From an optimization exercise on the open Yosys and OpenROAD flow, aimed at small area and a short achievable clock period; shortcuts taken in it are not production practice. The RTL was checked by simulation tests, not by an equivalence proof against the original design. Some runs may be left out. An edit can pass the tests and still lose a function that they never use.

--- flow/design.v ---
`timescale 1ns / 1ps
module cordic_single_stage #(parameter m = 6, parameter n = 10, parameter iter_length = 4)(clk, x_in, y_in, z_in, i, atan, x_out, y_out, z_out);
	input clk;
	input signed [m + n - 1:0] x_in, y_in, z_in;
	input signed [m + n - 1:0] atan;
	input [iter_length - 1:0] i;
	output reg [m + n - 1:0] x_out, y_out, z_out;
	reg signed [1:0] d;	
	always @(posedge clk) begin
		d = z_in[m + n - 1] == 1'b0 ? 1 : -1;
		x_out <= x_in - d * (y_in >>> i);
		y_out <= y_in + d * (x_in >>> i);
		z_out <= z_in - d * atan;
	end
endmodule
`timescale 1ns / 1ps
module cordic_pipeline(clk, x0, y0, z0, out_x, out_y, out_z);
	parameter M = 6;
	parameter N = 10;
	parameter ITER_BIT = 4;
	parameter ITER_COUNT = 11;
	input clk;
	input signed [M + N - 1:0] x0;
	input signed [M + N - 1:0] y0;
	input signed [M + N - 1:0] z0;
	output signed [M + N - 1:0] out_x;
	output signed [M + N - 1:0] out_y;
	output signed [M + N - 1:0] out_z;
	reg signed [M + N - 1:0] atan_lut [ITER_COUNT:0];
	initial begin
		atan_lut[0] = 16'b0000001100100100;
		atan_lut[1] = 16'b0000000111011010;
		atan_lut[2] = 16'b0000000011111010;
		atan_lut[3] = 16'b0000000001111111;
		atan_lut[4] = 16'b0000000000111111;
		atan_lut[5] = 16'b0000000000011111;
		atan_lut[6] = 16'b0000000000001111;
		atan_lut[7] = 16'b0000000000000111;
		atan_lut[8] = 16'b0000000000000011;
		atan_lut[9] = 16'b0000000000000001;
		atan_lut[10] = 16'b0000000000000000;
		atan_lut[11] = 16'b0000000000000000;
	end
	wire signed [M + N - 1:0] x_values [ITER_COUNT:0];
	wire signed [M + N - 1:0] y_values [ITER_COUNT:0];
	wire signed [M + N - 1:0] z_values [ITER_COUNT:0];
	assign x_values[0] = x0;
	assign y_values[0] = y0;
	assign z_values[0] = z0;
	genvar i;
	generate
		for (i = 0; i < ITER_COUNT; i = i + 1)
			begin
				cordic_single_stage #(.m(M), .n(N), .iter_length(ITER_BIT)) stage (
					 .clk(clk), 
					 .x_in(x_values[i]), 
					 .y_in(y_values[i]), 
					 .z_in(z_values[i]), 
					 .i(i), 
					 .atan(atan_lut[i]), 
					 .x_out(x_values[i + 1]), 
					 .y_out(y_values[i + 1]), 
					 .z_out(z_values[i + 1])
				);
			end
	endgenerate
	assign out_x = x_values[ITER_COUNT];
	assign out_y = y_values[ITER_COUNT];
	assign out_z = z_values[ITER_COUNT];
endmodule
module cordic_stream (
  input  wire        clk,
  input  wire        rst,
  input  wire        in_valid,
  input  wire [15:0] x0,
  input  wire [15:0] y0,
  input  wire [15:0] z0,
  output wire        out_valid,
  output wire [15:0] out_x,
  output wire [15:0] out_y,
  output wire [15:0] out_z
);
  reg [10:0] valid_sr;
  always @(posedge clk) begin
    if (rst)
      valid_sr <= 11'd0;
    else
      valid_sr <= {valid_sr[9:0], in_valid};
  end
  assign out_valid = valid_sr[10];
  cordic_pipeline core (
    .clk(clk), .x0(x0), .y0(y0), .z0(z0),
    .out_x(out_x), .out_y(out_y), .out_z(out_z)
  );
endmodule
--- flow/run.sh ---
#!/bin/bash
# synth_recipe.tcl (not shown) runs the flow's synth.tcl, then flattens the netlist and writes it again
# the make line also repeats each setting of config.mk as NAME=value (left out here)
make -C /OpenROAD-flow-scripts/flow DESIGN_CONFIG=/design/flow/config.mk WORK_HOME=/design/flow/orfs CLKGATE_MAP_FILE= SYNTH_SCRIPT=/design/flow/synth_recipe.tcl finish
--- flow/config.mk ---
export PLATFORM = sky130hd
export DESIGN_NAME = cordic_stream
export DESIGN_NICKNAME = cordic_stream
export VERILOG_FILES = /design/flow/design.v
export SDC_FILE = /design/flow/constraint.sdc
export NUM_CORES = 4
export LEC_CHECK = 0
export CAP_MARGIN = 20
export CORE_MARGIN = 2
export CORE_UTILIZATION = 40
export SLEW_MARGIN = 20
--- flow/constraint.sdc ---
create_clock -name core_clock -period 5.0 [get_ports {clk}]
set_input_delay 1.0000 -clock core_clock [delete_from_list [all_inputs] [get_ports {clk}]]
set_output_delay 1.0000 -clock core_clock [all_outputs]
set_load 0.01 [all_outputs]
==> flow_summary.toml, run 1 <==
[synthesis]
synth_seq_cells = 539
syn_inst = 5244
synth_cell_types = 84
synth_warnings = 14
synth_xor_xnor_area_share_pct = 8.50
yosys.area_share.adder_pct = 31.9
muxShareOfSynthArea_pct = 0.748
seq_area_frac_synth_pct = 23.5
synth_top_cell_by_area = "dfxtp_1"
synth_compound_area_share_pct = 15.4
syn_area_mm2 = 0.0460
syn_nets = 6324
synth_area_leaders = "dfxtp_1, ha_1, fa_1"
synth_area_per_cell_um2 = 8.77
synth-edff-count = 0
yosys-top-cells-count = "inv_1, ha_1, dfxtp_1"
synth_most_common_cell = "inv_1"
yosys.area_share.simple_pct = 12.5
synth_top_family_by_area = "adder cells"
async_flop_share_pct = 0
synth_flop_cell = "dfxtp_1"

[min_path]
hold_start = "core.genblk1[9].stage.z_out[1]"
hp-class = "reg2reg"
holdPathEnd = "core.genblk1[10].stage.z_out[1]"
worstHoldPathCells = 0

[cts]
cts_buffers = 71
clock_sinks = 539
h-tree-depth = 3
cts_tree = "done"
cts_root_buf = "clkbuf_16"
postCtsSetupBuffers = 0
hold_buffers = 0
clockBufferDepth = 3
post_cts_resized = 0

[grt]
grt_max_degree = 30
antenna_found_initial = 0
grt.busiest_layer = "met2"
grt_pass1_vias = 33619
met1_usage_pct = 19.8
met2_usage_pct = 28.8
overflow = 0
grt_pass1_wl_um = 158000
grt_usage_pct = 15.9
grt_use_met3_pct = 2.08

[sta]
min_period_over_period_pct = 75.7
worstMarginPinSlew_ns = 0.969
grt_setup_unrepaired = "no"
fmax_ghz = 0.264
slew_headroom_pct = 35.0
hold_ws_ns = 0.328
fin_ws_ns = 1.22
drv_slew = 0
fin_tns_setup_ns = 0
hold_violations = 0

[placement]
dp_slack_ns = 0.621
place_area_mm2 = 0.0487
io_buffers = 99
hpwl_um = 75500
post-place-cells = 6788

[cells_and_area]
fin_nets = 6429
clk_share_pct = 4.69
n_fill_cell = 11281
layout-drive-gt1-share_pct = 3.91
areaGrowthSynthToFinish_pct = 11.1
sh_seq_area_pct = 21.1
antennaDiodeCount = 0
nClkBuffers = 102
multi_input_gates = 3782
seq_area_mm2 = 0.0108
buf_share_pct = 2.23
final_area_mm2 = 0.0511
biggestCellCategory = "multi-input gates"
multi_input_area_mm2 = 0.0317
inv_count = 836
multi_input_area_share_pct = 62.1
nFlopsAndLatches = 539
buffers = 119

[setup_path]
cp_top_family = "adder cells"
worst_ep_required_time_ns = 5.51
path_buf_inv = 4
cp-end-kind = "register"
critPathMaxStageDelay_ns = 0.46
crit_type = "in2reg"
reg2reg_to = "core.genblk1[8].stage.x_out[14]"
reg2regPathDepth = 13
path_max_fanout = 29
rr_startpoint = "core.genblk1[7].stage.z_out[15]"
path_cells = "clkdlybuf4s50_1 -> inv_1 -> buf_4 -> nor2_1 -> ha_1 -> inv_1 -> fa_1 -> ha_1 -> o21ai_0 -> a31oi_1 -> o21ai_1 -> o311ai_1 -> a21oi_1 -> xnor2_1"
crit_arrival_ns = 4.29
r2r_slack_ns = 1.23
crit_cells = 14
cp-startpoint = "z0[15]"
crit_end = "core.genblk1[0].stage.x_out[15]"
start_kind = "primary input"
crit_path_top_delay_cell = "clkdlybuf4s50_1"

[drt]
num_vias = 34062
top_layer = "met4"
drcViolationCount = 0
dr_wl_met2_um = 44300
wl_met3_um = 2570
viasPerCell = 4.93
drt_iter0_markers = 1296
wire_per_inst_um = 13.2
routed_wl_um = 91400
ant_nets = 0
drt-met1-wl_um = 42500
drtPass1Iterations = 5

[floorplan]
start_util_pct = 40.3
rows = 124
die_width_um = 343
die_h_um = 343
die_area_mm2 = 0.118
ioPinCount = 100
nWellTaps = 1512
core-area_mm2 = 0.114

[run_status]
status = "no timing/DRC/antenna violations"

[flow_run]
drv_cap = 0
## run 1: layout by cell type (no fill, tap or decap), types with 22 or more instances in the layout
master	synthesis	routed
or2_2	49	49
and3_1	37	37
nor2_1	464	464
and2_1	26	26
nand4_1	31	31
nor2b_1	96	96
nor3_1	79	79
mux2i_1	22	22
ha_1	793	793
a31oi_1	33	33
clkdlybuf4s50_1	0	99
nand3_1	63	63
o211ai_1	37	37
o21ai_0	118	118
inv_1	829	829
clkbuf_16	0	74
a21oi_1	330	330
o21a_1	79	79
nand2_1	167	167
xnor2_1	336	336
nand2b_1	82	82
xor2_1	110	110
dfxtp_1	539	539
a21o_1	120	120
o21bai_1	32	32
o21ai_1	88	88
a211oi_1	52	52
fa_1	236	236
## run 1: flip-flops by register name, indices dropped and copies added, names as in the netlist
signal,flops
core.genblk1.stage.y_out,176
core.genblk1.stage.z_out,176
valid_sr,11
core.genblk1.stage.x_out,176
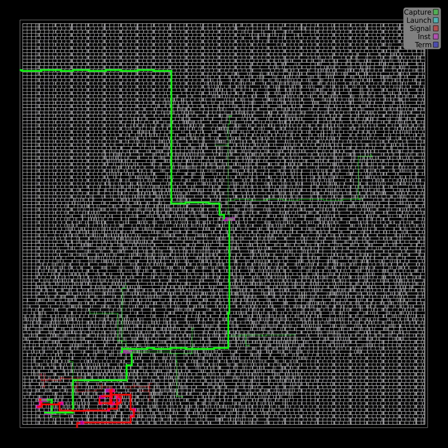
run_1/final_worst_path.png
Final Critical Period: 3.78 ns
final non-filler cell total: 6915
final core utilization: 44.7%

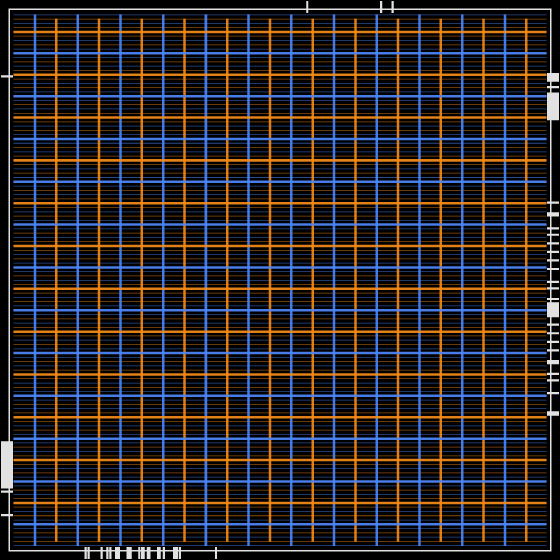
run_1/pdn.png
Pins as bars on the die edge.
blue -> VSS
orange -> VDD
rows = 124
met5 straps = 24
met4 straps = 24
met1 rails = 125

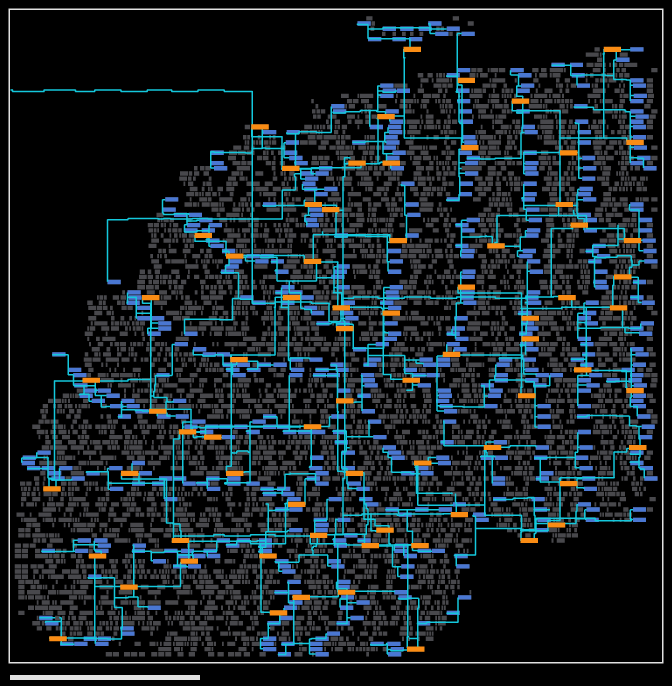
run_1/clock_map.png
Bar = 100 µm.
cyan -> clock wires  # length 8500 µm
blue -> flip-flops  # count 539
orange -> cells driving clock nets  # count 71
flops lie = all over the die
insertion delay to the later sink of the worst-skew pair: 0.64 ns
Layout Skew: 0.0329 ns

==> run 2: a larger rewrite; changed files in full <==
==> flow/design.v <==
module cordic_single_stage #(parameter K = 0, parameter [15:0] ATAN = 16'd0) (
  input  wire [15:0] x_in,
  input  wire [15:0] y_in,
  input  wire [15:0] z_in,
  output wire [15:0] x_out,
  output wire [15:0] y_out,
  output wire [15:0] z_out
);
  wire [31:0] xe = {{16{x_in[15]}}, x_in};
  wire [31:0] ye = {{16{y_in[15]}}, y_in};
  wire [15:0] sx = xe[K +: 16];
  wire [15:0] sy = ye[K +: 16];
  wire n = ~z_in[15];
  wire m = z_in[15];
  cordic_add_xy ax (.a(x_in), .b(sy ^ {16{n}}), .cin(n), .s(x_out));
  cordic_add_xy ay (.a(y_in), .b(sx ^ {16{m}}), .cin(m), .s(y_out));
  cordic_add_z  az (.a(z_in), .b(ATAN ^ {16{n}}), .cin(n), .s(z_out));
endmodule
module cordic_add_xy (input wire [15:0] a, input wire [15:0] b, input wire cin, output wire [15:0] s);
  wire [15:0] p = a ^ b;
  wire [15:0] g0 = a & b;
  wire [15:0] gg0 = {g0[15:1], g0[0] | (p[0] & cin)};
  wire [15:0] pp0 = p;
  wire g1_1 = gg0[1] | (pp0[1] & gg0[0]);
  wire p1_1 = pp0[1] & pp0[0];
  wire g1_3 = gg0[3] | (pp0[3] & gg0[2]);
  wire p1_3 = pp0[3] & pp0[2];
  wire g1_5 = gg0[5] | (pp0[5] & gg0[4]);
  wire p1_5 = pp0[5] & pp0[4];
  wire g1_7 = gg0[7] | (pp0[7] & gg0[6]);
  wire p1_7 = pp0[7] & pp0[6];
  wire g1_9 = gg0[9] | (pp0[9] & gg0[8]);
  wire p1_9 = pp0[9] & pp0[8];
  wire g1_11 = gg0[11] | (pp0[11] & gg0[10]);
  wire p1_11 = pp0[11] & pp0[10];
  wire g1_13 = gg0[13] | (pp0[13] & gg0[12]);
  wire p1_13 = pp0[13] & pp0[12];
  wire g1_15 = gg0[15] | (pp0[15] & gg0[14]);
  wire p1_15 = pp0[15] & pp0[14];
  wire g2_2 = gg0[2] | (pp0[2] & g1_1);
  wire p2_2 = pp0[2] & p1_1;
  wire g2_3 = g1_3 | (p1_3 & g1_1);
  wire p2_3 = p1_3 & p1_1;
  wire g2_6 = gg0[6] | (pp0[6] & g1_5);
  wire p2_6 = pp0[6] & p1_5;
  wire g2_7 = g1_7 | (p1_7 & g1_5);
  wire p2_7 = p1_7 & p1_5;
  wire g2_10 = gg0[10] | (pp0[10] & g1_9);
  wire p2_10 = pp0[10] & p1_9;
  wire g2_11 = g1_11 | (p1_11 & g1_9);
  wire p2_11 = p1_11 & p1_9;
  wire g2_14 = gg0[14] | (pp0[14] & g1_13);
  wire p2_14 = pp0[14] & p1_13;
  wire g2_15 = g1_15 | (p1_15 & g1_13);
  wire p2_15 = p1_15 & p1_13;
  wire g3_4 = gg0[4] | (pp0[4] & g2_3);
  wire p3_4 = pp0[4] & p2_3;
  wire g3_5 = g1_5 | (p1_5 & g2_3);
  wire p3_5 = p1_5 & p2_3;
  wire g3_6 = g2_6 | (p2_6 & g2_3);
  wire p3_6 = p2_6 & p2_3;
  wire g3_7 = g2_7 | (p2_7 & g2_3);
  wire p3_7 = p2_7 & p2_3;
  wire g3_12 = gg0[12] | (pp0[12] & g2_11);
  wire p3_12 = pp0[12] & p2_11;
  wire g3_13 = g1_13 | (p1_13 & g2_11);
  wire p3_13 = p1_13 & p2_11;
  wire g3_14 = g2_14 | (p2_14 & g2_11);
  wire p3_14 = p2_14 & p2_11;
  wire g3_15 = g2_15 | (p2_15 & g2_11);
  wire p3_15 = p2_15 & p2_11;
  wire g4_8 = gg0[8] | (pp0[8] & g3_7);
  wire p4_8 = pp0[8] & p3_7;
  wire g4_9 = g1_9 | (p1_9 & g3_7);
  wire p4_9 = p1_9 & p3_7;
  wire g4_10 = g2_10 | (p2_10 & g3_7);
  wire p4_10 = p2_10 & p3_7;
  wire g4_11 = g2_11 | (p2_11 & g3_7);
  wire p4_11 = p2_11 & p3_7;
  wire g4_12 = g3_12 | (p3_12 & g3_7);
  wire p4_12 = p3_12 & p3_7;
  wire g4_13 = g3_13 | (p3_13 & g3_7);
  wire p4_13 = p3_13 & p3_7;
  wire g4_14 = g3_14 | (p3_14 & g3_7);
  wire p4_14 = p3_14 & p3_7;
  wire g4_15 = g3_15 | (p3_15 & g3_7);
  wire p4_15 = p3_15 & p3_7;
  wire [15:0] c = {g4_14, g4_13, g4_12, g4_11, g4_10, g4_9, g4_8, g3_7, g3_6, g3_5, g3_4, g2_3, g2_2, g1_1, gg0[0], cin};
  assign s = p ^ c;
endmodule
module cordic_add_z (input wire [15:0] a, input wire [15:0] b, input wire cin, output wire [15:0] s);
  wire [15:0] p = a ^ b;
  wire [15:0] g0 = a & b;
  wire [15:0] gg0 = {g0[15:1], g0[0] | (p[0] & cin)};
  wire [15:0] pp0 = p;
  wire g1_1 = gg0[1] | (pp0[1] & gg0[0]);
  wire p1_1 = pp0[1] & pp0[0];
  wire g2_2 = gg0[2] | (pp0[2] & g1_1);
  wire p2_2 = pp0[2] & p1_1;
  wire g3_3 = gg0[3] | (pp0[3] & g2_2);
  wire p3_3 = pp0[3] & p2_2;
  wire g4_4 = gg0[4] | (pp0[4] & g3_3);
  wire p4_4 = pp0[4] & p3_3;
  wire g5_5 = gg0[5] | (pp0[5] & g4_4);
  wire p5_5 = pp0[5] & p4_4;
  wire g6_6 = gg0[6] | (pp0[6] & g5_5);
  wire p6_6 = pp0[6] & p5_5;
  wire g7_7 = gg0[7] | (pp0[7] & g6_6);
  wire p7_7 = pp0[7] & p6_6;
  wire g8_8 = gg0[8] | (pp0[8] & g7_7);
  wire p8_8 = pp0[8] & p7_7;
  wire g9_9 = gg0[9] | (pp0[9] & g8_8);
  wire p9_9 = pp0[9] & p8_8;
  wire g10_10 = gg0[10] | (pp0[10] & g9_9);
  wire p10_10 = pp0[10] & p9_9;
  wire g11_11 = gg0[11] | (pp0[11] & g10_10);
  wire p11_11 = pp0[11] & p10_10;
  wire g12_12 = gg0[12] | (pp0[12] & g11_11);
  wire p12_12 = pp0[12] & p11_11;
  wire g13_13 = gg0[13] | (pp0[13] & g12_12);
  wire p13_13 = pp0[13] & p12_12;
  wire g14_14 = gg0[14] | (pp0[14] & g13_13);
  wire p14_14 = pp0[14] & p13_13;
  wire g15_15 = gg0[15] | (pp0[15] & g14_14);
  wire p15_15 = pp0[15] & p14_14;
  wire [15:0] c = {g14_14, g13_13, g12_12, g11_11, g10_10, g9_9, g8_8, g7_7, g6_6, g5_5, g4_4, g3_3, g2_2, g1_1, gg0[0], cin};
  assign s = p ^ c;
endmodule
module cordic_pipeline (
  input  wire        clk,
  input  wire [15:0] x0,
  input  wire [15:0] y0,
  input  wire [15:0] z0,
  output wire [15:0] out_x,
  output wire [15:0] out_y,
  output wire [15:0] out_z
);
  wire [15:0] xc0 = x0, yc0 = y0, zc0 = z0;
  wire [15:0] xn0, yn0, zn0;
  cordic_single_stage #(.K(0), .ATAN(16'd804)) it0 (
    .x_in(xc0), .y_in(yc0), .z_in(zc0), .x_out(xn0), .y_out(yn0), .z_out(zn0));
  reg [15:0] xr0, yr0, zr0;
  always @(posedge clk) begin
    xr0 <= xn0; yr0 <= yn0; zr0 <= zn0;
  end
  wire [15:0] xc1 = xr0, yc1 = yr0, zc1 = zr0;
  wire [15:0] xn1, yn1, zn1;
  cordic_single_stage #(.K(1), .ATAN(16'd474)) it1 (
    .x_in(xc1), .y_in(yc1), .z_in(zc1), .x_out(xn1), .y_out(yn1), .z_out(zn1));
  reg [15:0] xr1, yr1, zr1;
  always @(posedge clk) begin
    xr1 <= xn1; yr1 <= yn1; zr1 <= zn1;
  end
  wire [15:0] xc2 = xr1, yc2 = yr1, zc2 = zr1;
  wire [15:0] xn2, yn2, zn2;
  cordic_single_stage #(.K(2), .ATAN(16'd250)) it2 (
    .x_in(xc2), .y_in(yc2), .z_in(zc2), .x_out(xn2), .y_out(yn2), .z_out(zn2));
  reg [15:0] xr2, yr2, zr2;
  always @(posedge clk) begin
    xr2 <= xn2; yr2 <= yn2; zr2 <= zn2;
  end
  wire [15:0] xc3 = xr2, yc3 = yr2, zc3 = zr2;
  wire [15:0] xn3, yn3, zn3;
  cordic_single_stage #(.K(3), .ATAN(16'd127)) it3 (
    .x_in(xc3), .y_in(yc3), .z_in(zc3), .x_out(xn3), .y_out(yn3), .z_out(zn3));
  reg [15:0] xr3, yr3, zr3;
  always @(posedge clk) begin
    xr3 <= xn3; yr3 <= yn3; zr3 <= zn3;
  end
  wire [15:0] xc4 = xr3, yc4 = yr3, zc4 = zr3;
  wire [15:0] xn4, yn4, zn4;
  cordic_single_stage #(.K(4), .ATAN(16'd63)) it4 (
    .x_in(xc4), .y_in(yc4), .z_in(zc4), .x_out(xn4), .y_out(yn4), .z_out(zn4));
  reg [15:0] xr4, yr4, zr4;
  always @(posedge clk) begin
    xr4 <= xn4; yr4 <= yn4; zr4 <= zn4;
  end
  wire [15:0] xc5 = xr4, yc5 = yr4, zc5 = zr4;
  wire [15:0] xn5, yn5, zn5;
  cordic_single_stage #(.K(5), .ATAN(16'd31)) it5 (
    .x_in(xc5), .y_in(yc5), .z_in(zc5), .x_out(xn5), .y_out(yn5), .z_out(zn5));
  reg [15:0] xr5, yr5, zr5;
  always @(posedge clk) begin
    xr5 <= xn5; yr5 <= yn5; zr5 <= zn5;
  end
  wire [15:0] xc6 = xr5, yc6 = yr5, zc6 = zr5;
  wire [15:0] xn6, yn6, zn6;
  cordic_single_stage #(.K(6), .ATAN(16'd15)) it6 (
    .x_in(xc6), .y_in(yc6), .z_in(zc6), .x_out(xn6), .y_out(yn6), .z_out(zn6));
  reg [15:0] xr6, yr6, zr6;
  always @(posedge clk) begin
    xr6 <= xn6; yr6 <= yn6; zr6 <= zn6;
  end
  wire [15:0] xc7 = xr6, yc7 = yr6, zc7 = zr6;
  wire [15:0] xn7, yn7, zn7;
  cordic_single_stage #(.K(7), .ATAN(16'd7)) it7 (
    .x_in(xc7), .y_in(yc7), .z_in(zc7), .x_out(xn7), .y_out(yn7), .z_out(zn7));
  reg [15:0] xr7, yr7, zr7;
  always @(posedge clk) begin
    xr7 <= xn7; yr7 <= yn7; zr7 <= zn7;
  end
  wire [15:0] xc8 = xr7, yc8 = yr7, zc8 = zr7;
  wire [15:0] xn8, yn8, zn8;
  cordic_single_stage #(.K(8), .ATAN(16'd3)) it8 (
    .x_in(xc8), .y_in(yc8), .z_in(zc8), .x_out(xn8), .y_out(yn8), .z_out(zn8));
  reg [15:0] xr8, yr8, zr8;
  always @(posedge clk) begin
    xr8 <= xn8; yr8 <= yn8; zr8 <= zn8;
  end
  wire [15:0] xc9 = xr8, yc9 = yr8, zc9 = zr8;
  wire [15:0] xn9, yn9, zn9;
  cordic_single_stage #(.K(9), .ATAN(16'd1)) it9 (
    .x_in(xc9), .y_in(yc9), .z_in(zc9), .x_out(xn9), .y_out(yn9), .z_out(zn9));
  reg [15:0] xr9, yr9, zr9;
  always @(posedge clk) begin
    xr9 <= xn9; yr9 <= yn9; zr9 <= zn9;
  end
  wire [15:0] xc10 = xr9, yc10 = yr9, zc10 = zr9;
  wire [15:0] xn10, yn10, zn10;
  cordic_single_stage #(.K(10), .ATAN(16'd0)) it10 (
    .x_in(xc10), .y_in(yc10), .z_in(zc10), .x_out(xn10), .y_out(yn10), .z_out(zn10));
  reg [15:0] xr10, yr10, zr10;
  always @(posedge clk) begin
    xr10 <= xn10; yr10 <= yn10; zr10 <= zn10;
  end
  wire [15:0] xc11 = xr10, yc11 = yr10, zc11 = zr10;
  assign out_x = xc11;
  assign out_y = yc11;
  assign out_z = zc11;
endmodule
module cordic_stream (
  input  wire        clk,
  input  wire        rst,
  input  wire        in_valid,
  input  wire [15:0] x0,
  input  wire [15:0] y0,
  input  wire [15:0] z0,
  output wire        out_valid,
  output wire [15:0] out_x,
  output wire [15:0] out_y,
  output wire [15:0] out_z
);
  reg [10:0] valid_sr;
  always @(posedge clk) begin
    if (rst)
      valid_sr <= 11'd0;
    else
      valid_sr <= {valid_sr[9:0], in_valid};
  end
  assign out_valid = valid_sr[10];
  cordic_pipeline core (
    .clk(clk), .x0(x0), .y0(y0), .z0(z0),
    .out_x(out_x), .out_y(out_y), .out_z(out_z)
  );
endmodule
==> flow/config.mk <==
export PLATFORM = sky130hd
export DESIGN_NAME = cordic_stream
export DESIGN_NICKNAME = cordic_stream
export VERILOG_FILES = /design/flow/design.v
export SDC_FILE = /design/flow/constraint.sdc
export NUM_CORES = 4
export LEC_CHECK = 0
export CAP_MARGIN = 20
export CORE_MARGIN = 2
export CORE_UTILIZATION = 55
export SETUP_SLACK_MARGIN = 2.5
export SLEW_MARGIN = 20
==> run 2 against run 1 <==
Against the previous run:
- now fails the layout checks on setup timing
- global-route usage up 4.9 points
- synthesized cell count down 45%
- routed wire length down 36%
- clock skew down 0.011 ns
- first-iteration DRC count down 62%
- die area down 52%
- via count down 44%
- setup slack worse by 1.9 ns
- utilization up 26 points
- critical path type is now reg2reg
- critical endpoint is now core.zr10[14]
==> flow_summary.toml, run 2 <==
[run_status]
status = "finished with violations"
violatedChecks = "setup timing"

[setup_path]
path_max_fanout = 2
reg2regPathDepth = 18
crit_type = "reg2reg"
path_buf_inv = 2
reg2reg_to = "core.zr10[14]"
cp-end-kind = "register"
critPathMaxStageDelay_ns = 0.48
crit_arrival_ns = 6.21
start_kind = "register"
worst_ep_required_time_ns = 5.53
crit_top_cell = "fa_2"
cp_top_family = "adder cells"
r2r_slack_ns = -0.68
crit_path_top_delay_cell = "fa_1"
rr_startpoint = "core.zr9[15]"
path_cells = "inv_8 -> ha_4 -> nor2_2 -> fa_2 -> fa_2 -> fa_2 -> fa_2 -> fa_2 -> fa_2 -> fa_2 -> fa_2 -> fa_2 -> fa_2 -> fa_2 -> fa_2 -> fa_2 -> fa_1 -> inv_1"

[cts]
insertion_delay_ns = 0.63
path_clk_slew_ns = 0.06
cts_root_buf = "clkbuf_16"
post_cts_resized = 187
cts_buffers = 59
postCtsSetupBuffers = 36
hold_buffers = 0
cts_tree = "done"
clock_sinks = 539
h-tree-depth = 2
clockBufferDepth = 3

[grt]
met1_usage_pct = 24.6
overflow = 0
antenna_found_initial = 0
grt.busiest_layer = "met2"
grt_use_met3_pct = 3.08
met2_usage_pct = 39.3
grt_max_degree = 31
grt_pass1_wl_um = 95300
grt_pass1_vias = 20139

[cells_and_area]
areaGrowthSynthToFinish_pct = 26.8
clk_share_pct = 5.17
biggestCellCategory = "multi-input gates"
sh_seq_area_pct = 28.6
layout_commonest_cell = "dfxtp_1"
layout-drive-gt1-share_pct = 26.5
final_area_mm2 = 0.0379
antennaDiodeCount = 0
buffers = 258
multi_input_gates = 1752
nFlopsAndLatches = 539
inv_count = 550
nClkBuffers = 79
buf_share_pct = 7.21
fin_nets = 3744
multi_input_area_mm2 = 0.0194
layout_common_cells = "dfxtp_1, inv_1, ha_1"
seq_area_mm2 = 0.0108
multi_input_area_share_pct = 51.2
n_fill_cell = 3957

[drt]
drtPass1Iterations = 5
ant_nets = 0
drcViolationCount = 0
drt_iter0_markers = 493
dr_wl_met2_um = 31600
wl_met3_um = 1550
viasPerCell = 4.92
drt-met1-wl_um = 24300
top_layer = "met4"

[synthesis]
syn_nets = 3461
synth_warnings = 2
synth_area_per_cell_um2 = 10.4
yosys-top-cells-count = "inv_1, dfxtp_1, ha_1"
syn_area_mm2 = 0.0299
synth_flop_cell = "dfxtp_1"
syn_inst = 2877
seq_area_frac_synth_pct = 36.1
yosys.area_share.adder_pct = 28.3
synth_cell_types = 45
synth_top_cell_by_area = "dfxtp_1"
synth-edff-count = 0
synth_xor_xnor_area_share_pct = 13.3
synth_top_family_by_area = "adder cells"
yosys.area_share.simple_pct = 6.14
async_flop_share_pct = 0
muxShareOfSynthArea_pct = 0.368
synth_seq_cells = 539
synth_compound_area_share_pct = 8.48
synth_top_area_share_pct = 36.1
synth_area_leaders = "dfxtp_1, fa_1, ha_1"
synth_most_common_cell = "inv_1"

[placement]
place.gp.congestion = 0.812
dp_slack_ns = -0.734
place_area_mm2 = 0.0329
hpwl_um = 42900
post-place-cells = 3667
io_buffers = 99

[sta]
finClkSkew_ns = 0.0219
drv_slew = 0
slew_headroom_pct = 56.4
hold_ws_ns = 0.328
min_period_over_period_pct = 114
hold_violations = 0
finalCriticalPeriod_ns = 5.68
fin_ws_ns = -0.678
grt_setup_unrepaired = "yes"
fmax_ghz = 0.176
worstMarginPinSlew_ns = 0.647
setup_viol_count_final = 17

[floorplan]
nWellTaps = 696
ioPinCount = 100
die_h_um = 237
die_area_mm2 = 0.0563
rows = 85
start_util_pct = 55.6
core-area_mm2 = 0.0538
die_width_um = 237

[flow_run]
drv_cap = 0

[min_path]
worstHoldPathCells = 0
holdPathEnd = "core.zr2[0]"
hold_start = "core.zr1[0]"
hp-class = "reg2reg"
[run 2: cell count changes after synthesis, moves of 61 or more]
cell	previous run	this run
nand2b_1	82	3
inv_1	829	550
nor2_1	464	183
a21oi_1	330	130
a21o_1	120	39
ha_1	793	295
xnor2_1	336	275
xor2_1	110	177
nor2b_1	96	32
clkbuf_1	82	15
o21ai_1	88	18
nand2_1	167	62
o21ai_0	118	32
[run 2: kinds of logic after synthesis]
kind of cell / count (synthesis)
xor+xnor: 453
simple gates: 399
mux: 11
compound gates: 356
fa+ha+maj: 533
buf+inv: 586
flops: 539
[run 2: worst max-delay path by stage]
| stage | from | end | slack [ns] | cells past startpoint |
|---|---|---|---|---|
| detailed placement | core.zr9[0] | core.zr10[14] | -0.73 | 18 |
| finish | core.zr9[15] | core.zr10[14] | -0.68 | 18 |
| global route | core.zr9[15] | core.zr10[14] | -0.82 | 18 |
| global placement | core.zr9[0] | core.zr10[14] | -0.65 | 18 |
| CTS | core.zr9[15] | core.zr10[14] | -0.72 | 18 |
| floorplan | core.zr9[15] | core.zr10[14] | -0.97 | 20 |
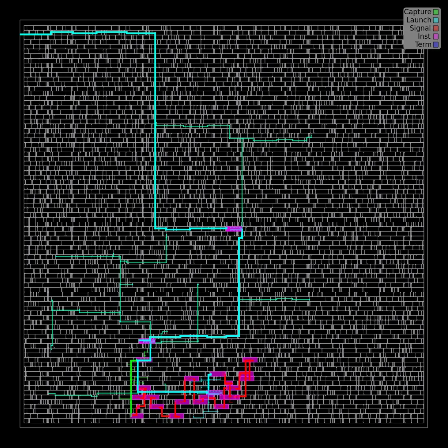
run_2/final_worst_path.png
total negative slack: -5.10 ns
final core utilization: 70.5%
final non-filler cell total: 3901
Setup WS post-layout: -0.678 ns

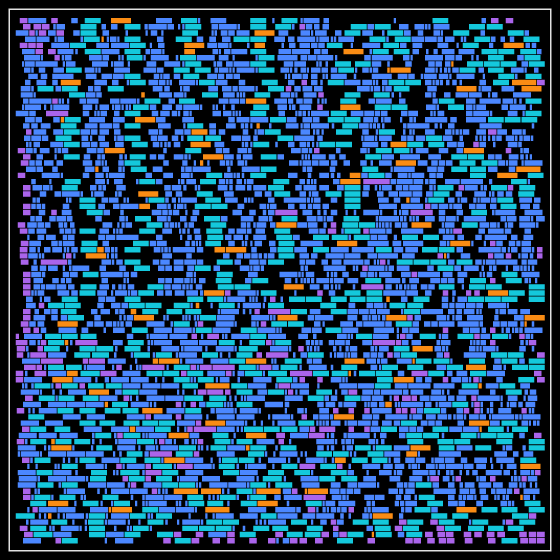
run_2/cell_classes.png
blue -> all other logic  # cells 2302
orange -> clock drivers and dummy loads  # cells 106
cyan -> flops  # cells 539
purple -> other buffers and delay cells  # cells 258

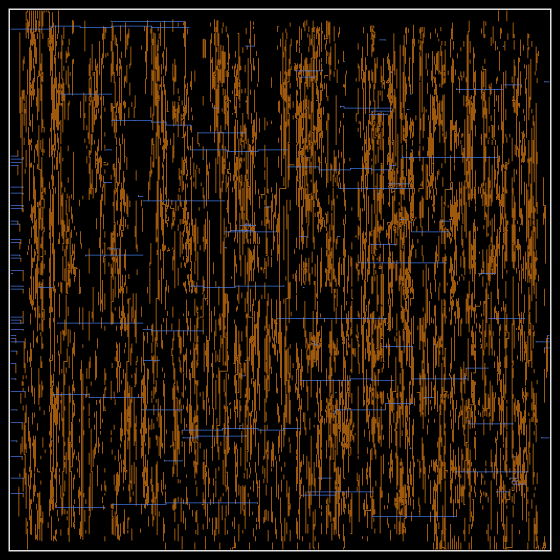
run_2/metal_stack.png
Two of the layers only.
orange -> met2  # wire length 31.6 mm
blue -> met3  # wire length 1550 µm
total number of vias: 19207
GRT Total Usage: 20.8%
routed len/inst: 15.0 µm
final wirelength: 58600 µm

run_2/clock_map.png
Bar = 50 µm.
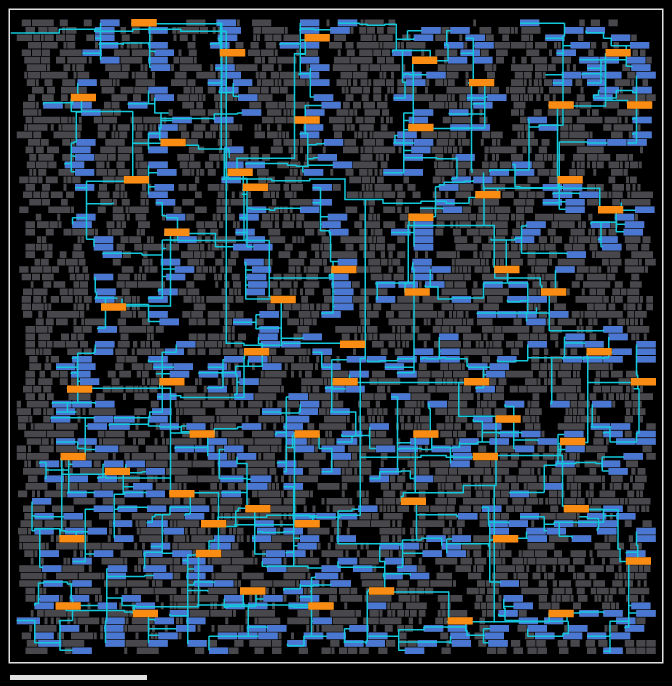

==> run 2 -> run 3 <==
--- a/flow/config.mk
+++ b/flow/config.mk
@@ -7,6 +7,5 @@
 export LEC_CHECK = 0
 export CAP_MARGIN = 20
 export CORE_MARGIN = 2
-export CORE_UTILIZATION = 55
-export SETUP_SLACK_MARGIN = 2.5
+export CORE_UTILIZATION = 40
 export SLEW_MARGIN = 20
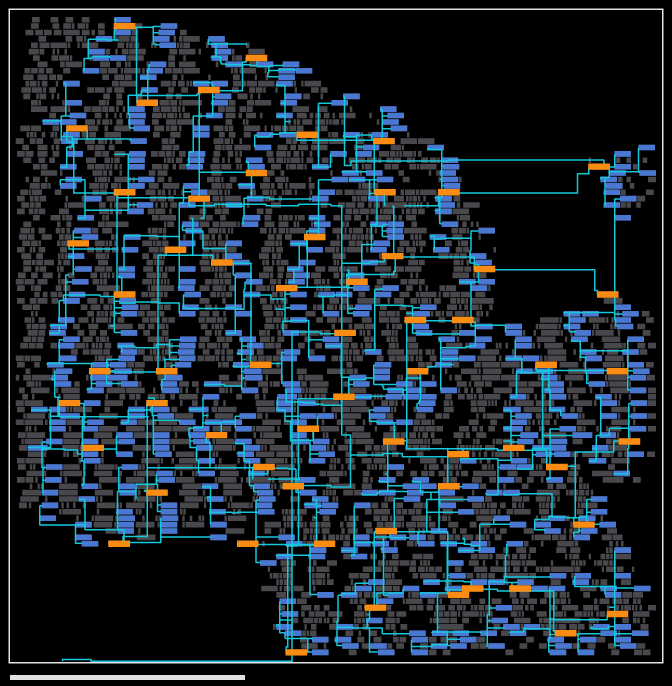
run_3/clock_map.png
Bar = 100 µm.
blue -> flip-flops  # count 539
orange -> cells driving clock nets  # count 59
cyan -> clock wires  # length 7020 µm
routed clock nets = 60
flops lie = all over the die

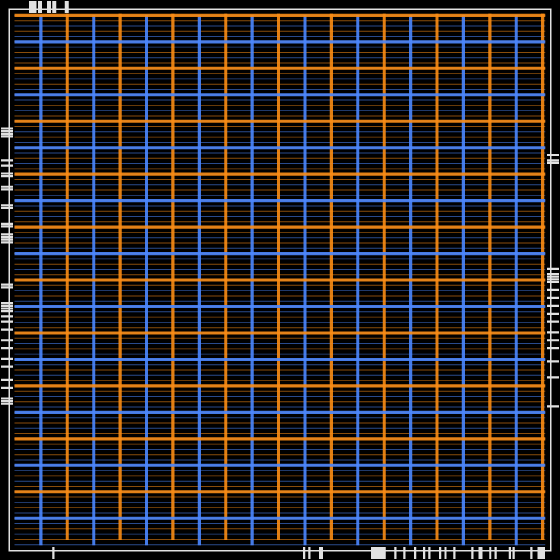
run_3/pdn.png
Pins as bars on the die edge.
orange -> VDD
blue -> VSS
signal pins = 100
met4 straps = 20
rows = 100
met1 rails = 101
met5 straps = 20
chip height: 277 µm
Core ar.: 0.0742 mm²
Die X-Extent: 277 µm

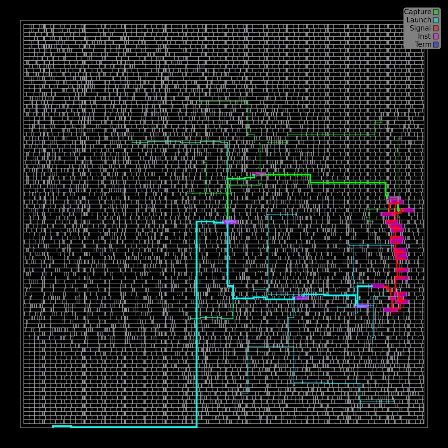
run_3/final_worst_path.png
final non-filler cell total: 4056
Final Critical Period: 5.73 ns
total negative slack: -5.73 ns
Setup WS post-layout: -0.732 ns

==> run 3 against run 2 <==
Against the previous run:
- the layout still fails its checks (setup timing)
- cell count up 4.0%
- via count shrank 4.1%
- fmax fell by 0.95%
- synthesized cell count is the same
- sequential share of layout area increased by 2.6 points
- flip-flop and latch count unchanged
- setup slack worse by 0.054 ns
- utilization fell by 24 points
- register-to-register slack worse by 0.05 ns
- critical path depth is the same
- worst hold slack better by 0.0021 ns
==> flow_summary.toml, run 3 <==
[cts]
cts_root_buf = "clkbuf_16"
insertion_delay_ns = 0.65
cts_buffers = 59
path_clk_slew_ns = 0.06
clockBufferDepth = 3

[synthesis]
synth_seq_cells = 539
synth_most_common_cell = "inv_1"
synth-edff-count = 0
syn_nets = 3461
yosys.area_share.simple_pct = 6.14
syn_inst = 2877
syn_area_mm2 = 0.0299
yosys.area_share.adder_pct = 28.3
synth_top_area_share_pct = 36.1
synth_area_leaders = "dfxtp_1, fa_1, ha_1"
yosys-top-cells-count = "inv_1, dfxtp_1, ha_1"

[min_path]
hold_start = "core.zr1[0]"
worstHoldPathCells = 0
hp-class = "reg2reg"

[cells_and_area]
final_area_mm2 = 0.0348
layout_common_cells = "dfxtp_1, inv_1, ha_1"
final_util_pct = 46.9
antennaDiodeCount = 0
layout-drive-gt1-share_pct = 11.8
areaGrowthSynthToFinish_pct = 16.4
fin_nets = 3622

[drt]
drt_iter0_markers = 592
drcViolationCount = 0
viasPerCell = 4.54
ant_nets = 0
num_vias = 18411
routed_wl_um = 52400

[sta]
hold_violations = 0
setup_viol_count_final = 19
fin_ws_ns = -0.732
slew_headroom_pct = 43.7
min_period_over_period_pct = 115
grt_setup_unrepaired = "yes"

[setup_path]
reg2regPathDepth = 18
path_buf_inv = 2
start_kind = "register"
cp-startpoint = "core.zr9[15]"
crit_path_top_delay_cell = "fa_1"
cp-end-kind = "register"
cp_top_family = "adder cells"
path_cells = "inv_8 -> ha_4 -> nor2_2 -> fa_2 -> fa_2 -> fa_2 -> fa_2 -> fa_2 -> fa_2 -> fa_2 -> fa_2 -> fa_2 -> fa_2 -> fa_2 -> fa_2 -> fa_2 -> fa_1 -> inv_1"
crit_arrival_ns = 6.23
reg2reg_to = "core.zr10[14]"
crit_cells = 18
rr_startpoint = "core.zr9[15]"

[grt]
grt_pass1_vias = 19155
grt_max_degree = 31
grt_usage_pct = 13.7
grt_pass1_wl_um = 88300

[placement]
post-place-cells = 3945
place.gp.congestion = 0.878
hpwl_um = 43200

[floorplan]
start_util_pct = 40.3

[run_status]
violatedChecks = "setup timing"
status = "finished with violations"
[run 3: cell counts after synthesis]
Identical to the previous run, type by type.
[run 3: cell type report]
cell class	instances	area, µm²
multi-input combinational	1752	17300
tap	969	1210
inverter	550	2090
fill	6830	39400
clock inverter	28	424
timing repair buffer	136	1270
clock buffer	82	1680
sequential	539	10800
[run 3: repair_timing]
item,CTS,global route
resized for setup,20,6
setup buffers,1,0
hold buffers,0,0
setup endpoints to repair,19,22
[run 3: layer usage]
metal | vias up | wire, µm | GRT usage, %
met5 | - | 0 | 0
met4 | 0 | 1350 | 4.18
met3 | 92 | 1690 | 2.06
met2 | 236 | 26800 | 25.5
met1 | 8700 | 22600 | 16.1
li1 | 9383 | - | -
run_3/cell_classes.png
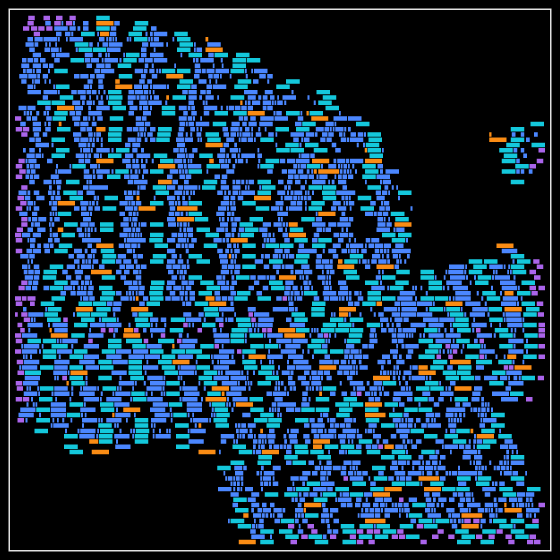

## Run 4: files that changed since run 3, shown whole
==> flow/design.v <==
module cordic_single_stage #(parameter K = 0, parameter [15:0] ATAN = 16'd0) (
  input  wire [15:0] x_in,
  input  wire [15:0] yi_in,
  input  wire [14:0] w_in,
  input  wire        d_in,
  output wire [15:0] x_out,
  output wire [15:0] yi_out,
  output wire [14:0] w_out,
  output wire        d_out
);
  wire [31:0] xe = {{16{x_in[15]}}, x_in};
  wire [31:0] ye = {{16{yi_in[15]}}, yi_in};
  wire [15:0] sx = xe[K +: 16];
  wire [15:0] sy = ye[K +: 16];
  wire [15:0] y_t;
  cordic_add_xy ax (.a(x_in), .b(sy), .cin(d_in), .s(x_out));
  cordic_add_xy ay (.a(yi_in), .b(~sx), .cin(1'b1), .s(y_t));
  wire [15:0] u = {1'b1, w_in} + ATAN;
  wire flip = ~u[15];
  assign d_out = ~(d_in ^ u[15]);
  assign yi_out = y_t ^ {16{flip}};
  assign w_out = u[14:0] ^ {15{flip}};
endmodule
module cordic_add_xy (input wire [15:0] a, input wire [15:0] b, input wire cin, output wire [15:0] s);
  wire [15:0] p = a ^ b;
  wire [15:0] g = a & b;
  wire g0c = g[0] | (p[0] & cin);
  wire g1_1 = g[1] | (p[1] & g0c);
  wire p1_1 = p[1] & p[0];
  wire g1_3 = g[3] | (p[3] & g[2]);
  wire p1_3 = p[3] & p[2];
  wire g1_5 = g[5] | (p[5] & g[4]);
  wire p1_5 = p[5] & p[4];
  wire g1_7 = g[7] | (p[7] & g[6]);
  wire p1_7 = p[7] & p[6];
  wire g1_9 = g[9] | (p[9] & g[8]);
  wire p1_9 = p[9] & p[8];
  wire g1_11 = g[11] | (p[11] & g[10]);
  wire p1_11 = p[11] & p[10];
  wire g1_13 = g[13] | (p[13] & g[12]);
  wire p1_13 = p[13] & p[12];
  wire g1_15 = g[15] | (p[15] & g[14]);
  wire p1_15 = p[15] & p[14];
  wire g2_3 = g1_3 | (p1_3 & g1_1);
  wire p2_3 = p1_3 & p1_1;
  wire g2_7 = g1_7 | (p1_7 & g1_5);
  wire p2_7 = p1_7 & p1_5;
  wire g2_11 = g1_11 | (p1_11 & g1_9);
  wire p2_11 = p1_11 & p1_9;
  wire g2_15 = g1_15 | (p1_15 & g1_13);
  wire p2_15 = p1_15 & p1_13;
  wire g3_7 = g2_7 | (p2_7 & g2_3);
  wire p3_7 = p2_7 & p2_3;
  wire g3_15 = g2_15 | (p2_15 & g2_11);
  wire p3_15 = p2_15 & p2_11;
  wire g4_15 = g3_15 | (p3_15 & g3_7);
  wire p4_15 = p3_15 & p3_7;
  wire g6_11 = g2_11 | (p2_11 & g3_7);
  wire p6_11 = p2_11 & p3_7;
  wire g7_5 = g1_5 | (p1_5 & g2_3);
  wire p7_5 = p1_5 & p2_3;
  wire g7_9 = g1_9 | (p1_9 & g3_7);
  wire p7_9 = p1_9 & p3_7;
  wire g7_13 = g1_13 | (p1_13 & g6_11);
  wire p7_13 = p1_13 & p6_11;
  wire g8_2 = g[2] | (p[2] & g1_1);
  wire p8_2 = p[2] & p1_1;
  wire g8_4 = g[4] | (p[4] & g2_3);
  wire p8_4 = p[4] & p2_3;
  wire g8_6 = g[6] | (p[6] & g7_5);
  wire p8_6 = p[6] & p7_5;
  wire g8_8 = g[8] | (p[8] & g3_7);
  wire p8_8 = p[8] & p3_7;
  wire g8_10 = g[10] | (p[10] & g7_9);
  wire p8_10 = p[10] & p7_9;
  wire g8_12 = g[12] | (p[12] & g6_11);
  wire p8_12 = p[12] & p6_11;
  wire g8_14 = g[14] | (p[14] & g7_13);
  wire p8_14 = p[14] & p7_13;
  wire [15:0] c = {g8_14, g7_13, g8_12, g6_11, g8_10, g7_9, g8_8, g3_7, g8_6, g7_5, g8_4, g2_3, g8_2, g1_1, g0c, cin};
  assign s = p ^ c;
endmodule
module cordic_pipeline (
  input  wire        clk,
  input  wire [15:0] x0,
  input  wire [15:0] y0,
  input  wire [15:0] z0,
  output wire [15:0] out_x,
  output wire [15:0] out_y,
  output wire [15:0] out_z
);
  wire [15:0] xa = x0, ya = y0, za = z0;
  wire        dc0 = ~za[15];
  wire [15:0] xc0 = xa;
  wire [15:0] yc0 = ya ^ {16{dc0}};
  wire [14:0] wc0 = za[14:0] ^ {15{dc0}};
  wire [15:0] xn0, yn0;
  wire [14:0] wn0;
  wire        dn0;
  cordic_single_stage #(.K(0), .ATAN(16'd804)) it0 (
    .x_in(xc0), .yi_in(yc0), .w_in(wc0), .d_in(dc0),
    .x_out(xn0), .yi_out(yn0), .w_out(wn0), .d_out(dn0));
  reg [15:0] xr0, yr0;
  reg [14:0] wr0;
  reg        dr0;
  always @(posedge clk) begin
    xr0 <= xn0; yr0 <= yn0; wr0 <= wn0; dr0 <= dn0;
  end
  wire [15:0] xc1 = xr0, yc1 = yr0;
  wire [14:0] wc1 = wr0;
  wire        dc1 = dr0;
  wire [15:0] xn1, yn1;
  wire [14:0] wn1;
  wire        dn1;
  cordic_single_stage #(.K(1), .ATAN(16'd474)) it1 (
    .x_in(xc1), .yi_in(yc1), .w_in(wc1), .d_in(dc1),
    .x_out(xn1), .yi_out(yn1), .w_out(wn1), .d_out(dn1));
  reg [15:0] xr1, yr1;
  reg [14:0] wr1;
  reg        dr1;
  always @(posedge clk) begin
    xr1 <= xn1; yr1 <= yn1; wr1 <= wn1; dr1 <= dn1;
  end
  wire [15:0] xc2 = xr1, yc2 = yr1;
  wire [14:0] wc2 = wr1;
  wire        dc2 = dr1;
  wire [15:0] xn2, yn2;
  wire [14:0] wn2;
  wire        dn2;
  cordic_single_stage #(.K(2), .ATAN(16'd250)) it2 (
    .x_in(xc2), .yi_in(yc2), .w_in(wc2), .d_in(dc2),
    .x_out(xn2), .yi_out(yn2), .w_out(wn2), .d_out(dn2));
  reg [15:0] xr2, yr2;
  reg [14:0] wr2;
  reg        dr2;
  always @(posedge clk) begin
    xr2 <= xn2; yr2 <= yn2; wr2 <= wn2; dr2 <= dn2;
  end
  wire [15:0] xc3 = xr2, yc3 = yr2;
  wire [14:0] wc3 = wr2;
  wire        dc3 = dr2;
  wire [15:0] xn3, yn3;
  wire [14:0] wn3;
  wire        dn3;
  cordic_single_stage #(.K(3), .ATAN(16'd127)) it3 (
    .x_in(xc3), .yi_in(yc3), .w_in(wc3), .d_in(dc3),
    .x_out(xn3), .yi_out(yn3), .w_out(wn3), .d_out(dn3));
  reg [15:0] xr3, yr3;
  reg [14:0] wr3;
  reg        dr3;
  always @(posedge clk) begin
    xr3 <= xn3; yr3 <= yn3; wr3 <= wn3; dr3 <= dn3;
  end
  wire [15:0] xc4 = xr3, yc4 = yr3;
  wire [14:0] wc4 = wr3;
  wire        dc4 = dr3;
  wire [15:0] xn4, yn4;
  wire [14:0] wn4;
  wire        dn4;
  cordic_single_stage #(.K(4), .ATAN(16'd63)) it4 (
    .x_in(xc4), .yi_in(yc4), .w_in(wc4), .d_in(dc4),
    .x_out(xn4), .yi_out(yn4), .w_out(wn4), .d_out(dn4));
  reg [15:0] xr4, yr4;
  reg [14:0] wr4;
  reg        dr4;
  always @(posedge clk) begin
    xr4 <= xn4; yr4 <= yn4; wr4 <= wn4; dr4 <= dn4;
  end
  wire [15:0] xc5 = xr4, yc5 = yr4;
  wire [14:0] wc5 = wr4;
  wire        dc5 = dr4;
  wire [15:0] xn5, yn5;
  wire [14:0] wn5;
  wire        dn5;
  cordic_single_stage #(.K(5), .ATAN(16'd31)) it5 (
    .x_in(xc5), .yi_in(yc5), .w_in(wc5), .d_in(dc5),
    .x_out(xn5), .yi_out(yn5), .w_out(wn5), .d_out(dn5));
  reg [15:0] xr5, yr5;
  reg [14:0] wr5;
  reg        dr5;
  always @(posedge clk) begin
    xr5 <= xn5; yr5 <= yn5; wr5 <= wn5; dr5 <= dn5;
  end
  wire [15:0] xc6 = xr5, yc6 = yr5;
  wire [14:0] wc6 = wr5;
  wire        dc6 = dr5;
  wire [15:0] xn6, yn6;
  wire [14:0] wn6;
  wire        dn6;
  cordic_single_stage #(.K(6), .ATAN(16'd15)) it6 (
    .x_in(xc6), .yi_in(yc6), .w_in(wc6), .d_in(dc6),
    .x_out(xn6), .yi_out(yn6), .w_out(wn6), .d_out(dn6));
  reg [15:0] xr6, yr6;
  reg [14:0] wr6;
  reg        dr6;
  always @(posedge clk) begin
    xr6 <= xn6; yr6 <= yn6; wr6 <= wn6; dr6 <= dn6;
  end
  wire [15:0] xc7 = xr6, yc7 = yr6;
  wire [14:0] wc7 = wr6;
  wire        dc7 = dr6;
  wire [15:0] xn7, yn7;
  wire [14:0] wn7;
  wire        dn7;
  cordic_single_stage #(.K(7), .ATAN(16'd7)) it7 (
    .x_in(xc7), .yi_in(yc7), .w_in(wc7), .d_in(dc7),
    .x_out(xn7), .yi_out(yn7), .w_out(wn7), .d_out(dn7));
  reg [15:0] xr7, yr7;
  reg [14:0] wr7;
  reg        dr7;
  always @(posedge clk) begin
    xr7 <= xn7; yr7 <= yn7; wr7 <= wn7; dr7 <= dn7;
  end
  wire [15:0] xc8 = xr7, yc8 = yr7;
  wire [14:0] wc8 = wr7;
  wire        dc8 = dr7;
  wire [15:0] xn8, yn8;
  wire [14:0] wn8;
  wire        dn8;
  cordic_single_stage #(.K(8), .ATAN(16'd3)) it8 (
    .x_in(xc8), .yi_in(yc8), .w_in(wc8), .d_in(dc8),
    .x_out(xn8), .yi_out(yn8), .w_out(wn8), .d_out(dn8));
  reg [15:0] xr8, yr8;
  reg [14:0] wr8;
  reg        dr8;
  always @(posedge clk) begin
    xr8 <= xn8; yr8 <= yn8; wr8 <= wn8; dr8 <= dn8;
  end
  wire [15:0] xc9 = xr8, yc9 = yr8;
  wire [14:0] wc9 = wr8;
  wire        dc9 = dr8;
  wire [15:0] xn9, yn9;
  wire [14:0] wn9;
  wire        dn9;
  cordic_single_stage #(.K(9), .ATAN(16'd1)) it9 (
    .x_in(xc9), .yi_in(yc9), .w_in(wc9), .d_in(dc9),
    .x_out(xn9), .yi_out(yn9), .w_out(wn9), .d_out(dn9));
  reg [15:0] xr9, yr9;
  reg [14:0] wr9;
  reg        dr9;
  always @(posedge clk) begin
    xr9 <= xn9; yr9 <= yn9; wr9 <= wn9; dr9 <= dn9;
  end
  wire [15:0] xc10 = xr9, yc10 = yr9;
  wire [14:0] wc10 = wr9;
  wire        dc10 = dr9;
  wire [31:0] xe10 = {{16{xc10[15]}}, xc10};
  wire [31:0] ye10 = {{16{yc10[15]}}, yc10};
  wire [15:0] xn10, yt10;
  cordic_add_xy ax10 (.a(xc10), .b(ye10[10 +: 16]), .cin(dc10), .s(xn10));
  cordic_add_xy ay10 (.a(yc10), .b(~xe10[10 +: 16]), .cin(1'b1), .s(yt10));
  wire [15:0] yn10 = yt10 ^ {16{dc10}};
  wire [15:0] zn10 = {1'b1, wc10} ^ {16{dc10}};
  reg [15:0] xr10, yr10, zr10;
  always @(posedge clk) begin
    xr10 <= xn10; yr10 <= yn10; zr10 <= zn10;
  end
  assign out_x = xr10;
  assign out_y = yr10;
  assign out_z = zr10;
endmodule
module cordic_stream (
  input  wire        clk,
  input  wire        rst,
  input  wire        in_valid,
  input  wire [15:0] x0,
  input  wire [15:0] y0,
  input  wire [15:0] z0,
  output wire        out_valid,
  output wire [15:0] out_x,
  output wire [15:0] out_y,
  output wire [15:0] out_z
);
  reg [10:0] valid_sr;
  always @(posedge clk) begin
    if (rst)
      valid_sr <= 11'd0;
    else
      valid_sr <= {valid_sr[9:0], in_valid};
  end
  assign out_valid = valid_sr[10];
  cordic_pipeline core (
    .clk(clk), .x0(x0), .y0(y0), .z0(z0),
    .out_x(out_x), .out_y(out_y), .out_z(out_z)
  );
endmodule
==> flow/config.mk <==
export PLATFORM = sky130hd
export DESIGN_NAME = cordic_stream
export DESIGN_NICKNAME = cordic_stream
export VERILOG_FILES = /design/flow/design.v
export SDC_FILE = /design/flow/constraint.sdc
export NUM_CORES = 4
export LEC_CHECK = 0
export ABC_AREA = 1
export CAP_MARGIN = 20
export CORE_MARGIN = 2
export CORE_UTILIZATION = 40
export SETUP_SLACK_MARGIN = 2.7
export SLEW_MARGIN = 20
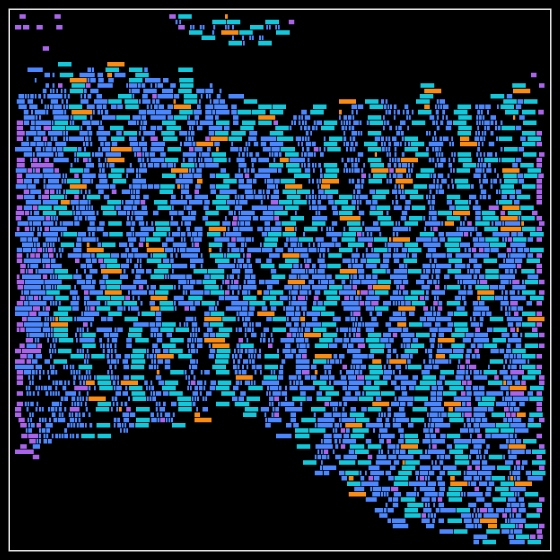
run_4/cell_classes.png
purple -> other buffers and delay cells  # cells 263
cyan -> flops  # cells 539
orange -> clock drivers and dummy loads  # cells 111
blue -> all other logic  # cells 2591
fraction of area in registers: 29.3%
final core utilization: 50.3%
Std-Cell Rows: 100

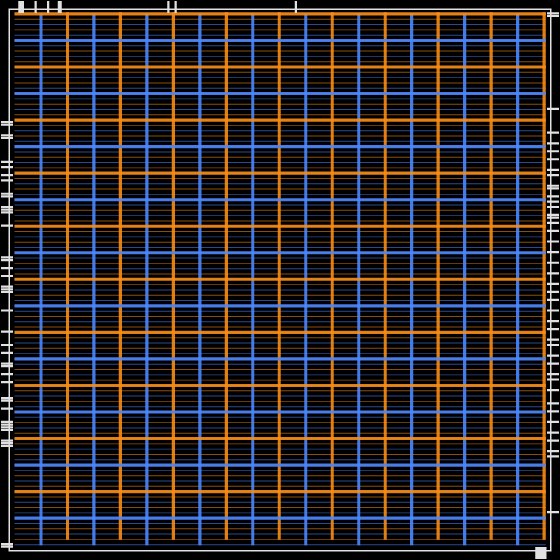
run_4/pdn.png
Pins as bars on the die edge.
orange -> VDD
blue -> VSS
signal pins = 100
rows = 100
Die X-Extent: 277 µm
chip height: 277 µm

==> run 4 against run 3 <==
Against the previous run:
- now clean on timing, DRC and antenna
- fmax up 120%
- register-to-register slack better by 3.3 ns
- routed wire length is 1.5% higher
- critical path type is now in2reg
- highest routed layer unchanged
==> flow_summary.toml, run 4 <==
[run_status]
status = "no timing/DRC/antenna violations"

[cells_and_area]
antennaDiodeCount = 0
fin_cells = 4473
layout_common_cells = "dfxtp_1, nand2_1, inv_1"
layout-drive-gt1-share_pct = 24.6
final_area_mm2 = 0.0373

[synthesis]
yosys.area_share.simple_pct = 12.8
synth_most_common_cell = "nand2_1"
synth_top_area_share_pct = 36.3
seq_area_frac_synth_pct = 36.3
synth_warnings = 2
synth_area_leaders = "dfxtp_1, fa_1, ha_1"
syn_nets = 3690
synth_seq_cells = 539
synth-edff-count = 0

[drt]
dr_wl_met2_um = 29500
viasPerCell = 4.39
wl_met3_um = 1510
top_layer = "met4"
ant_nets = 0
drcViolationCount = 0
drt_iter0_markers = 531
drt-met1-wl_um = 20200

[placement]
hpwl_um = 39100
post-place-cells = 4206
place.gp.congestion = 0.814

[floorplan]
start_util_pct = 40.2
core-area_mm2 = 0.0741

[cts]
cts_buffers = 59
clockBufferDepth = 3
insertion_delay_ns = 0.63
cts_root_buf = "clkbuf_16"
path_clk_slew_ns = 0.06

[grt]
grt_pass1_vias = 19483
grt_max_degree = 32
grt_pass1_wl_um = 87600

[min_path]
worstHoldPathCells = 2
hp-class = "reg2reg"
hold_start = "valid_sr[9]"

[setup_path]
rr_startpoint = "core.xr3[4]"
reg2regPathDepth = 13
crit_path_top_delay_cell = "fa_2"
start_kind = "primary input"
reg2reg_to = "core.yr4[14]"
crit_arrival_ns = 3.16
crit_type = "in2reg"

[sta]
drv_slew = 0
fin_tns_setup_ns = 0
setup_viol_count_final = 0
fin_ws_ns = 2.37
min_period_over_period_pct = 52.7
worstMarginPinSlew_ns = 0.668
hold_violations = 0
slew_headroom_pct = 55.3
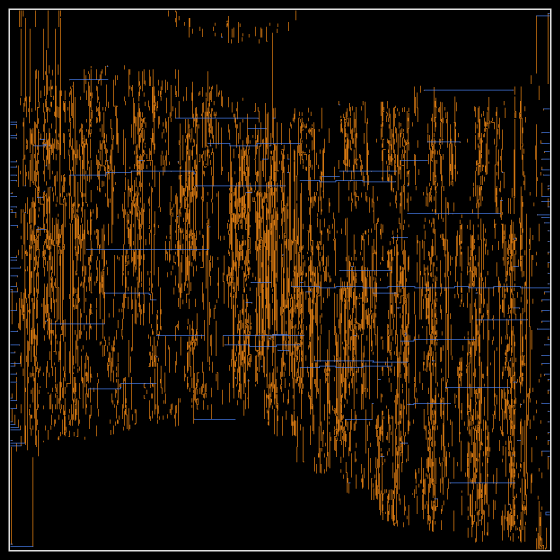
run_4/metal_stack.png
Two of the layers only.
orange -> met2  # wire length 29.5 mm
blue -> met3  # wire length 1510 µm
final wirelength: 53200 µm
total number of vias: 19645
GRT Total Usage: 13.7%
routed len/inst: 11.9 µm

==> run 4: timing repair <==
item	in CTS	in global routing
pin swaps	124	150
setup endpoints to repair	230	169
gates resized for setup	364	293
buffers inserted	107	47
gates cloned	2	0
==> run 4: worst max path at each step <==
stage	from	end	slack [ns]
floorplan	z0[15]	core.yr0[14]	1.58
global placement	z0[15]	core.xr0[14]	1.14
detailed placement	z0[15]	core.xr0[14]	1.07
CTS	z0[15]	core.yr0[15]	2.37
global route	x0[6]	core.yr0[15]	2.26
finish	z0[15]	core.yr0[13]	2.37
==> run 4: layer usage <==
metal  up-vias  global-route usage [%]
li1      10446                       -
met4         0                    5.35
met2       211                    27.8
met3       101                    2.35
met1      8887                    13.5
met5         -                       0
==> run 4: cell type report <==
| class | count | area, µm² |
|---|---|---|
| Multi-Input combinational cell | 2106 | 18900 |
| Inverter | 485 | 1860 |
| Sequential cell | 539 | 10900 |
| Clock buffer | 78 | 1680 |
| Fill cell | 6707 | 36800 |
| Clock inverter | 33 | 353 |
| Timing Repair Buffer | 263 | 2350 |
| Tap cell | 969 | 1210 |
==> run 4 -> run 5 <==
--- a/flow/design.v
+++ b/flow/design.v
@@ -41,43 +41,55 @@
   wire p1_13 = p[13] & p[12];
   wire g1_15 = g[15] | (p[15] & g[14]);
   wire p1_15 = p[15] & p[14];
+  wire g2_2 = g[2] | (p[2] & g1_1);
+  wire p2_2 = p[2] & p1_1;
   wire g2_3 = g1_3 | (p1_3 & g1_1);
   wire p2_3 = p1_3 & p1_1;
+  wire g2_6 = g[6] | (p[6] & g1_5);
+  wire p2_6 = p[6] & p1_5;
   wire g2_7 = g1_7 | (p1_7 & g1_5);
   wire p2_7 = p1_7 & p1_5;
+  wire g2_10 = g[10] | (p[10] & g1_9);
+  wire p2_10 = p[10] & p1_9;
   wire g2_11 = g1_11 | (p1_11 & g1_9);
   wire p2_11 = p1_11 & p1_9;
+  wire g2_14 = g[14] | (p[14] & g1_13);
+  wire p2_14 = p[14] & p1_13;
   wire g2_15 = g1_15 | (p1_15 & g1_13);
   wire p2_15 = p1_15 & p1_13;
+  wire g3_4 = g[4] | (p[4] & g2_3);
+  wire p3_4 = p[4] & p2_3;
+  wire g3_5 = g1_5 | (p1_5 & g2_3);
+  wire p3_5 = p1_5 & p2_3;
+  wire g3_6 = g2_6 | (p2_6 & g2_3);
+  wire p3_6 = p2_6 & p2_3;
   wire g3_7 = g2_7 | (p2_7 & g2_3);
   wire p3_7 = p2_7 & p2_3;
+  wire g3_12 = g[12] | (p[12] & g2_11);
+  wire p3_12 = p[12] & p2_11;
+  wire g3_13 = g1_13 | (p1_13 & g2_11);
+  wire p3_13 = p1_13 & p2_11;
+  wire g3_14 = g2_14 | (p2_14 & g2_11);
+  wire p3_14 = p2_14 & p2_11;
   wire g3_15 = g2_15 | (p2_15 & g2_11);
   wire p3_15 = p2_15 & p2_11;
+  wire g4_8 = g[8] | (p[8] & g3_7);
+  wire p4_8 = p[8] & p3_7;
+  wire g4_9 = g1_9 | (p1_9 & g3_7);
+  wire p4_9 = p1_9 & p3_7;
+  wire g4_10 = g2_10 | (p2_10 & g3_7);
+  wire p4_10 = p2_10 & p3_7;
+  wire g4_11 = g2_11 | (p2_11 & g3_7);
+  wire p4_11 = p2_11 & p3_7;
+  wire g4_12 = g3_12 | (p3_12 & g3_7);
+  wire p4_12 = p3_12 & p3_7;
+  wire g4_13 = g3_13 | (p3_13 & g3_7);
+  wire p4_13 = p3_13 & p3_7;
+  wire g4_14 = g3_14 | (p3_14 & g3_7);
+  wire p4_14 = p3_14 & p3_7;
   wire g4_15 = g3_15 | (p3_15 & g3_7);
   wire p4_15 = p3_15 & p3_7;
-  wire g6_11 = g2_11 | (p2_11 & g3_7);
-  wire p6_11 = p2_11 & p3_7;
-  wire g7_5 = g1_5 | (p1_5 & g2_3);
-  wire p7_5 = p1_5 & p2_3;
-  wire g7_9 = g1_9 | (p1_9 & g3_7);
-  wire p7_9 = p1_9 & p3_7;
-  wire g7_13 = g1_13 | (p1_13 & g6_11);
-  wire p7_13 = p1_13 & p6_11;
-  wire g8_2 = g[2] | (p[2] & g1_1);
-  wire p8_2 = p[2] & p1_1;
-  wire g8_4 = g[4] | (p[4] & g2_3);
-  wire p8_4 = p[4] & p2_3;
-  wire g8_6 = g[6] | (p[6] & g7_5);
-  wire p8_6 = p[6] & p7_5;
-  wire g8_8 = g[8] | (p[8] & g3_7);
-  wire p8_8 = p[8] & p3_7;
-  wire g8_10 = g[10] | (p[10] & g7_9);
-  wire p8_10 = p[10] & p7_9;
-  wire g8_12 = g[12] | (p[12] & g6_11);
-  wire p8_12 = p[12] & p6_11;
-  wire g8_14 = g[14] | (p[14] & g7_13);
-  wire p8_14 = p[14] & p7_13;
-  wire [15:0] c = {g8_14, g7_13, g8_12, g6_11, g8_10, g7_9, g8_8, g3_7, g8_6, g7_5, g8_4, g2_3, g8_2, g1_1, g0c, cin};
+  wire [15:0] c = {g4_14, g4_13, g4_12, g4_11, g4_10, g4_9, g4_8, g3_7, g3_6, g3_5, g3_4, g2_3, g2_2, g1_1, g0c, cin};
   assign s = p ^ c;
 endmodule
 module cordic_pipeline (
@@ -89,11 +101,17 @@
   output wire [15:0] out_y,
   output wire [15:0] out_z
 );
-  wire [15:0] xa = x0, ya = y0, za = z0;
-  wire        dc0 = ~za[15];
-  wire [15:0] xc0 = xa;
-  wire [15:0] yc0 = ya ^ {16{dc0}};
-  wire [14:0] wc0 = za[14:0] ^ {15{dc0}};
+  wire        dh = ~z0[15];
+  reg  [15:0] xi, yi;
+  reg  [14:0] wi;
+  reg         di;
+  always @(posedge clk) begin
+    xi <= x0; yi <= y0 ^ {16{dh}}; wi <= z0[14:0] ^ {15{dh}}; di <= dh;
+  end
+  wire        dc0 = di;
+  wire [15:0] xc0 = xi;
+  wire [15:0] yc0 = yi;
+  wire [14:0] wc0 = wi;
   wire [15:0] xn0, yn0;
   wire [14:0] wn0;
   wire        dn0;
@@ -271,14 +289,14 @@
   output wire [15:0] out_y,
   output wire [15:0] out_z
 );
-  reg [10:0] valid_sr;
+  reg [11:0] valid_sr;
   always @(posedge clk) begin
     if (rst)
-      valid_sr <= 11'd0;
+      valid_sr <= 12'd0;
     else
-      valid_sr <= {valid_sr[9:0], in_valid};
-  end
-  assign out_valid = valid_sr[10];
+      valid_sr <= {valid_sr[10:0], in_valid};
+  end
+  assign out_valid = valid_sr[11];
   cordic_pipeline core (
     .clk(clk), .x0(x0), .y0(y0), .z0(z0),
     .out_x(out_x), .out_y(out_y), .out_z(out_z)
==> flow/flow/run.sh (new file) <==
#!/bin/bash
# Layout flow: the standard flow (standard.sh) with two synthesis changes:
# Yosys's full-adder extraction is skipped (ADDER_MAP_FILE empty) and the
# final ABC mapping is area-oriented (flow/synth.tcl, flow/abc_map_area.script).
# Placement, CTS, timing repair and routing are the standard ones.
set -uo pipefail
here=$(pwd)
bash standard.sh SYNTH_SCRIPT="$here/flow/synth.tcl" ADDER_MAP_FILE= finish > "$here/flow_make.log" 2>&1
status=$?
exit $status
==> flow/flow/abc_map_area.script (new file) <==
strash
dch
map -a
topo
stime -c
buffer -c
upsize -c
dnsize -c
==> flow/flow/synth.tcl (new file) <==
set my_abc_script [file join [file dirname [file normalize [info script]]] abc_map_area.script]
proc abc {args} {
  set i [lsearch -exact $args -script]
  if {$i >= 0} { lset args [expr {$i + 1}] $::my_abc_script }
  puts "abc (area map): $args"
  yosys abc {*}$args
}
source [file join [file dirname [file dirname [file normalize [info script]]]] synth_recipe.tcl]
==> flow/standard.sh (new file) <==
#!/bin/bash
# synth_recipe.tcl (not shown) runs the flow's synth.tcl, then flattens the netlist and writes it again
# the make line also repeats each setting of config.mk as NAME=value (left out here)
make -C /OpenROAD-flow-scripts/flow DESIGN_CONFIG=/design/flow/config.mk WORK_HOME=/design/flow/orfs CLKGATE_MAP_FILE= SYNTH_SCRIPT=/design/flow/synth_recipe.tcl "${@:-finish}"
--- a/flow/config.mk
+++ b/flow/config.mk
@@ -5,9 +5,8 @@
 export SDC_FILE = /design/flow/constraint.sdc
 export NUM_CORES = 4
 export LEC_CHECK = 0
-export ABC_AREA = 1
 export CAP_MARGIN = 20
 export CORE_MARGIN = 2
 export CORE_UTILIZATION = 40
-export SETUP_SLACK_MARGIN = 2.7
+export SETUP_SLACK_MARGIN = 3.0
 export SLEW_MARGIN = 20
removed: flow/run.sh
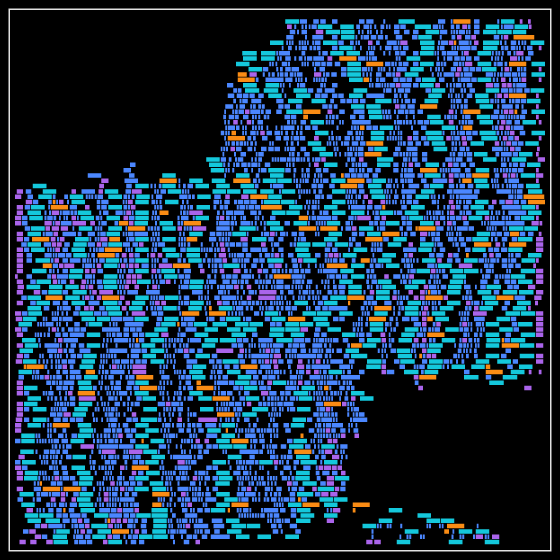
run_5/cell_classes.png
orange -> clock drivers and dummy loads  # cells 121
purple -> other buffers and delay cells  # cells 412
cyan -> flops  # cells 588
blue -> all other logic  # cells 3341
final core utilization: 54.2%
fraction of area in registers: 30.3%
final instance area: 0.0397 mm²
Core ar.: 0.0732 mm²
Std-Cell Rows: 99

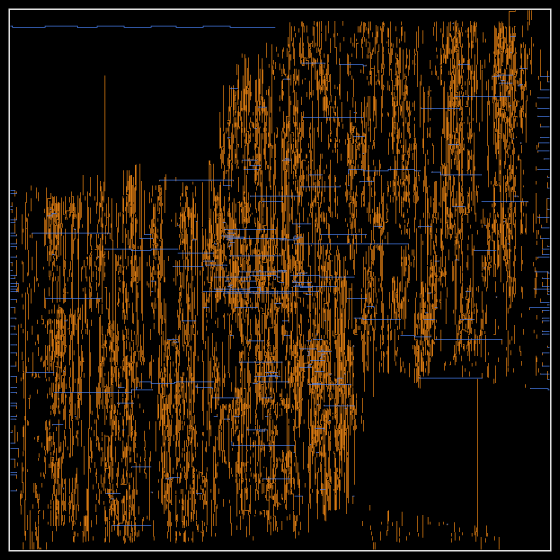
run_5/metal_stack.png
Two of the layers only.
blue -> met3  # wire length 2170 µm
orange -> met2  # wire length 35.2 mm
routed len/inst: 12.4 µm
final wirelength: 67400 µm
GRT Total Usage: 16.3%
total number of vias: 24850

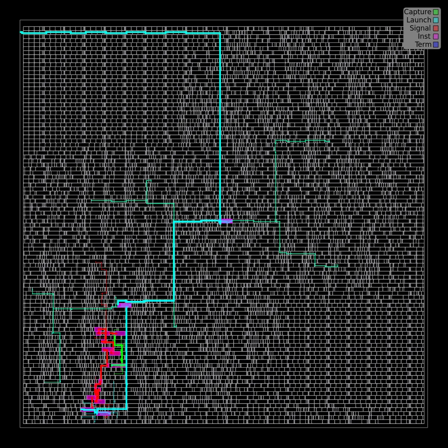
run_5/final_worst_path.png
Final Critical Period: 2.18 ns
total negative slack: 0 ns
final non-filler cell total: 5421
Setup WS post-layout: 2.82 ns

==> run 5 against run 4 <==
Against the previous run:
- register-to-register slack better by 0.22 ns
- critical path depth did not move
- global-route usage grew 2.6 points
- flip-flop and latch count grew 49
- critical path type is now reg2reg
- fmax increased by 21%
- still clean on timing, DRC and antenna
- routed wire length rose by 27%
- setup slack gained 0.45 ns
- synthesized area decreased by 0.19%
==> flow_summary.toml, run 5 <==
[floorplan]
die_width_um = 276
die_area_mm2 = 0.0764
die_h_um = 276
start_util_pct = 40.6
ioPinCount = 100

[cts]
cts_buffers = 68
path_clk_slew_ns = 0.05
post_cts_resized = 594
cts_root_buf = "clkbuf_16"
postCtsSetupBuffers = 168
insertion_delay_ns = 0.61
h-tree-depth = 3
clock_sinks = 588
clockBufferDepth = 3
cts_tree = "done"
hold_buffers = 0

[cells_and_area]
layout-drive-gt1-share_pct = 27.4
antennaDiodeCount = 0
fin_nets = 4462
layout_commonest_cell = "nor2_1"
layout_common_cells = "nor2_1, inv_1, xor2_1"
areaGrowthSynthToFinish_pct = 33.5

[sta]
hold_ws_ns = 0.397
drv_slew = 0
finClkSkew_ns = 0.0346
min_period_over_period_pct = 43.7
hold_violations = 0
setup_viol_count_final = 0
grt_setup_unrepaired = "yes"
slew_headroom_pct = 43.3
fmax_ghz = 0.458
worstMarginPinSlew_ns = 0.850

[synthesis]
synth_flop_cell = "dfxtp_1"
async_flop_share_pct = 0
syn_inst = 3971
synth_area_leaders = "dfxtp_1, xor2_1, nor2_1"
synth_top_cell_by_area = "dfxtp_1"
synth_seq_cells = 588
yosys-top-cells-count = "nor2_1, inv_1, dfxtp_1"
synth_area_per_cell_um2 = 7.48
synth_top_area_share_pct = 39.6
synth-edff-count = 0
syn_nets = 4022
syn_area_mm2 = 0.0297
synth_most_common_cell = "nor2_1"
synth_warnings = 2
synth_cell_types = 64
seq_area_frac_synth_pct = 39.6

[setup_path]
r2r_slack_ns = 2.82
crit_end = "core.yr1[10]"
reg2reg_to = "core.yr1[10]"
rr_startpoint = "core.yr0[1]"
crit_cells = 14
critPathMaxStageDelay_ns = 0.36
start_kind = "register"
crit_arrival_ns = 2.71
crit_top_cell = "nor2_1"
worst_ep_required_time_ns = 5.52
cp_top_family = "XOR/XNOR gates"
path_max_fanout = 8
crit_path_top_delay_cell = "dfxtp_4"
path_buf_inv = 3
reg2regPathDepth = 14
crit_type = "reg2reg"
path_cells = "xnor2_2 -> nand2_1 -> a21boi_4 -> nor2_1 -> nor2_1 -> nor2_1 -> nor2_2 -> inv_2 -> a31oi_4 -> buf_12 -> buf_4 -> o31ai_2 -> xor2_1 -> xor2_1"
cp-startpoint = "core.yr0[1]"
cp-end-kind = "register"

[grt]
grt_pass1_vias = 22833
grt_max_degree = 33
antenna_found_initial = 0
overflow = 0
grt_pass1_wl_um = 105000

[drt]
drcViolationCount = 0
ant_nets = 0
drt_iter0_markers = 871
drtPass1Iterations = 5
viasPerCell = 4.58

[placement]
dp_slack_ns = 2.46
place.gp.congestion = 0.867
hpwl_um = 44500
place_area_mm2 = 0.0317
post-place-cells = 4990
io_buffers = 99

[flow_run]
drv_cap = 0

[min_path]
holdPathEnd = "valid_sr[11]"
hp-class = "reg2reg"
worstHoldPathCells = 2
hold_start = "valid_sr[10]"

[run_status]
status = "no timing/DRC/antenna violations"
==> run 5: layout make-up <==
cell class	instances	area, µm²
tap	959	1200
clock inverter	27	294
inverter	662	2570
sequential	588	12000
fill	6607	33600
multi-input combinational	2679	18000
clock buffer	94	1950
timing repair buffer	412	3660
==> run 5: routing by layer <==
metal  GRT usage, %  share of wire (%)  up-vias
met4           5.81                3.5        0
met1           18.3                 41    11181
met5              0                  0        -
li1               -                  -    13133
met2           31.1                 52      392
met3           2.29                3.2      144
==> run 5: cells by family (layout without fill, tap and decap cells) <==
kind of cell | after synthesis | in the layout | share of synthesized area [%]
flops | 588 | 588 | 39.6
fa+ha+maj | 3 | 3 | 0.101
simple gates | 1484 | 1488 | 20.1
compound gates | 480 | 480 | 9.76
buf+inv | 708 | 1195 | 9.25
xor+xnor | 708 | 708 | 21.2
==> run 5 -> run 6 <==
--- a/flow/config.mk
+++ b/flow/config.mk
@@ -8,5 +8,5 @@
 export CAP_MARGIN = 20
 export CORE_MARGIN = 2
 export CORE_UTILIZATION = 40
-export SETUP_SLACK_MARGIN = 3.0
+export SETUP_SLACK_MARGIN = 2.8
 export SLEW_MARGIN = 20
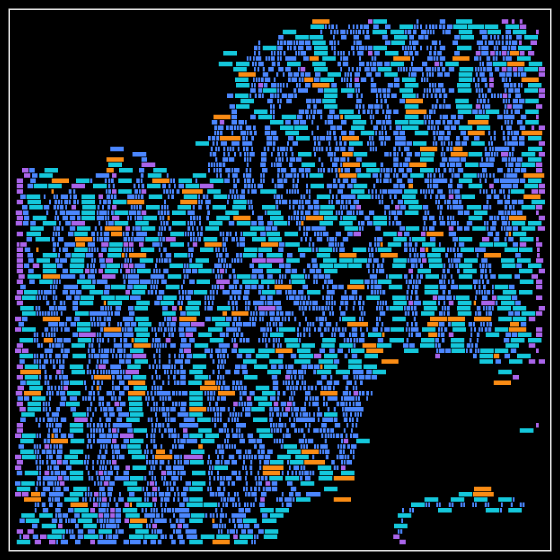
run_6/cell_classes.png
purple -> other buffers and delay cells  # cells 230
orange -> clock drivers and dummy loads  # cells 121
cyan -> flops  # cells 588
blue -> all other logic  # cells 3341
fraction of area in registers: 32.3%
final core utilization: 50.3%
final instance area: 0.0368 mm²

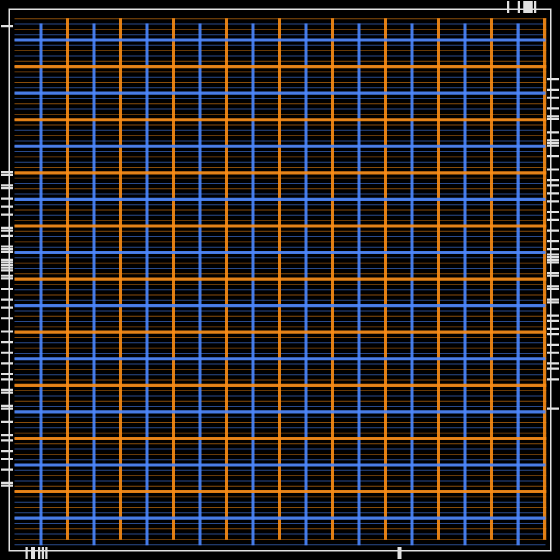
run_6/pdn.png
Pins as bars on the die edge.
blue -> VSS
orange -> VDD
met1 rails = 100
met5 straps = 19
met4 straps = 20

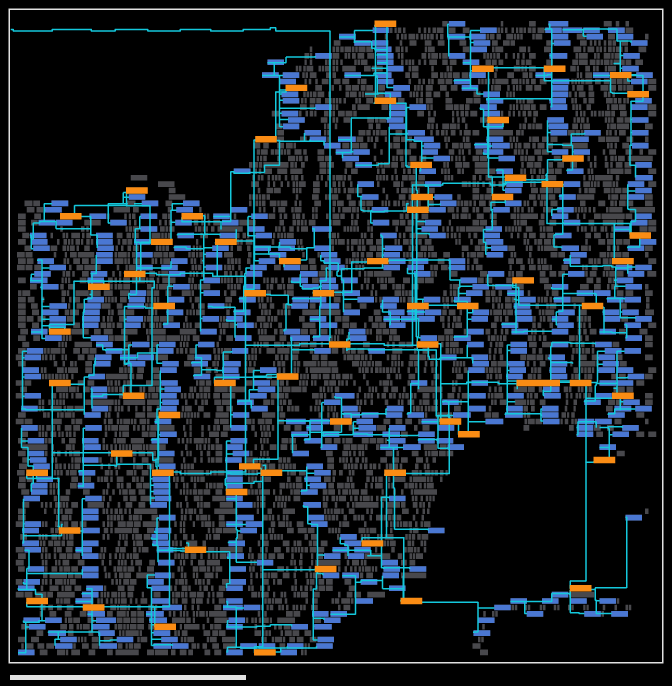
run_6/clock_map.png
Bar = 100 µm.
cyan -> clock wires  # length 7220 µm
blue -> flip-flops  # count 588
orange -> cells driving clock nets  # count 67
flops lie = all over the die

==> run 6 against run 5 <==
Against the previous run:
- still clean on timing, DRC and antenna
- global-route usage shrank 0.79 points
- via count shrank 5.6%
- critical endpoint is now core.yr2[8]
- largest cell class unchanged
==> flow_summary.toml, run 6 <==
[setup_path]
cp_top_family = "simple AND/OR/NAND/NOR gates"
crit_top_cell = "inv_2"
path_buf_inv = 11
critPathMaxStageDelay_ns = 0.32
crit_type = "reg2reg"
crit_arrival_ns = 2.73
worst_ep_required_time_ns = 5.53
crit_path_top_delay_cell = "dfxtp_2"
cp-end-kind = "register"

[synthesis]
yosys-top-cells-count = "nor2_1, inv_1, dfxtp_1"
synth_most_common_cell = "nor2_1"
syn_nets = 4022
synth_area_leaders = "dfxtp_1, xor2_1, nor2_1"
syn_inst = 3971
seq_area_frac_synth_pct = 39.6
synth_top_area_share_pct = 39.6
synth-edff-count = 0
synth_warnings = 2
synth_flop_cell = "dfxtp_1"
async_flop_share_pct = 0
synth_cell_types = 64

[cells_and_area]
multi_input_gates = 2679
fin_nets = 4279
layout_common_cells = "nor2_1, inv_1, dfxtp_1"
seq_area_mm2 = 0.0119
biggestCellCategory = "multi-input gates"
nClkBuffers = 95
areaGrowthSynthToFinish_pct = 24.0
inv_count = 662
nFlopsAndLatches = 588
buffers = 230
multi_input_area_mm2 = 0.0166
n_fill_cell = 7060
fin_cells = 5239

[floorplan]
ioPinCount = 100
rows = 99
nWellTaps = 959
die_width_um = 276
core-area_mm2 = 0.0732
die_area_mm2 = 0.0764
die_h_um = 276

[sta]
fin_tns_setup_ns = 0
drv_slew = 0
hold_violations = 0
grt_setup_unrepaired = "yes"
setup_viol_count_final = 0
slew_headroom_pct = 43.5
finalCriticalPeriod_ns = 2.21
fin_ws_ns = 2.79
finClkSkew_ns = 0.0223
min_period_over_period_pct = 44.1
fmax_ghz = 0.453

[cts]
cts_tree = "done"
h-tree-depth = 3
hold_buffers = 0
cts_root_buf = "clkbuf_16"
path_clk_slew_ns = 0.06
clock_sinks = 588
insertion_delay_ns = 0.61
post_cts_resized = 217
cts_buffers = 67

[grt]
antenna_found_initial = 0
grt_usage_pct = 15.5
grt_pass1_vias = 21715

[drt]
viasPerCell = 4.48
drcViolationCount = 0
ant_nets = 0
drtPass1Iterations = 5
num_vias = 23460

[flow_run]
drv_cap = 0

[placement]
hpwl_um = 44600
dp_slack_ns = 2.45
place.gp.congestion = 0.885
place_area_mm2 = 0.0317
io_buffers = 99

[run_status]
status = "no timing/DRC/antenna violations"
-- run 6: cell counts after synthesis --
Identical to the previous run, type by type.
-- run 6: routing by layer --
metal | track usage [%] | share of wire (%) | vias up
li1 | - | - | 12756
met1 | 17.8 | 43 | 10282
met2 | 28.5 | 50 | 307
met3 | 2.37 | 3.1 | 115
met4 | 6.26 | 3.4 | 0
met5 | 0 | 0 | -
-- run 6: path summary, 6_finish.rpt --
check | start | end | slack, ns | depth (start not counted)
worst max register to register | core.wr1[2] | core.yr2[8] | 2.79 | 25
worst max-delay path | core.wr1[2] | core.yr2[8] | 2.79 | 25
worst min register to register | valid_sr[8] | valid_sr[9] | 0.40 | 2
worst min-delay path | valid_sr[8] | valid_sr[9] | 0.40 | 2
-- run 6: tightest hold or removal path, stage by stage (launching register included) --
cell	delay [ns]
dfxtp_1	0.29
inv_1	0.04
nor2_1	0.03
-- run 6: kinds of logic after synthesis --
family | synth area share, %
simple gates | 20.1
xor+xnor | 21.2
buf+inv | 9.25
flops | 39.6
compound gates | 9.76
fa+ha+maj | 0.101
==> run 6 -> run 7 <==
==> flow/flow/abc_map_area.script (replaced) <==
strash
dch
map -B 0.9
topo
stime -c
buffer -c
upsize -c
dnsize -c
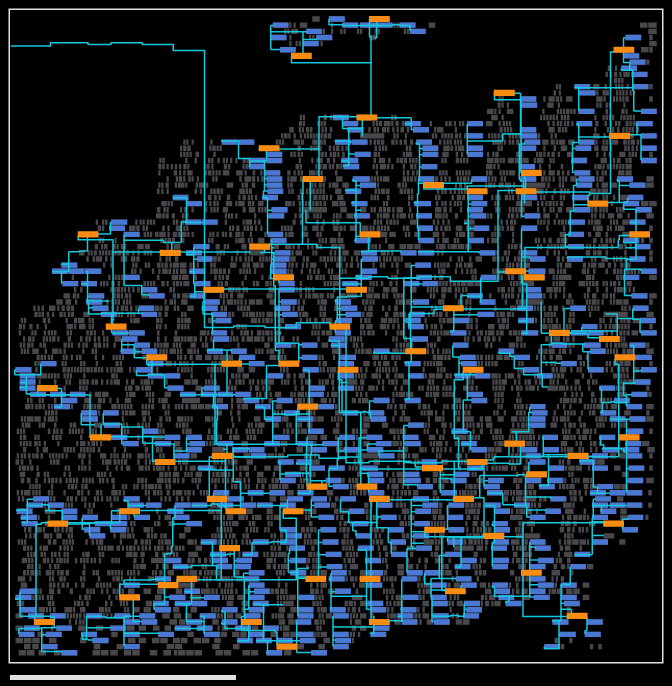
run_7/clock_map.png
Bar = 100 µm.
orange -> cells driving clock nets  # count 71
cyan -> clock wires  # length 7560 µm
blue -> flip-flops  # count 588
routed clock nets = 72
flops lie = all over the die

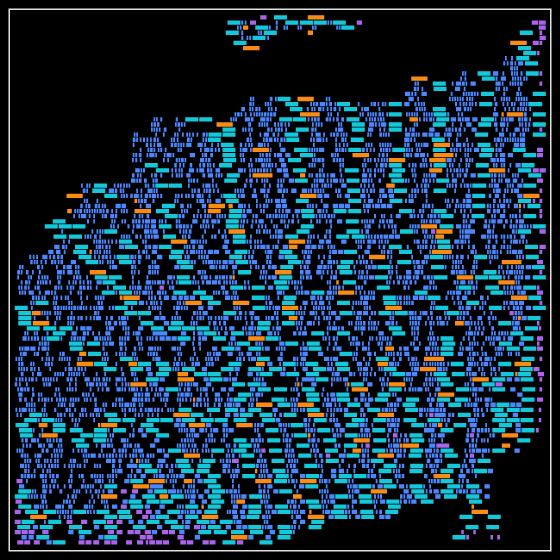
run_7/cell_classes.png
blue -> all other logic  # cells 4252
purple -> other buffers and delay cells  # cells 112
cyan -> flops  # cells 588
orange -> clock drivers and dummy loads  # cells 126
Std-Cell Rows: 104
fraction of area in registers: 32.1%
final instance area: 0.0368 mm²

==> run 7 against run 6 <==
Against the previous run:
- clock skew rose by 0.0020 ns
- non-clock buffer count fell by 118
- first-iteration DRC count rose by 15%
- cell count rose by 17%
- fmax rose by 2.6%
- setup slack improved by 0.055 ns
==> flow_summary.toml, run 7 <==
[run_status]
status = "no timing/DRC/antenna violations"

[cells_and_area]
biggestCellCategory = "multi-input gates"
buf_share_pct = 2.61
fin_cells = 6138
fin_nets = 5076
nClkBuffers = 103
areaGrowthSynthToFinish_pct = 13.8
n_fill_cell = 8129
multi_input_gates = 3472
layout-drive-gt1-share_pct = 5.34
inv_count = 780
seq_area_mm2 = 0.0118
antennaDiodeCount = 0
layout_common_cells = "nand2_1, inv_1, nor2_1"
clk_share_pct = 6.61
buffers = 112
multi_input_area_mm2 = 0.0173
nFlopsAndLatches = 588
multi_input_area_share_pct = 47.1
layout_commonest_cell = "nand2_1"

[placement]
io_buffers = 99
dp_slack_ns = 2.66
place.gp.congestion = 0.858
post-place-cells = 6006
place_area_mm2 = 0.0344
hpwl_um = 51500

[synthesis]
muxShareOfSynthArea_pct = 0
syn_area_mm2 = 0.0323
synth_top_family_by_area = "simple AND/OR/NAND/NOR gates"
seq_area_frac_synth_pct = 36.4
synth_top_area_share_pct = 36.4
yosys-top-cells-count = "nand2_1, inv_1, nor2_1"
async_flop_share_pct = 0
synth_cell_types = 52
yosys.area_share.simple_pct = 32.5
synth_area_leaders = "dfxtp_1, nand2_1, xor2_1"
synth_area_per_cell_um2 = 6.61
synth_seq_cells = 588
synth_warnings = 2
yosys.area_share.adder_pct = 0.0310
synth_xor_xnor_area_share_pct = 14.6
synth_compound_area_share_pct = 6.38
synth_flop_cell = "dfxtp_1"
synth_top_cell_by_area = "dfxtp_1"
synth-edff-count = 0
synth_most_common_cell = "nand2_1"
syn_inst = 4891
syn_nets = 4942

[drt]
routed_wl_um = 64200
drcViolationCount = 0
wire_per_inst_um = 10.5
drtPass1Iterations = 5
ant_nets = 0
drt_iter0_markers = 935
viasPerCell = 4.40

[cts]
insertion_delay_ns = 0.62
clock_sinks = 588
cts_root_buf = "clkbuf_16"
path_clk_slew_ns = 0.05
postCtsSetupBuffers = 1
hold_buffers = 0
cts_buffers = 71
clockBufferDepth = 3
cts_tree = "done"
post_cts_resized = 111
h-tree-depth = 3

[flow_run]
drv_cap = 0

[setup_path]
path_max_fanout = 1
worst_ep_required_time_ns = 4.00
start_kind = "register"
cp-end-kind = "output pin"
cp_top_family = "flip-flops"
crit_path_top_delay_cell = "dfxtp_1"
path_cells = "dlygate4sd2_1"
path_buf_inv = 1
crit_type = "reg2out"
critPathMaxStageDelay_ns = 0.29
crit_arrival_ns = 1.15

[sta]
fin_ws_ns = 2.85
finClkSkew_ns = 0.0243
hold_ws_ns = 0.399
grt_setup_unrepaired = "no"
finalCriticalPeriod_ns = 2.15
min_period_over_period_pct = 43.0
fmax_ghz = 0.465
drv_slew = 0
setup_viol_count_final = 0
fin_tns_setup_ns = 0
slew_headroom_pct = 38.8
worstMarginPinSlew_ns = 0.918
hold_violations = 0

[floorplan]
ioPinCount = 100
die_width_um = 288
nWellTaps = 1060
start_util_pct = 40.2
die_area_mm2 = 0.0831
core-area_mm2 = 0.0803
die_h_um = 288

[grt]
grt_max_degree = 33
grt_pass1_vias = 25116
grt_pass1_wl_um = 110000
antenna_found_initial = 0
overflow = 0

[min_path]
hp-class = "reg2reg"
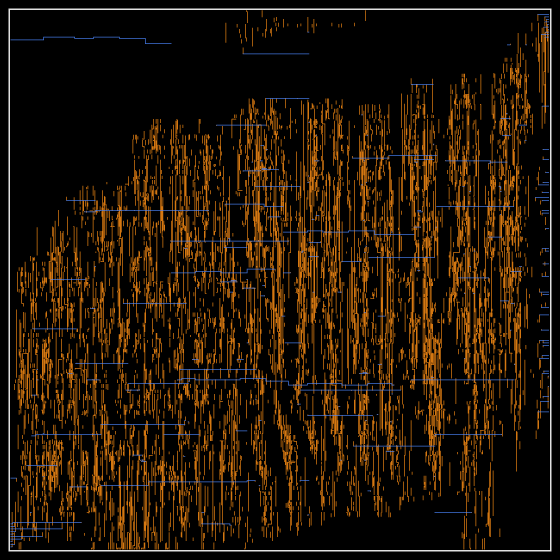
run_7/metal_stack.png
Two of the layers only.
blue -> met3  # wire length 1960 µm
orange -> met2  # wire length 32.7 mm
GRT Total Usage: 15.8%
total number of vias: 27007

## run 7: cell families (layout without fill, tap and decap cells)
logic type,after synthesis,in the layout
compound gates,377,377
xor+xnor,537,537
buf+inv,831,1018
fa+ha+maj,1,1
simple gates,2557,2557
flops,588,588
## run 7: metrics by stage
step           util [%]
2_1_floorplan         -
3_3_place_gp       42.8
3_5_place_dp       42.8
4_1_cts            45.8
5_1_grt            45.8
6_report           45.8
## run 7: routing by layer
metal  up-vias  GRT usage [%]  routed length, µm  share of wire (%)
met5         -              0                  0                  0
met4         0           6.50               2380                3.7
met3       147           2.69               1960                3.0
met2       269           30.6              32700                 51
met1     11457           16.7              27200                 42
li1      15134              -                  -                  -
## run 7: worst paths after layout
| kind | depth (start not counted) | to | startpoint | slack, ns |
|---|---|---|---|---|
| max | 1 | out_valid | valid_sr[11] | 2.85 |
| min | 2 | valid_sr[10] | valid_sr[9] | 0.40 |
| max reg2reg | 11 | core.yr0[7] | core.wi[2] | 3.03 |
| min reg2reg | 2 | valid_sr[10] | valid_sr[9] | 0.40 |
run_7/pdn.png
Pins as bars on the die edge.
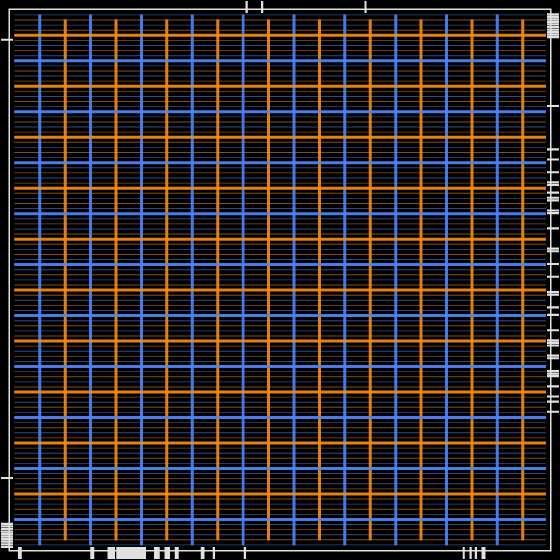

==> run 7 -> run 8 <==
==> flow/flow/run.sh (replaced) <==
#!/bin/bash
# Layout flow: the standard flow (standard.sh) with two synthesis changes:
# Yosys's full-adder extraction is skipped (ADDER_MAP_FILE empty), and the
# final ABC mapping uses flow/abc_map.script (see flow/synth.tcl).
# Placement, CTS, timing repair and routing are the standard ones.
# The make output (all tools) goes to flow_make.log; ORFS keeps each
# step's log under orfs/logs/.
set -uo pipefail
here=$(pwd)
bash standard.sh SYNTH_SCRIPT="$here/flow/synth.tcl" ADDER_MAP_FILE= finish > "$here/flow_make.log" 2>&1
exit $?
==> flow/flow/abc_map.script (new file) <==
strash
dch
map -D 1500
topo
stime -c
buffer -c
upsize -c
dnsize -c
==> flow/flow/synth.tcl (replaced) <==
set my_abc_script [file join [file dirname [file normalize [info script]]] abc_map.script]
proc abc {args} {
  set i [lsearch -exact $args -script]
  if {$i >= 0} { lset args [expr {$i + 1}] $::my_abc_script }
  puts "abc (own script): $args"
  yosys abc {*}$args
}
source [file join [file dirname [file dirname [file normalize [info script]]]] synth_recipe.tcl]
removed: flow/flow/abc_map_area.script
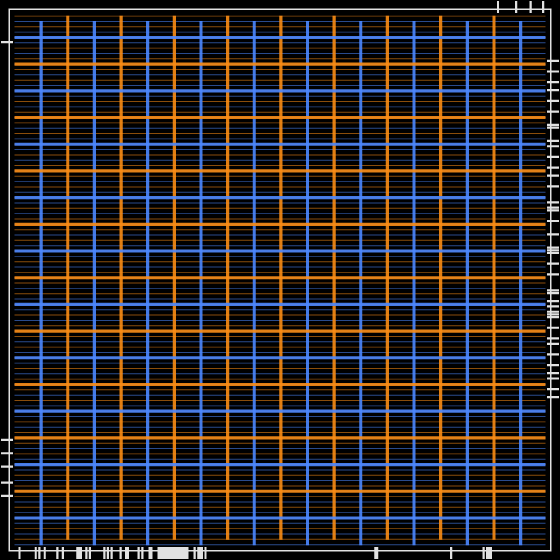
run_8/pdn.png
Pins as bars on the die edge.
orange -> VDD
blue -> VSS
met4 straps = 19
rows = 99
met1 rails = 100
chip height: 275 µm
Die X-Extent: 275 µm
Core ar.: 0.0728 mm²

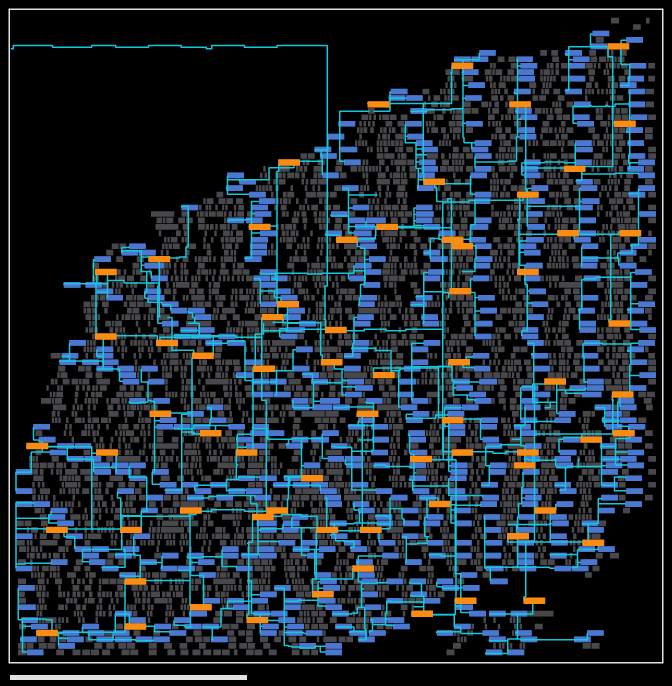
run_8/clock_map.png
Bar = 100 µm.
cyan -> clock wires  # length 7290 µm
orange -> cells driving clock nets  # count 68
blue -> flip-flops  # count 588
flops lie = all over the die

==> run 8 against run 7 <==
Against the previous run:
- fmax is essentially flat
- largest cell class unchanged
- utilization grew 3.1 points
- flip-flop and latch count is the same
- setup slack lost 0.0011 ns
==> flow_summary.toml, run 8 <==
[run_status]
status = "no timing/DRC/antenna violations"

[setup_path]
r2r_slack_ns = 2.86
rr_startpoint = "core.yr5[6]"
path_max_fanout = 1
path_buf_inv = 1
crit_arrival_ns = 1.15
crit_end = "out_y[14]"
worst_ep_required_time_ns = 4.00
critPathMaxStageDelay_ns = 0.29
crit_path_top_delay_cell = "dfxtp_1"
reg2regPathDepth = 11
crit_type = "reg2out"
start_kind = "register"
cp-end-kind = "output pin"
crit_cells = 1
cp_top_family = "flip-flops"
reg2reg_to = "core.xr6[11]"
path_cells = "dlygate4sd2_1"
cp-startpoint = "core.yr10[14]"

[cts]
hold_buffers = 0
post_cts_resized = 118
cts_buffers = 68
insertion_delay_ns = 0.59
cts_root_buf = "clkbuf_16"
cts_tree = "done"
postCtsSetupBuffers = 23
clockBufferDepth = 3
h-tree-depth = 3
path_clk_slew_ns = 0.06
clock_sinks = 588

[synthesis]
synth_top_cell_by_area = "dfxtp_1"
async_flop_share_pct = 0
synth_compound_area_share_pct = 10.1
yosys.area_share.simple_pct = 19.7
synth_most_common_cell = "nor2_1"
synth_area_leaders = "dfxtp_1, xor2_1, nor2_1"
muxShareOfSynthArea_pct = 0
synth_top_area_share_pct = 40.0
yosys-top-cells-count = "nor2_1, dfxtp_1, inv_1"
seq_area_frac_synth_pct = 40.0
syn_nets = 3871
yosys.area_share.adder_pct = 0.170
synth_seq_cells = 588
synth_xor_xnor_area_share_pct = 22.3
synth_area_per_cell_um2 = 7.70
syn_area_mm2 = 0.0294
synth_warnings = 2
syn_inst = 3820
synth-edff-count = 0
synth_cell_types = 67
synth_flop_cell = "dfxtp_1"
synth_top_family_by_area = "XOR/XNOR gates"

[min_path]
hold_start = "valid_sr[3]"
holdPathEnd = "valid_sr[4]"
worstHoldPathCells = 2
hp-class = "reg2reg"

[sta]
finClkSkew_ns = 0.0200
slew_headroom_pct = 40.7
drv_slew = 0
grt_setup_unrepaired = "yes"
min_period_over_period_pct = 43.1
fmax_ghz = 0.465
worstMarginPinSlew_ns = 0.890
setup_viol_count_final = 0
fin_ws_ns = 2.85
finalCriticalPeriod_ns = 2.15
hold_ws_ns = 0.397
fin_tns_setup_ns = 0
hold_violations = 0

[drt]
top_layer = "met4"
wire_per_inst_um = 11.3
drt-met1-wl_um = 24600
viasPerCell = 4.53
drt_iter0_markers = 854
dr_wl_met2_um = 29300
routed_wl_um = 57000
drcViolationCount = 0
ant_nets = 0
wl_met3_um = 1600
drtPass1Iterations = 5
num_vias = 22864

[floorplan]
die_area_mm2 = 0.0757
rows = 99
start_util_pct = 40.4
ioPinCount = 100

[cells_and_area]
layout-drive-gt1-share_pct = 11.8
areaGrowthSynthToFinish_pct = 21.0
multi_input_area_mm2 = 0.0165
n_fill_cell = 7030
final_util_pct = 48.9
seq_area_mm2 = 0.0118
antennaDiodeCount = 0
layout_common_cells = "nor2_1, dfxtp_1, inv_1"
fin_nets = 4094
fin_cells = 5050
layout_commonest_cell = "nor2_1"
final_area_mm2 = 0.0356

[grt]
met2_usage_pct = 28.4
grt.busiest_layer = "met2"
met1_usage_pct = 16.4
grt_usage_pct = 14.8
grt_pass1_vias = 21432
overflow = 0
grt_max_degree = 33
antenna_found_initial = 0
grt_use_met3_pct = 2.24
grt_pass1_wl_um = 94500

[placement]
place.gp.congestion = 0.843
hpwl_um = 41700
place_area_mm2 = 0.0313
post-place-cells = 4835
io_buffers = 99
dp_slack_ns = 2.29

[flow_run]
drv_cap = 0
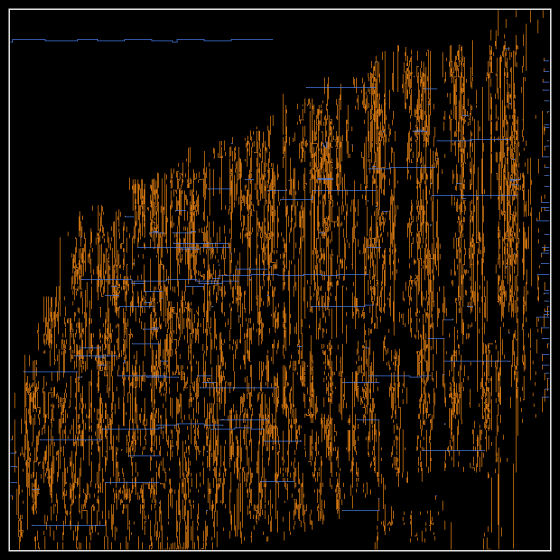
run_8/metal_stack.png
Two of the layers only.
blue -> met3  # wire length 1600 µm
orange -> met2  # wire length 29.3 mm

-- run 8: cell types whose count changed in the layout (fill, tap and decap cells not counted), moves of 24 or more --
| cell | previous run | this run |
|---|---|---|
| xnor2_1 | 194 | 232 |
| a21oi_1 | 162 | 125 |
| nand3b_1 | 26 | 1 |
| inv_1 | 772 | 506 |
| buf_4 | 10 | 81 |
| nor2_2 | 7 | 31 |
| nand2_1 | 1465 | 412 |
| or2_2 | 40 | 10 |
| nand3_1 | 245 | 65 |
| xor2_1 | 340 | 501 |
| nor2_1 | 637 | 759 |
-- run 8: cell type report --
| class | instances | share of cell area (%) |
|---|---|---|
| Clock buffer | 97 | 5.63 |
| Clock inverter | 21 | 0.693 |
| Inverter | 527 | 5.60 |
| Multi-Input combinational cell | 2663 | 46.2 |
| Sequential cell | 588 | 33.3 |
| Tap cell | 959 | 3.37 |
| Timing Repair Buffer | 195 | 5.19 |
-- run 8: cell families (layout without fill, tap and decap cells) --
kind of cell	Yosys count	count (layout)
xor gates and xnor gates	750	750
and+or+nand+nor	1434	1439
buffers and inverters	574	840
AOI/OAI and AO/OA	469	469
adders and majority gates	5	5
DFF	588	588
==> run 8 -> run 9 <==
--- a/flow/config.mk
+++ b/flow/config.mk
@@ -8,5 +8,7 @@
 export CAP_MARGIN = 20
 export CORE_MARGIN = 2
 export CORE_UTILIZATION = 40
+export CTS_CLUSTER_DIAMETER = 60
+export CTS_CLUSTER_SIZE = 20
 export SETUP_SLACK_MARGIN = 2.8
 export SLEW_MARGIN = 20
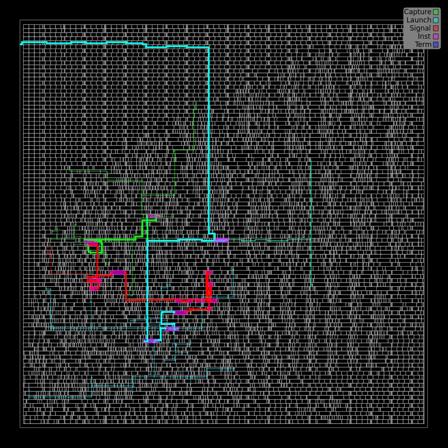
run_9/final_worst_path.png
Setup WS post-layout: 2.79 ns
Final Critical Period: 2.21 ns

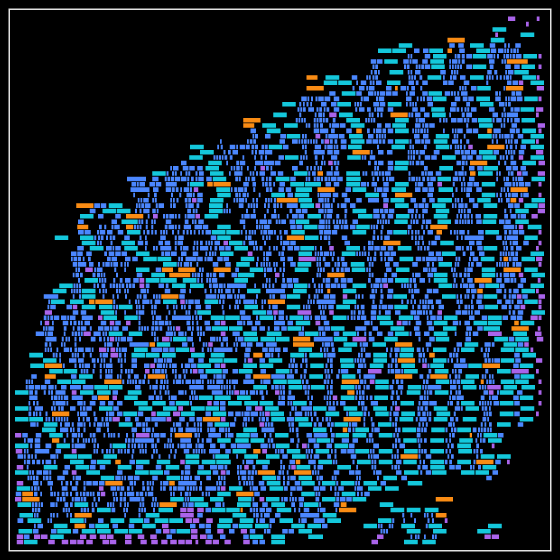
run_9/cell_classes.png
blue -> all other logic  # cells 3191
purple -> other buffers and delay cells  # cells 198
orange -> clock drivers and dummy loads  # cells 94
cyan -> flops  # cells 588
final instance area: 0.0351 mm²
final core utilization: 48.2%
Std-Cell Rows: 99

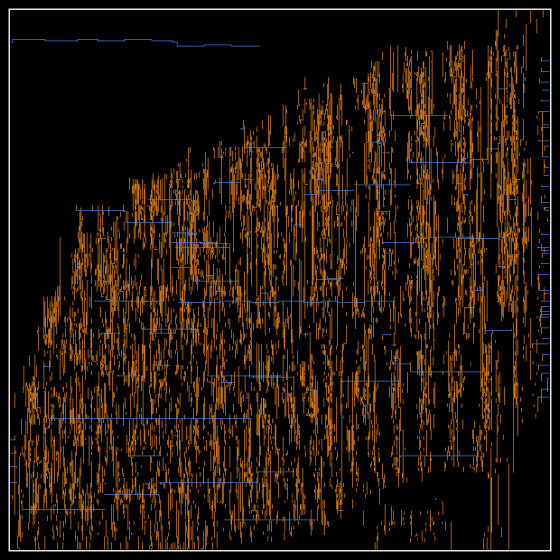
run_9/metal_stack.png
Two of the layers only.
blue -> met3  # wire length 1570 µm
orange -> met2  # wire length 29.1 mm
routed len/inst: 11.3 µm
final wirelength: 57000 µm
total number of vias: 22716
GRT Total Usage: 14.7%

==> run 9 against run 8 <==
Against the previous run:
- still clean
- sequential share of layout area rose by 0.44 points
- clock-buffer cell count fell by 42
- global-route usage fell by 0.16 points
- die area did not move
==> flow_summary.toml, run 9 <==
[run_status]
status = "no timing/DRC/antenna violations"

[cts]
cts_tree = "done"
cts_root_buf = "clkbuf_16"
clockBufferDepth = 3
clock_sinks = 588
insertion_delay_ns = 0.61
cts_buffers = 51
h-tree-depth = 2
path_clk_slew_ns = 0.08

[drt]
ant_nets = 0
drcViolationCount = 0
drtPass1Iterations = 5
viasPerCell = 4.52
top_layer = "met4"
dr_wl_met2_um = 29100
drt_iter0_markers = 783
wl_met3_um = 1570
drt-met1-wl_um = 24800

[cells_and_area]
areaGrowthSynthToFinish_pct = 19.5
nClkBuffers = 55
layout_commonest_cell = "nor2_1"
biggestCellCategory = "multi-input gates"
multi_input_area_share_pct = 47.1
sh_seq_area_pct = 33.7
layout-drive-gt1-share_pct = 12.9
clk_share_pct = 5.15
buffers = 198
layout_common_cells = "nor2_1, dfxtp_1, inv_1"
seq_area_mm2 = 0.0118
multi_input_gates = 2664
antennaDiodeCount = 0
inv_count = 527
fin_cells = 5030
buf_share_pct = 4.97
nFlopsAndLatches = 588
multi_input_area_mm2 = 0.0165
fin_nets = 4081
n_fill_cell = 7144

[floorplan]
die_h_um = 275
die_width_um = 275
core-area_mm2 = 0.0728
nWellTaps = 959
start_util_pct = 40.4
die_area_mm2 = 0.0757
ioPinCount = 100

[synthesis]
synth-edff-count = 0
synth_top_area_share_pct = 40.0
synth_warnings = 2
synth_most_common_cell = "nor2_1"
synth_area_leaders = "dfxtp_1, xor2_1, nor2_1"
synth_area_per_cell_um2 = 7.70
syn_inst = 3820
syn_nets = 3871
yosys-top-cells-count = "nor2_1, dfxtp_1, inv_1"
synth_flop_cell = "dfxtp_1"
syn_area_mm2 = 0.0294
seq_area_frac_synth_pct = 40.0
synth_seq_cells = 588
async_flop_share_pct = 0
synth_top_cell_by_area = "dfxtp_1"
synth_cell_types = 67

[flow_run]
drv_cap = 0

[setup_path]
path_cells = "nand2_2 -> inv_2 -> or2_4 -> nor2_4 -> nor2_4 -> o21ai_4 -> nand3_2 -> nand2_4 -> a41oi_4 -> buf_6 -> nor3_2 -> nor2_1 -> xnor2_1"
crit_path_top_delay_cell = "dfxtp_4"
start_kind = "register"
crit_top_cell = "nor2_4"
crit_arrival_ns = 2.72
worst_ep_required_time_ns = 5.51
cp-end-kind = "register"
crit_type = "reg2reg"
path_max_fanout = 8
critPathMaxStageDelay_ns = 0.36

[sta]
setup_viol_count_final = 0
fmax_ghz = 0.452
hold_violations = 0
fin_tns_setup_ns = 0
slew_headroom_pct = 40.8
finClkSkew_ns = 0.0321
worstMarginPinSlew_ns = 0.888
drv_slew = 0
hold_ws_ns = 0.401
min_period_over_period_pct = 44.3
grt_setup_unrepaired = "yes"

[grt]
met1_usage_pct = 16.4
overflow = 0
met2_usage_pct = 28.4
grt_use_met3_pct = 1.91
grt_max_degree = 33
grt_pass1_wl_um = 94100
antenna_found_initial = 0
grt.busiest_layer = "met2"
grt_pass1_vias = 21254

[placement]
hpwl_um = 41700
post-place-cells = 4835
place_area_mm2 = 0.0313
dp_slack_ns = 2.29
io_buffers = 99
place.gp.congestion = 0.843

[min_path]
hp-class = "reg2reg"
-- run 9: worst max-delay path: cells and delay by family (launching register included) --
family,cells,cell delay [ns]
flip-flops,1,0.36
buffers and inverters,2,0.25
AO/OA/AOI/OAI,2,0.40
XOR/XNOR,1,0.20
AND/OR/NAND/NOR,8,0.89
-- run 9: logic make-up (layout without fill, tap and decap cells) --
family	Yosys count	in the layout	synth area share, %
buffers and inverters	574	819	7.66
adder cells (fa/ha/maj)	5	5	0.170
flip-flops	588	588	40.0
AND/OR/NAND/NOR	1434	1440	19.7
AO/OA/AOI/OAI	469	469	10.1
XOR/XNOR	750	750	22.3
-- run 9: worst paths after layout --
kind | startpoint | slack (ns) | cells after the start | to
max reg2reg | core.yr1[2] | 2.79 | 13 | core.xr2[9]
min reg2reg | valid_sr[0] | 0.40 | 2 | valid_sr[1]
max | core.yr1[2] | 2.79 | 13 | core.xr2[9]
min | valid_sr[0] | 0.40 | 2 | valid_sr[1]
-- run 9: what timing repair did --
item                                    4_1_cts  5_1_grt
gates resized for setup                     184      277
endpoints found under the setup margin      285      276
setup buffers                                22       71
cloned                                        4        4
hold buffers                                  0        0
pin swaps                                    15      102
run_9/clock_map.png
Bar = 100 µm.
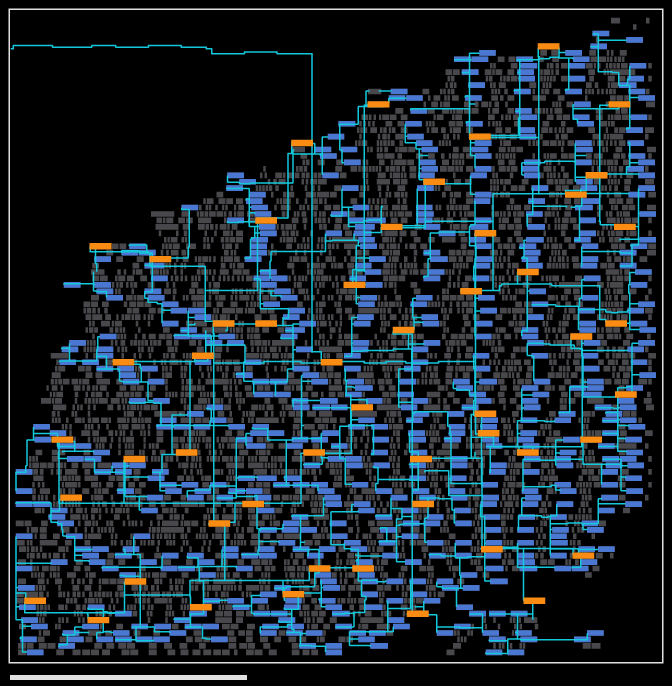

==> run 9 -> run 10 <==
==> flow/flow/abc_map.script (replaced) <==
strash
dch
map -B 0.9
topo
stime -c
buffer -c
upsize -c
dnsize -c
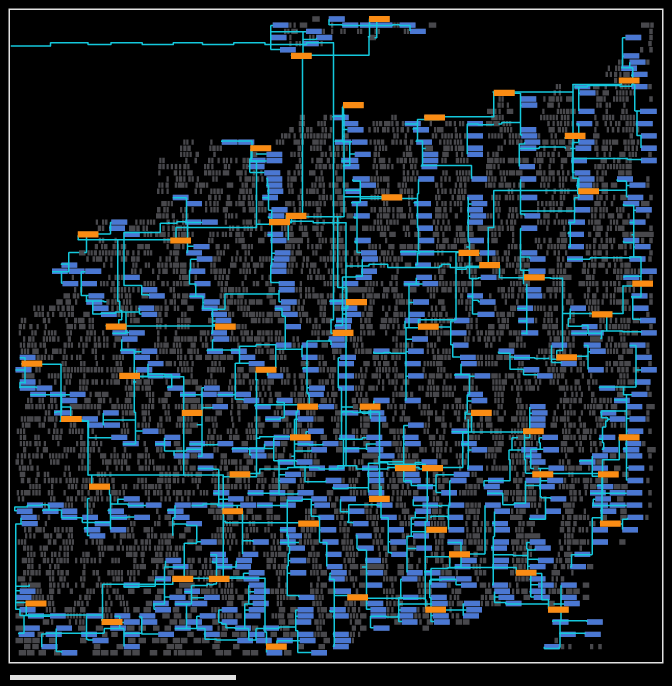
run_10/clock_map.png
Bar = 100 µm.
orange -> cells driving clock nets  # count 57
cyan -> clock wires  # length 7310 µm
blue -> flip-flops  # count 588
routed clock nets = 58
flops lie = all over the die
Layout Skew: 0.0304 ns

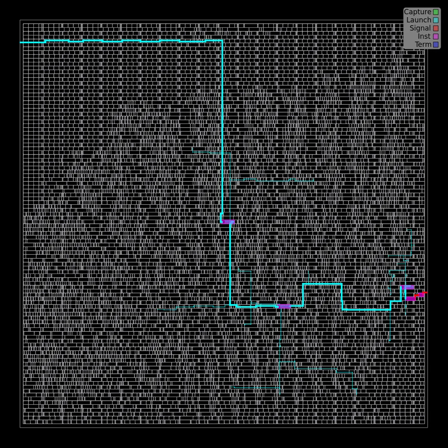
run_10/final_worst_path.png
Final Critical Period: 2.14 ns
final core utilization: 45.2%

==> run 10 against run 9 <==
Against the previous run:
- still clean
- setup slack better by 0.070 ns
- non-clock buffer count down 86
- largest cell class unchanged
- highest routed layer unchanged
==> flow_summary.toml, run 10 <==
[sta]
fmax_ghz = 0.467
drv_slew = 0
min_period_over_period_pct = 42.9
fin_ws_ns = 2.86
slew_headroom_pct = 38.1
hold_violations = 0
worstMarginPinSlew_ns = 0.928
grt_setup_unrepaired = "no"
fin_tns_setup_ns = 0
setup_viol_count_final = 0

[grt]
grt_use_met3_pct = 2.19
overflow = 0
grt_pass1_vias = 24821
met2_usage_pct = 30.5
grt_max_degree = 33
grt.busiest_layer = "met2"
antenna_found_initial = 0
met1_usage_pct = 16.8
grt_pass1_wl_um = 110000

[min_path]
holdPathEnd = "valid_sr[10]"
hold_start = "valid_sr[9]"
worstHoldPathCells = 2
hp-class = "reg2reg"

[floorplan]
rows = 104
die_area_mm2 = 0.0831
die_width_um = 288
ioPinCount = 100
core-area_mm2 = 0.0803
die_h_um = 288
nWellTaps = 1060
start_util_pct = 40.2

[cells_and_area]
biggestCellCategory = "multi-input gates"
clk_share_pct = 5.51
sh_seq_area_pct = 32.5
multi_input_gates = 3472
layout-drive-gt1-share_pct = 5.58
seq_area_mm2 = 0.0118
n_fill_cell = 8195
layout_common_cells = "nand2_1, inv_1, nor2_1"
layout_commonest_cell = "nand2_1"
inv_count = 780
multi_input_area_mm2 = 0.0173
multi_input_area_share_pct = 47.8
antennaDiodeCount = 0
nClkBuffers = 59
final_area_mm2 = 0.0363
areaGrowthSynthToFinish_pct = 12.2
fin_nets = 5062
buf_share_pct = 2.45
nFlopsAndLatches = 588
buffers = 112

[setup_path]
path_buf_inv = 1
cp-startpoint = "core.zr10[10]"
crit_cells = 1
reg2regPathDepth = 11
path_max_fanout = 1
rr_startpoint = "core.wi[2]"
path_cells = "clkdlybuf4s15_2"
critPathMaxStageDelay_ns = 0.31
reg2reg_to = "core.yr0[7]"
crit_type = "reg2out"
worst_ep_required_time_ns = 4.00
crit_path_top_delay_cell = "dfxtp_1"
cp_top_family = "flip-flops"
r2r_slack_ns = 3.02
start_kind = "register"
crit_arrival_ns = 1.14
cp-end-kind = "output pin"

[placement]
dp_slack_ns = 2.66
place.gp.congestion = 0.858
place_area_mm2 = 0.0344
io_buffers = 99
hpwl_um = 51500

[cts]
cts_tree = "done"
cts_root_buf = "clkbuf_16"
cts_buffers = 57
clock_sinks = 588
path_clk_slew_ns = 0.07
h-tree-depth = 2
hold_buffers = 0
insertion_delay_ns = 0.64
clockBufferDepth = 3

[drt]
ant_nets = 0
wl_met3_um = 1790
drt-met1-wl_um = 27200
viasPerCell = 4.41
top_layer = "met4"
drtPass1Iterations = 5
drcViolationCount = 0
drt_iter0_markers = 1023
dr_wl_met2_um = 32800

[synthesis]
synth_most_common_cell = "nand2_1"
synth_cell_types = 52
syn_inst = 4891
synth_top_area_share_pct = 36.4
yosys-top-cells-count = "nand2_1, inv_1, nor2_1"
synth_top_cell_by_area = "dfxtp_1"
synth_warnings = 2
synth_seq_cells = 588
synth_area_leaders = "dfxtp_1, nand2_1, xor2_1"
syn_area_mm2 = 0.0323
async_flop_share_pct = 0
synth_flop_cell = "dfxtp_1"
synth-edff-count = 0
seq_area_frac_synth_pct = 36.4
synth_area_per_cell_um2 = 6.61
syn_nets = 4942

[run_status]
status = "no timing/DRC/antenna violations"

[flow_run]
drv_cap = 0
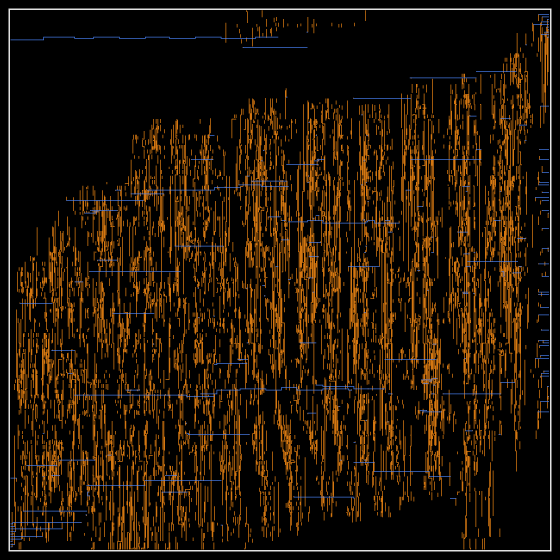
run_10/metal_stack.png
Two of the layers only.
orange -> met2  # wire length 32.8 mm
blue -> met3  # wire length 1790 µm
GRT Total Usage: 15.6%
final wirelength: 64000 µm
total number of vias: 26961
routed len/inst: 10.5 µm

==> run 10: how the worst max path moves through the flow <==
stage | to | slack, ns
finish | out_z[10] | 2.86
global route | out_valid | 2.80
CTS | out_x[14] | 2.70
detailed placement | core.xr10[11] | 2.66
global placement | core.xr10[15] | 2.71
floorplan | core.wi[10] | 3.11
==> run 10: timing repair <==
| action | CTS | global route |
|---|---|---|
| setup endpoints to repair | 57 | 86 |
| endpoints found under the hold margin | 0 | 0 |
| setup buffers | 1 | 5 |
| pin swaps | 0 | 2 |
| resized for setup | 140 | 54 |
==> run 10: stage by stage <==
stage,instances,hold slack [ns]
after global routing,6118,0.407
after detailed placement,6006,0.392
after floorplan,4891,0.388
after global placement,6006,0.389
after CTS,6113,0.399
final,6118,0.399
==> run 10: cells by family after synthesis <==
family / share of synthesized area, %
DFF: 36.4
and+or+nand+nor: 32.5
buffers and inverters: 10.1
adders and majority gates: 0.0310
AOI/OAI and AO/OA: 6.38
xor gates and xnor gates: 14.6

==> gallery <==
Metal layers overlaid.
Two of the layers only.
picture 1
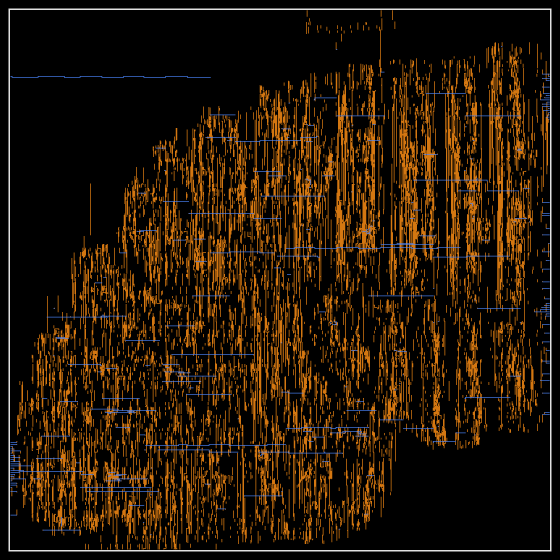
picture 2
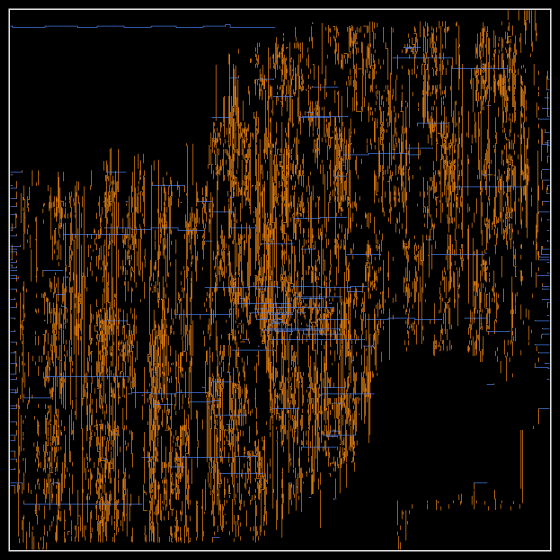
picture 3
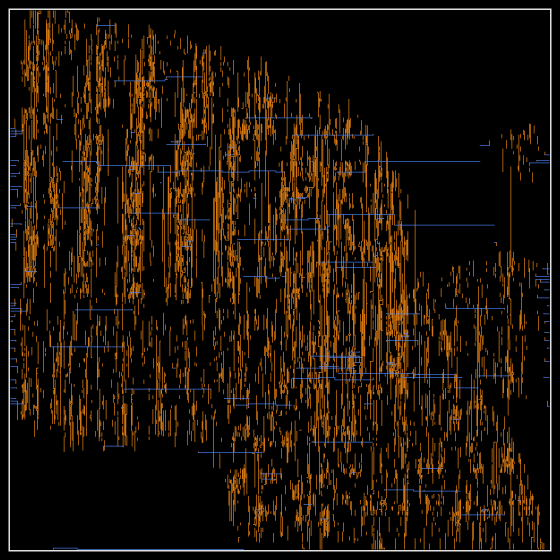
- most wire: picture 1
- least wire: picture 3
| picture | from |
|---|---|
| picture 1 | run 1 |
| picture 2 | run 6 |
| picture 3 | run 3 |

==> separate check: timing with driven ports <==
The flow's constraints put no driver on any port. The routed layouts listed below were extracted and timed again, unchanged, in two steps.
Step 1 (the two cells are an assumption about what drives the block):
set clk [get_ports {clk}]
set_driving_cell -lib_cell sky130_fd_sc_hd__clkbuf_16 $clk
set_driving_cell -lib_cell sky130_fd_sc_hd__buf_2 [delete_from_list [all_inputs] $clk]
Step 2 adds t to the input delays and takes it off the output delays; t is the mean of the earliest and latest rising clock arrival at the registers after step 1. Input paths then give back, and output paths get back, about the clock's delay inside the block.
a / b / c = no drivers / after step 1 / after step 2; a / b = the first two.
run	t (ns)	setup WS [ns]	pins driven straight from the clock port
run 1	0.693	1.217 / 1.229 / 0.571	1
run 2	0.678	-0.678 / -0.678 / -0.678	1
run 3	0.682	-0.732 / -0.732 / -0.732	1
run 4	0.676	2.366 / 2.260 / 1.584	1
run 5	0.649	2.817 / 2.817 / 2.817	1
run 6	0.662	2.793 / 2.793 / 2.793	1
run 7	0.671	2.848 / 2.784 / 2.970	1
run 8	0.640	2.847 / 2.787 / 2.864	1
run 9	0.661	2.786 / 2.786 / 2.786	1
run 10	0.689	2.856 / 2.793 / 2.966	1
For run 4, which loses most, drivers alone change the setup slack by -0.106 ns; drivers and shift together by -0.782 ns.
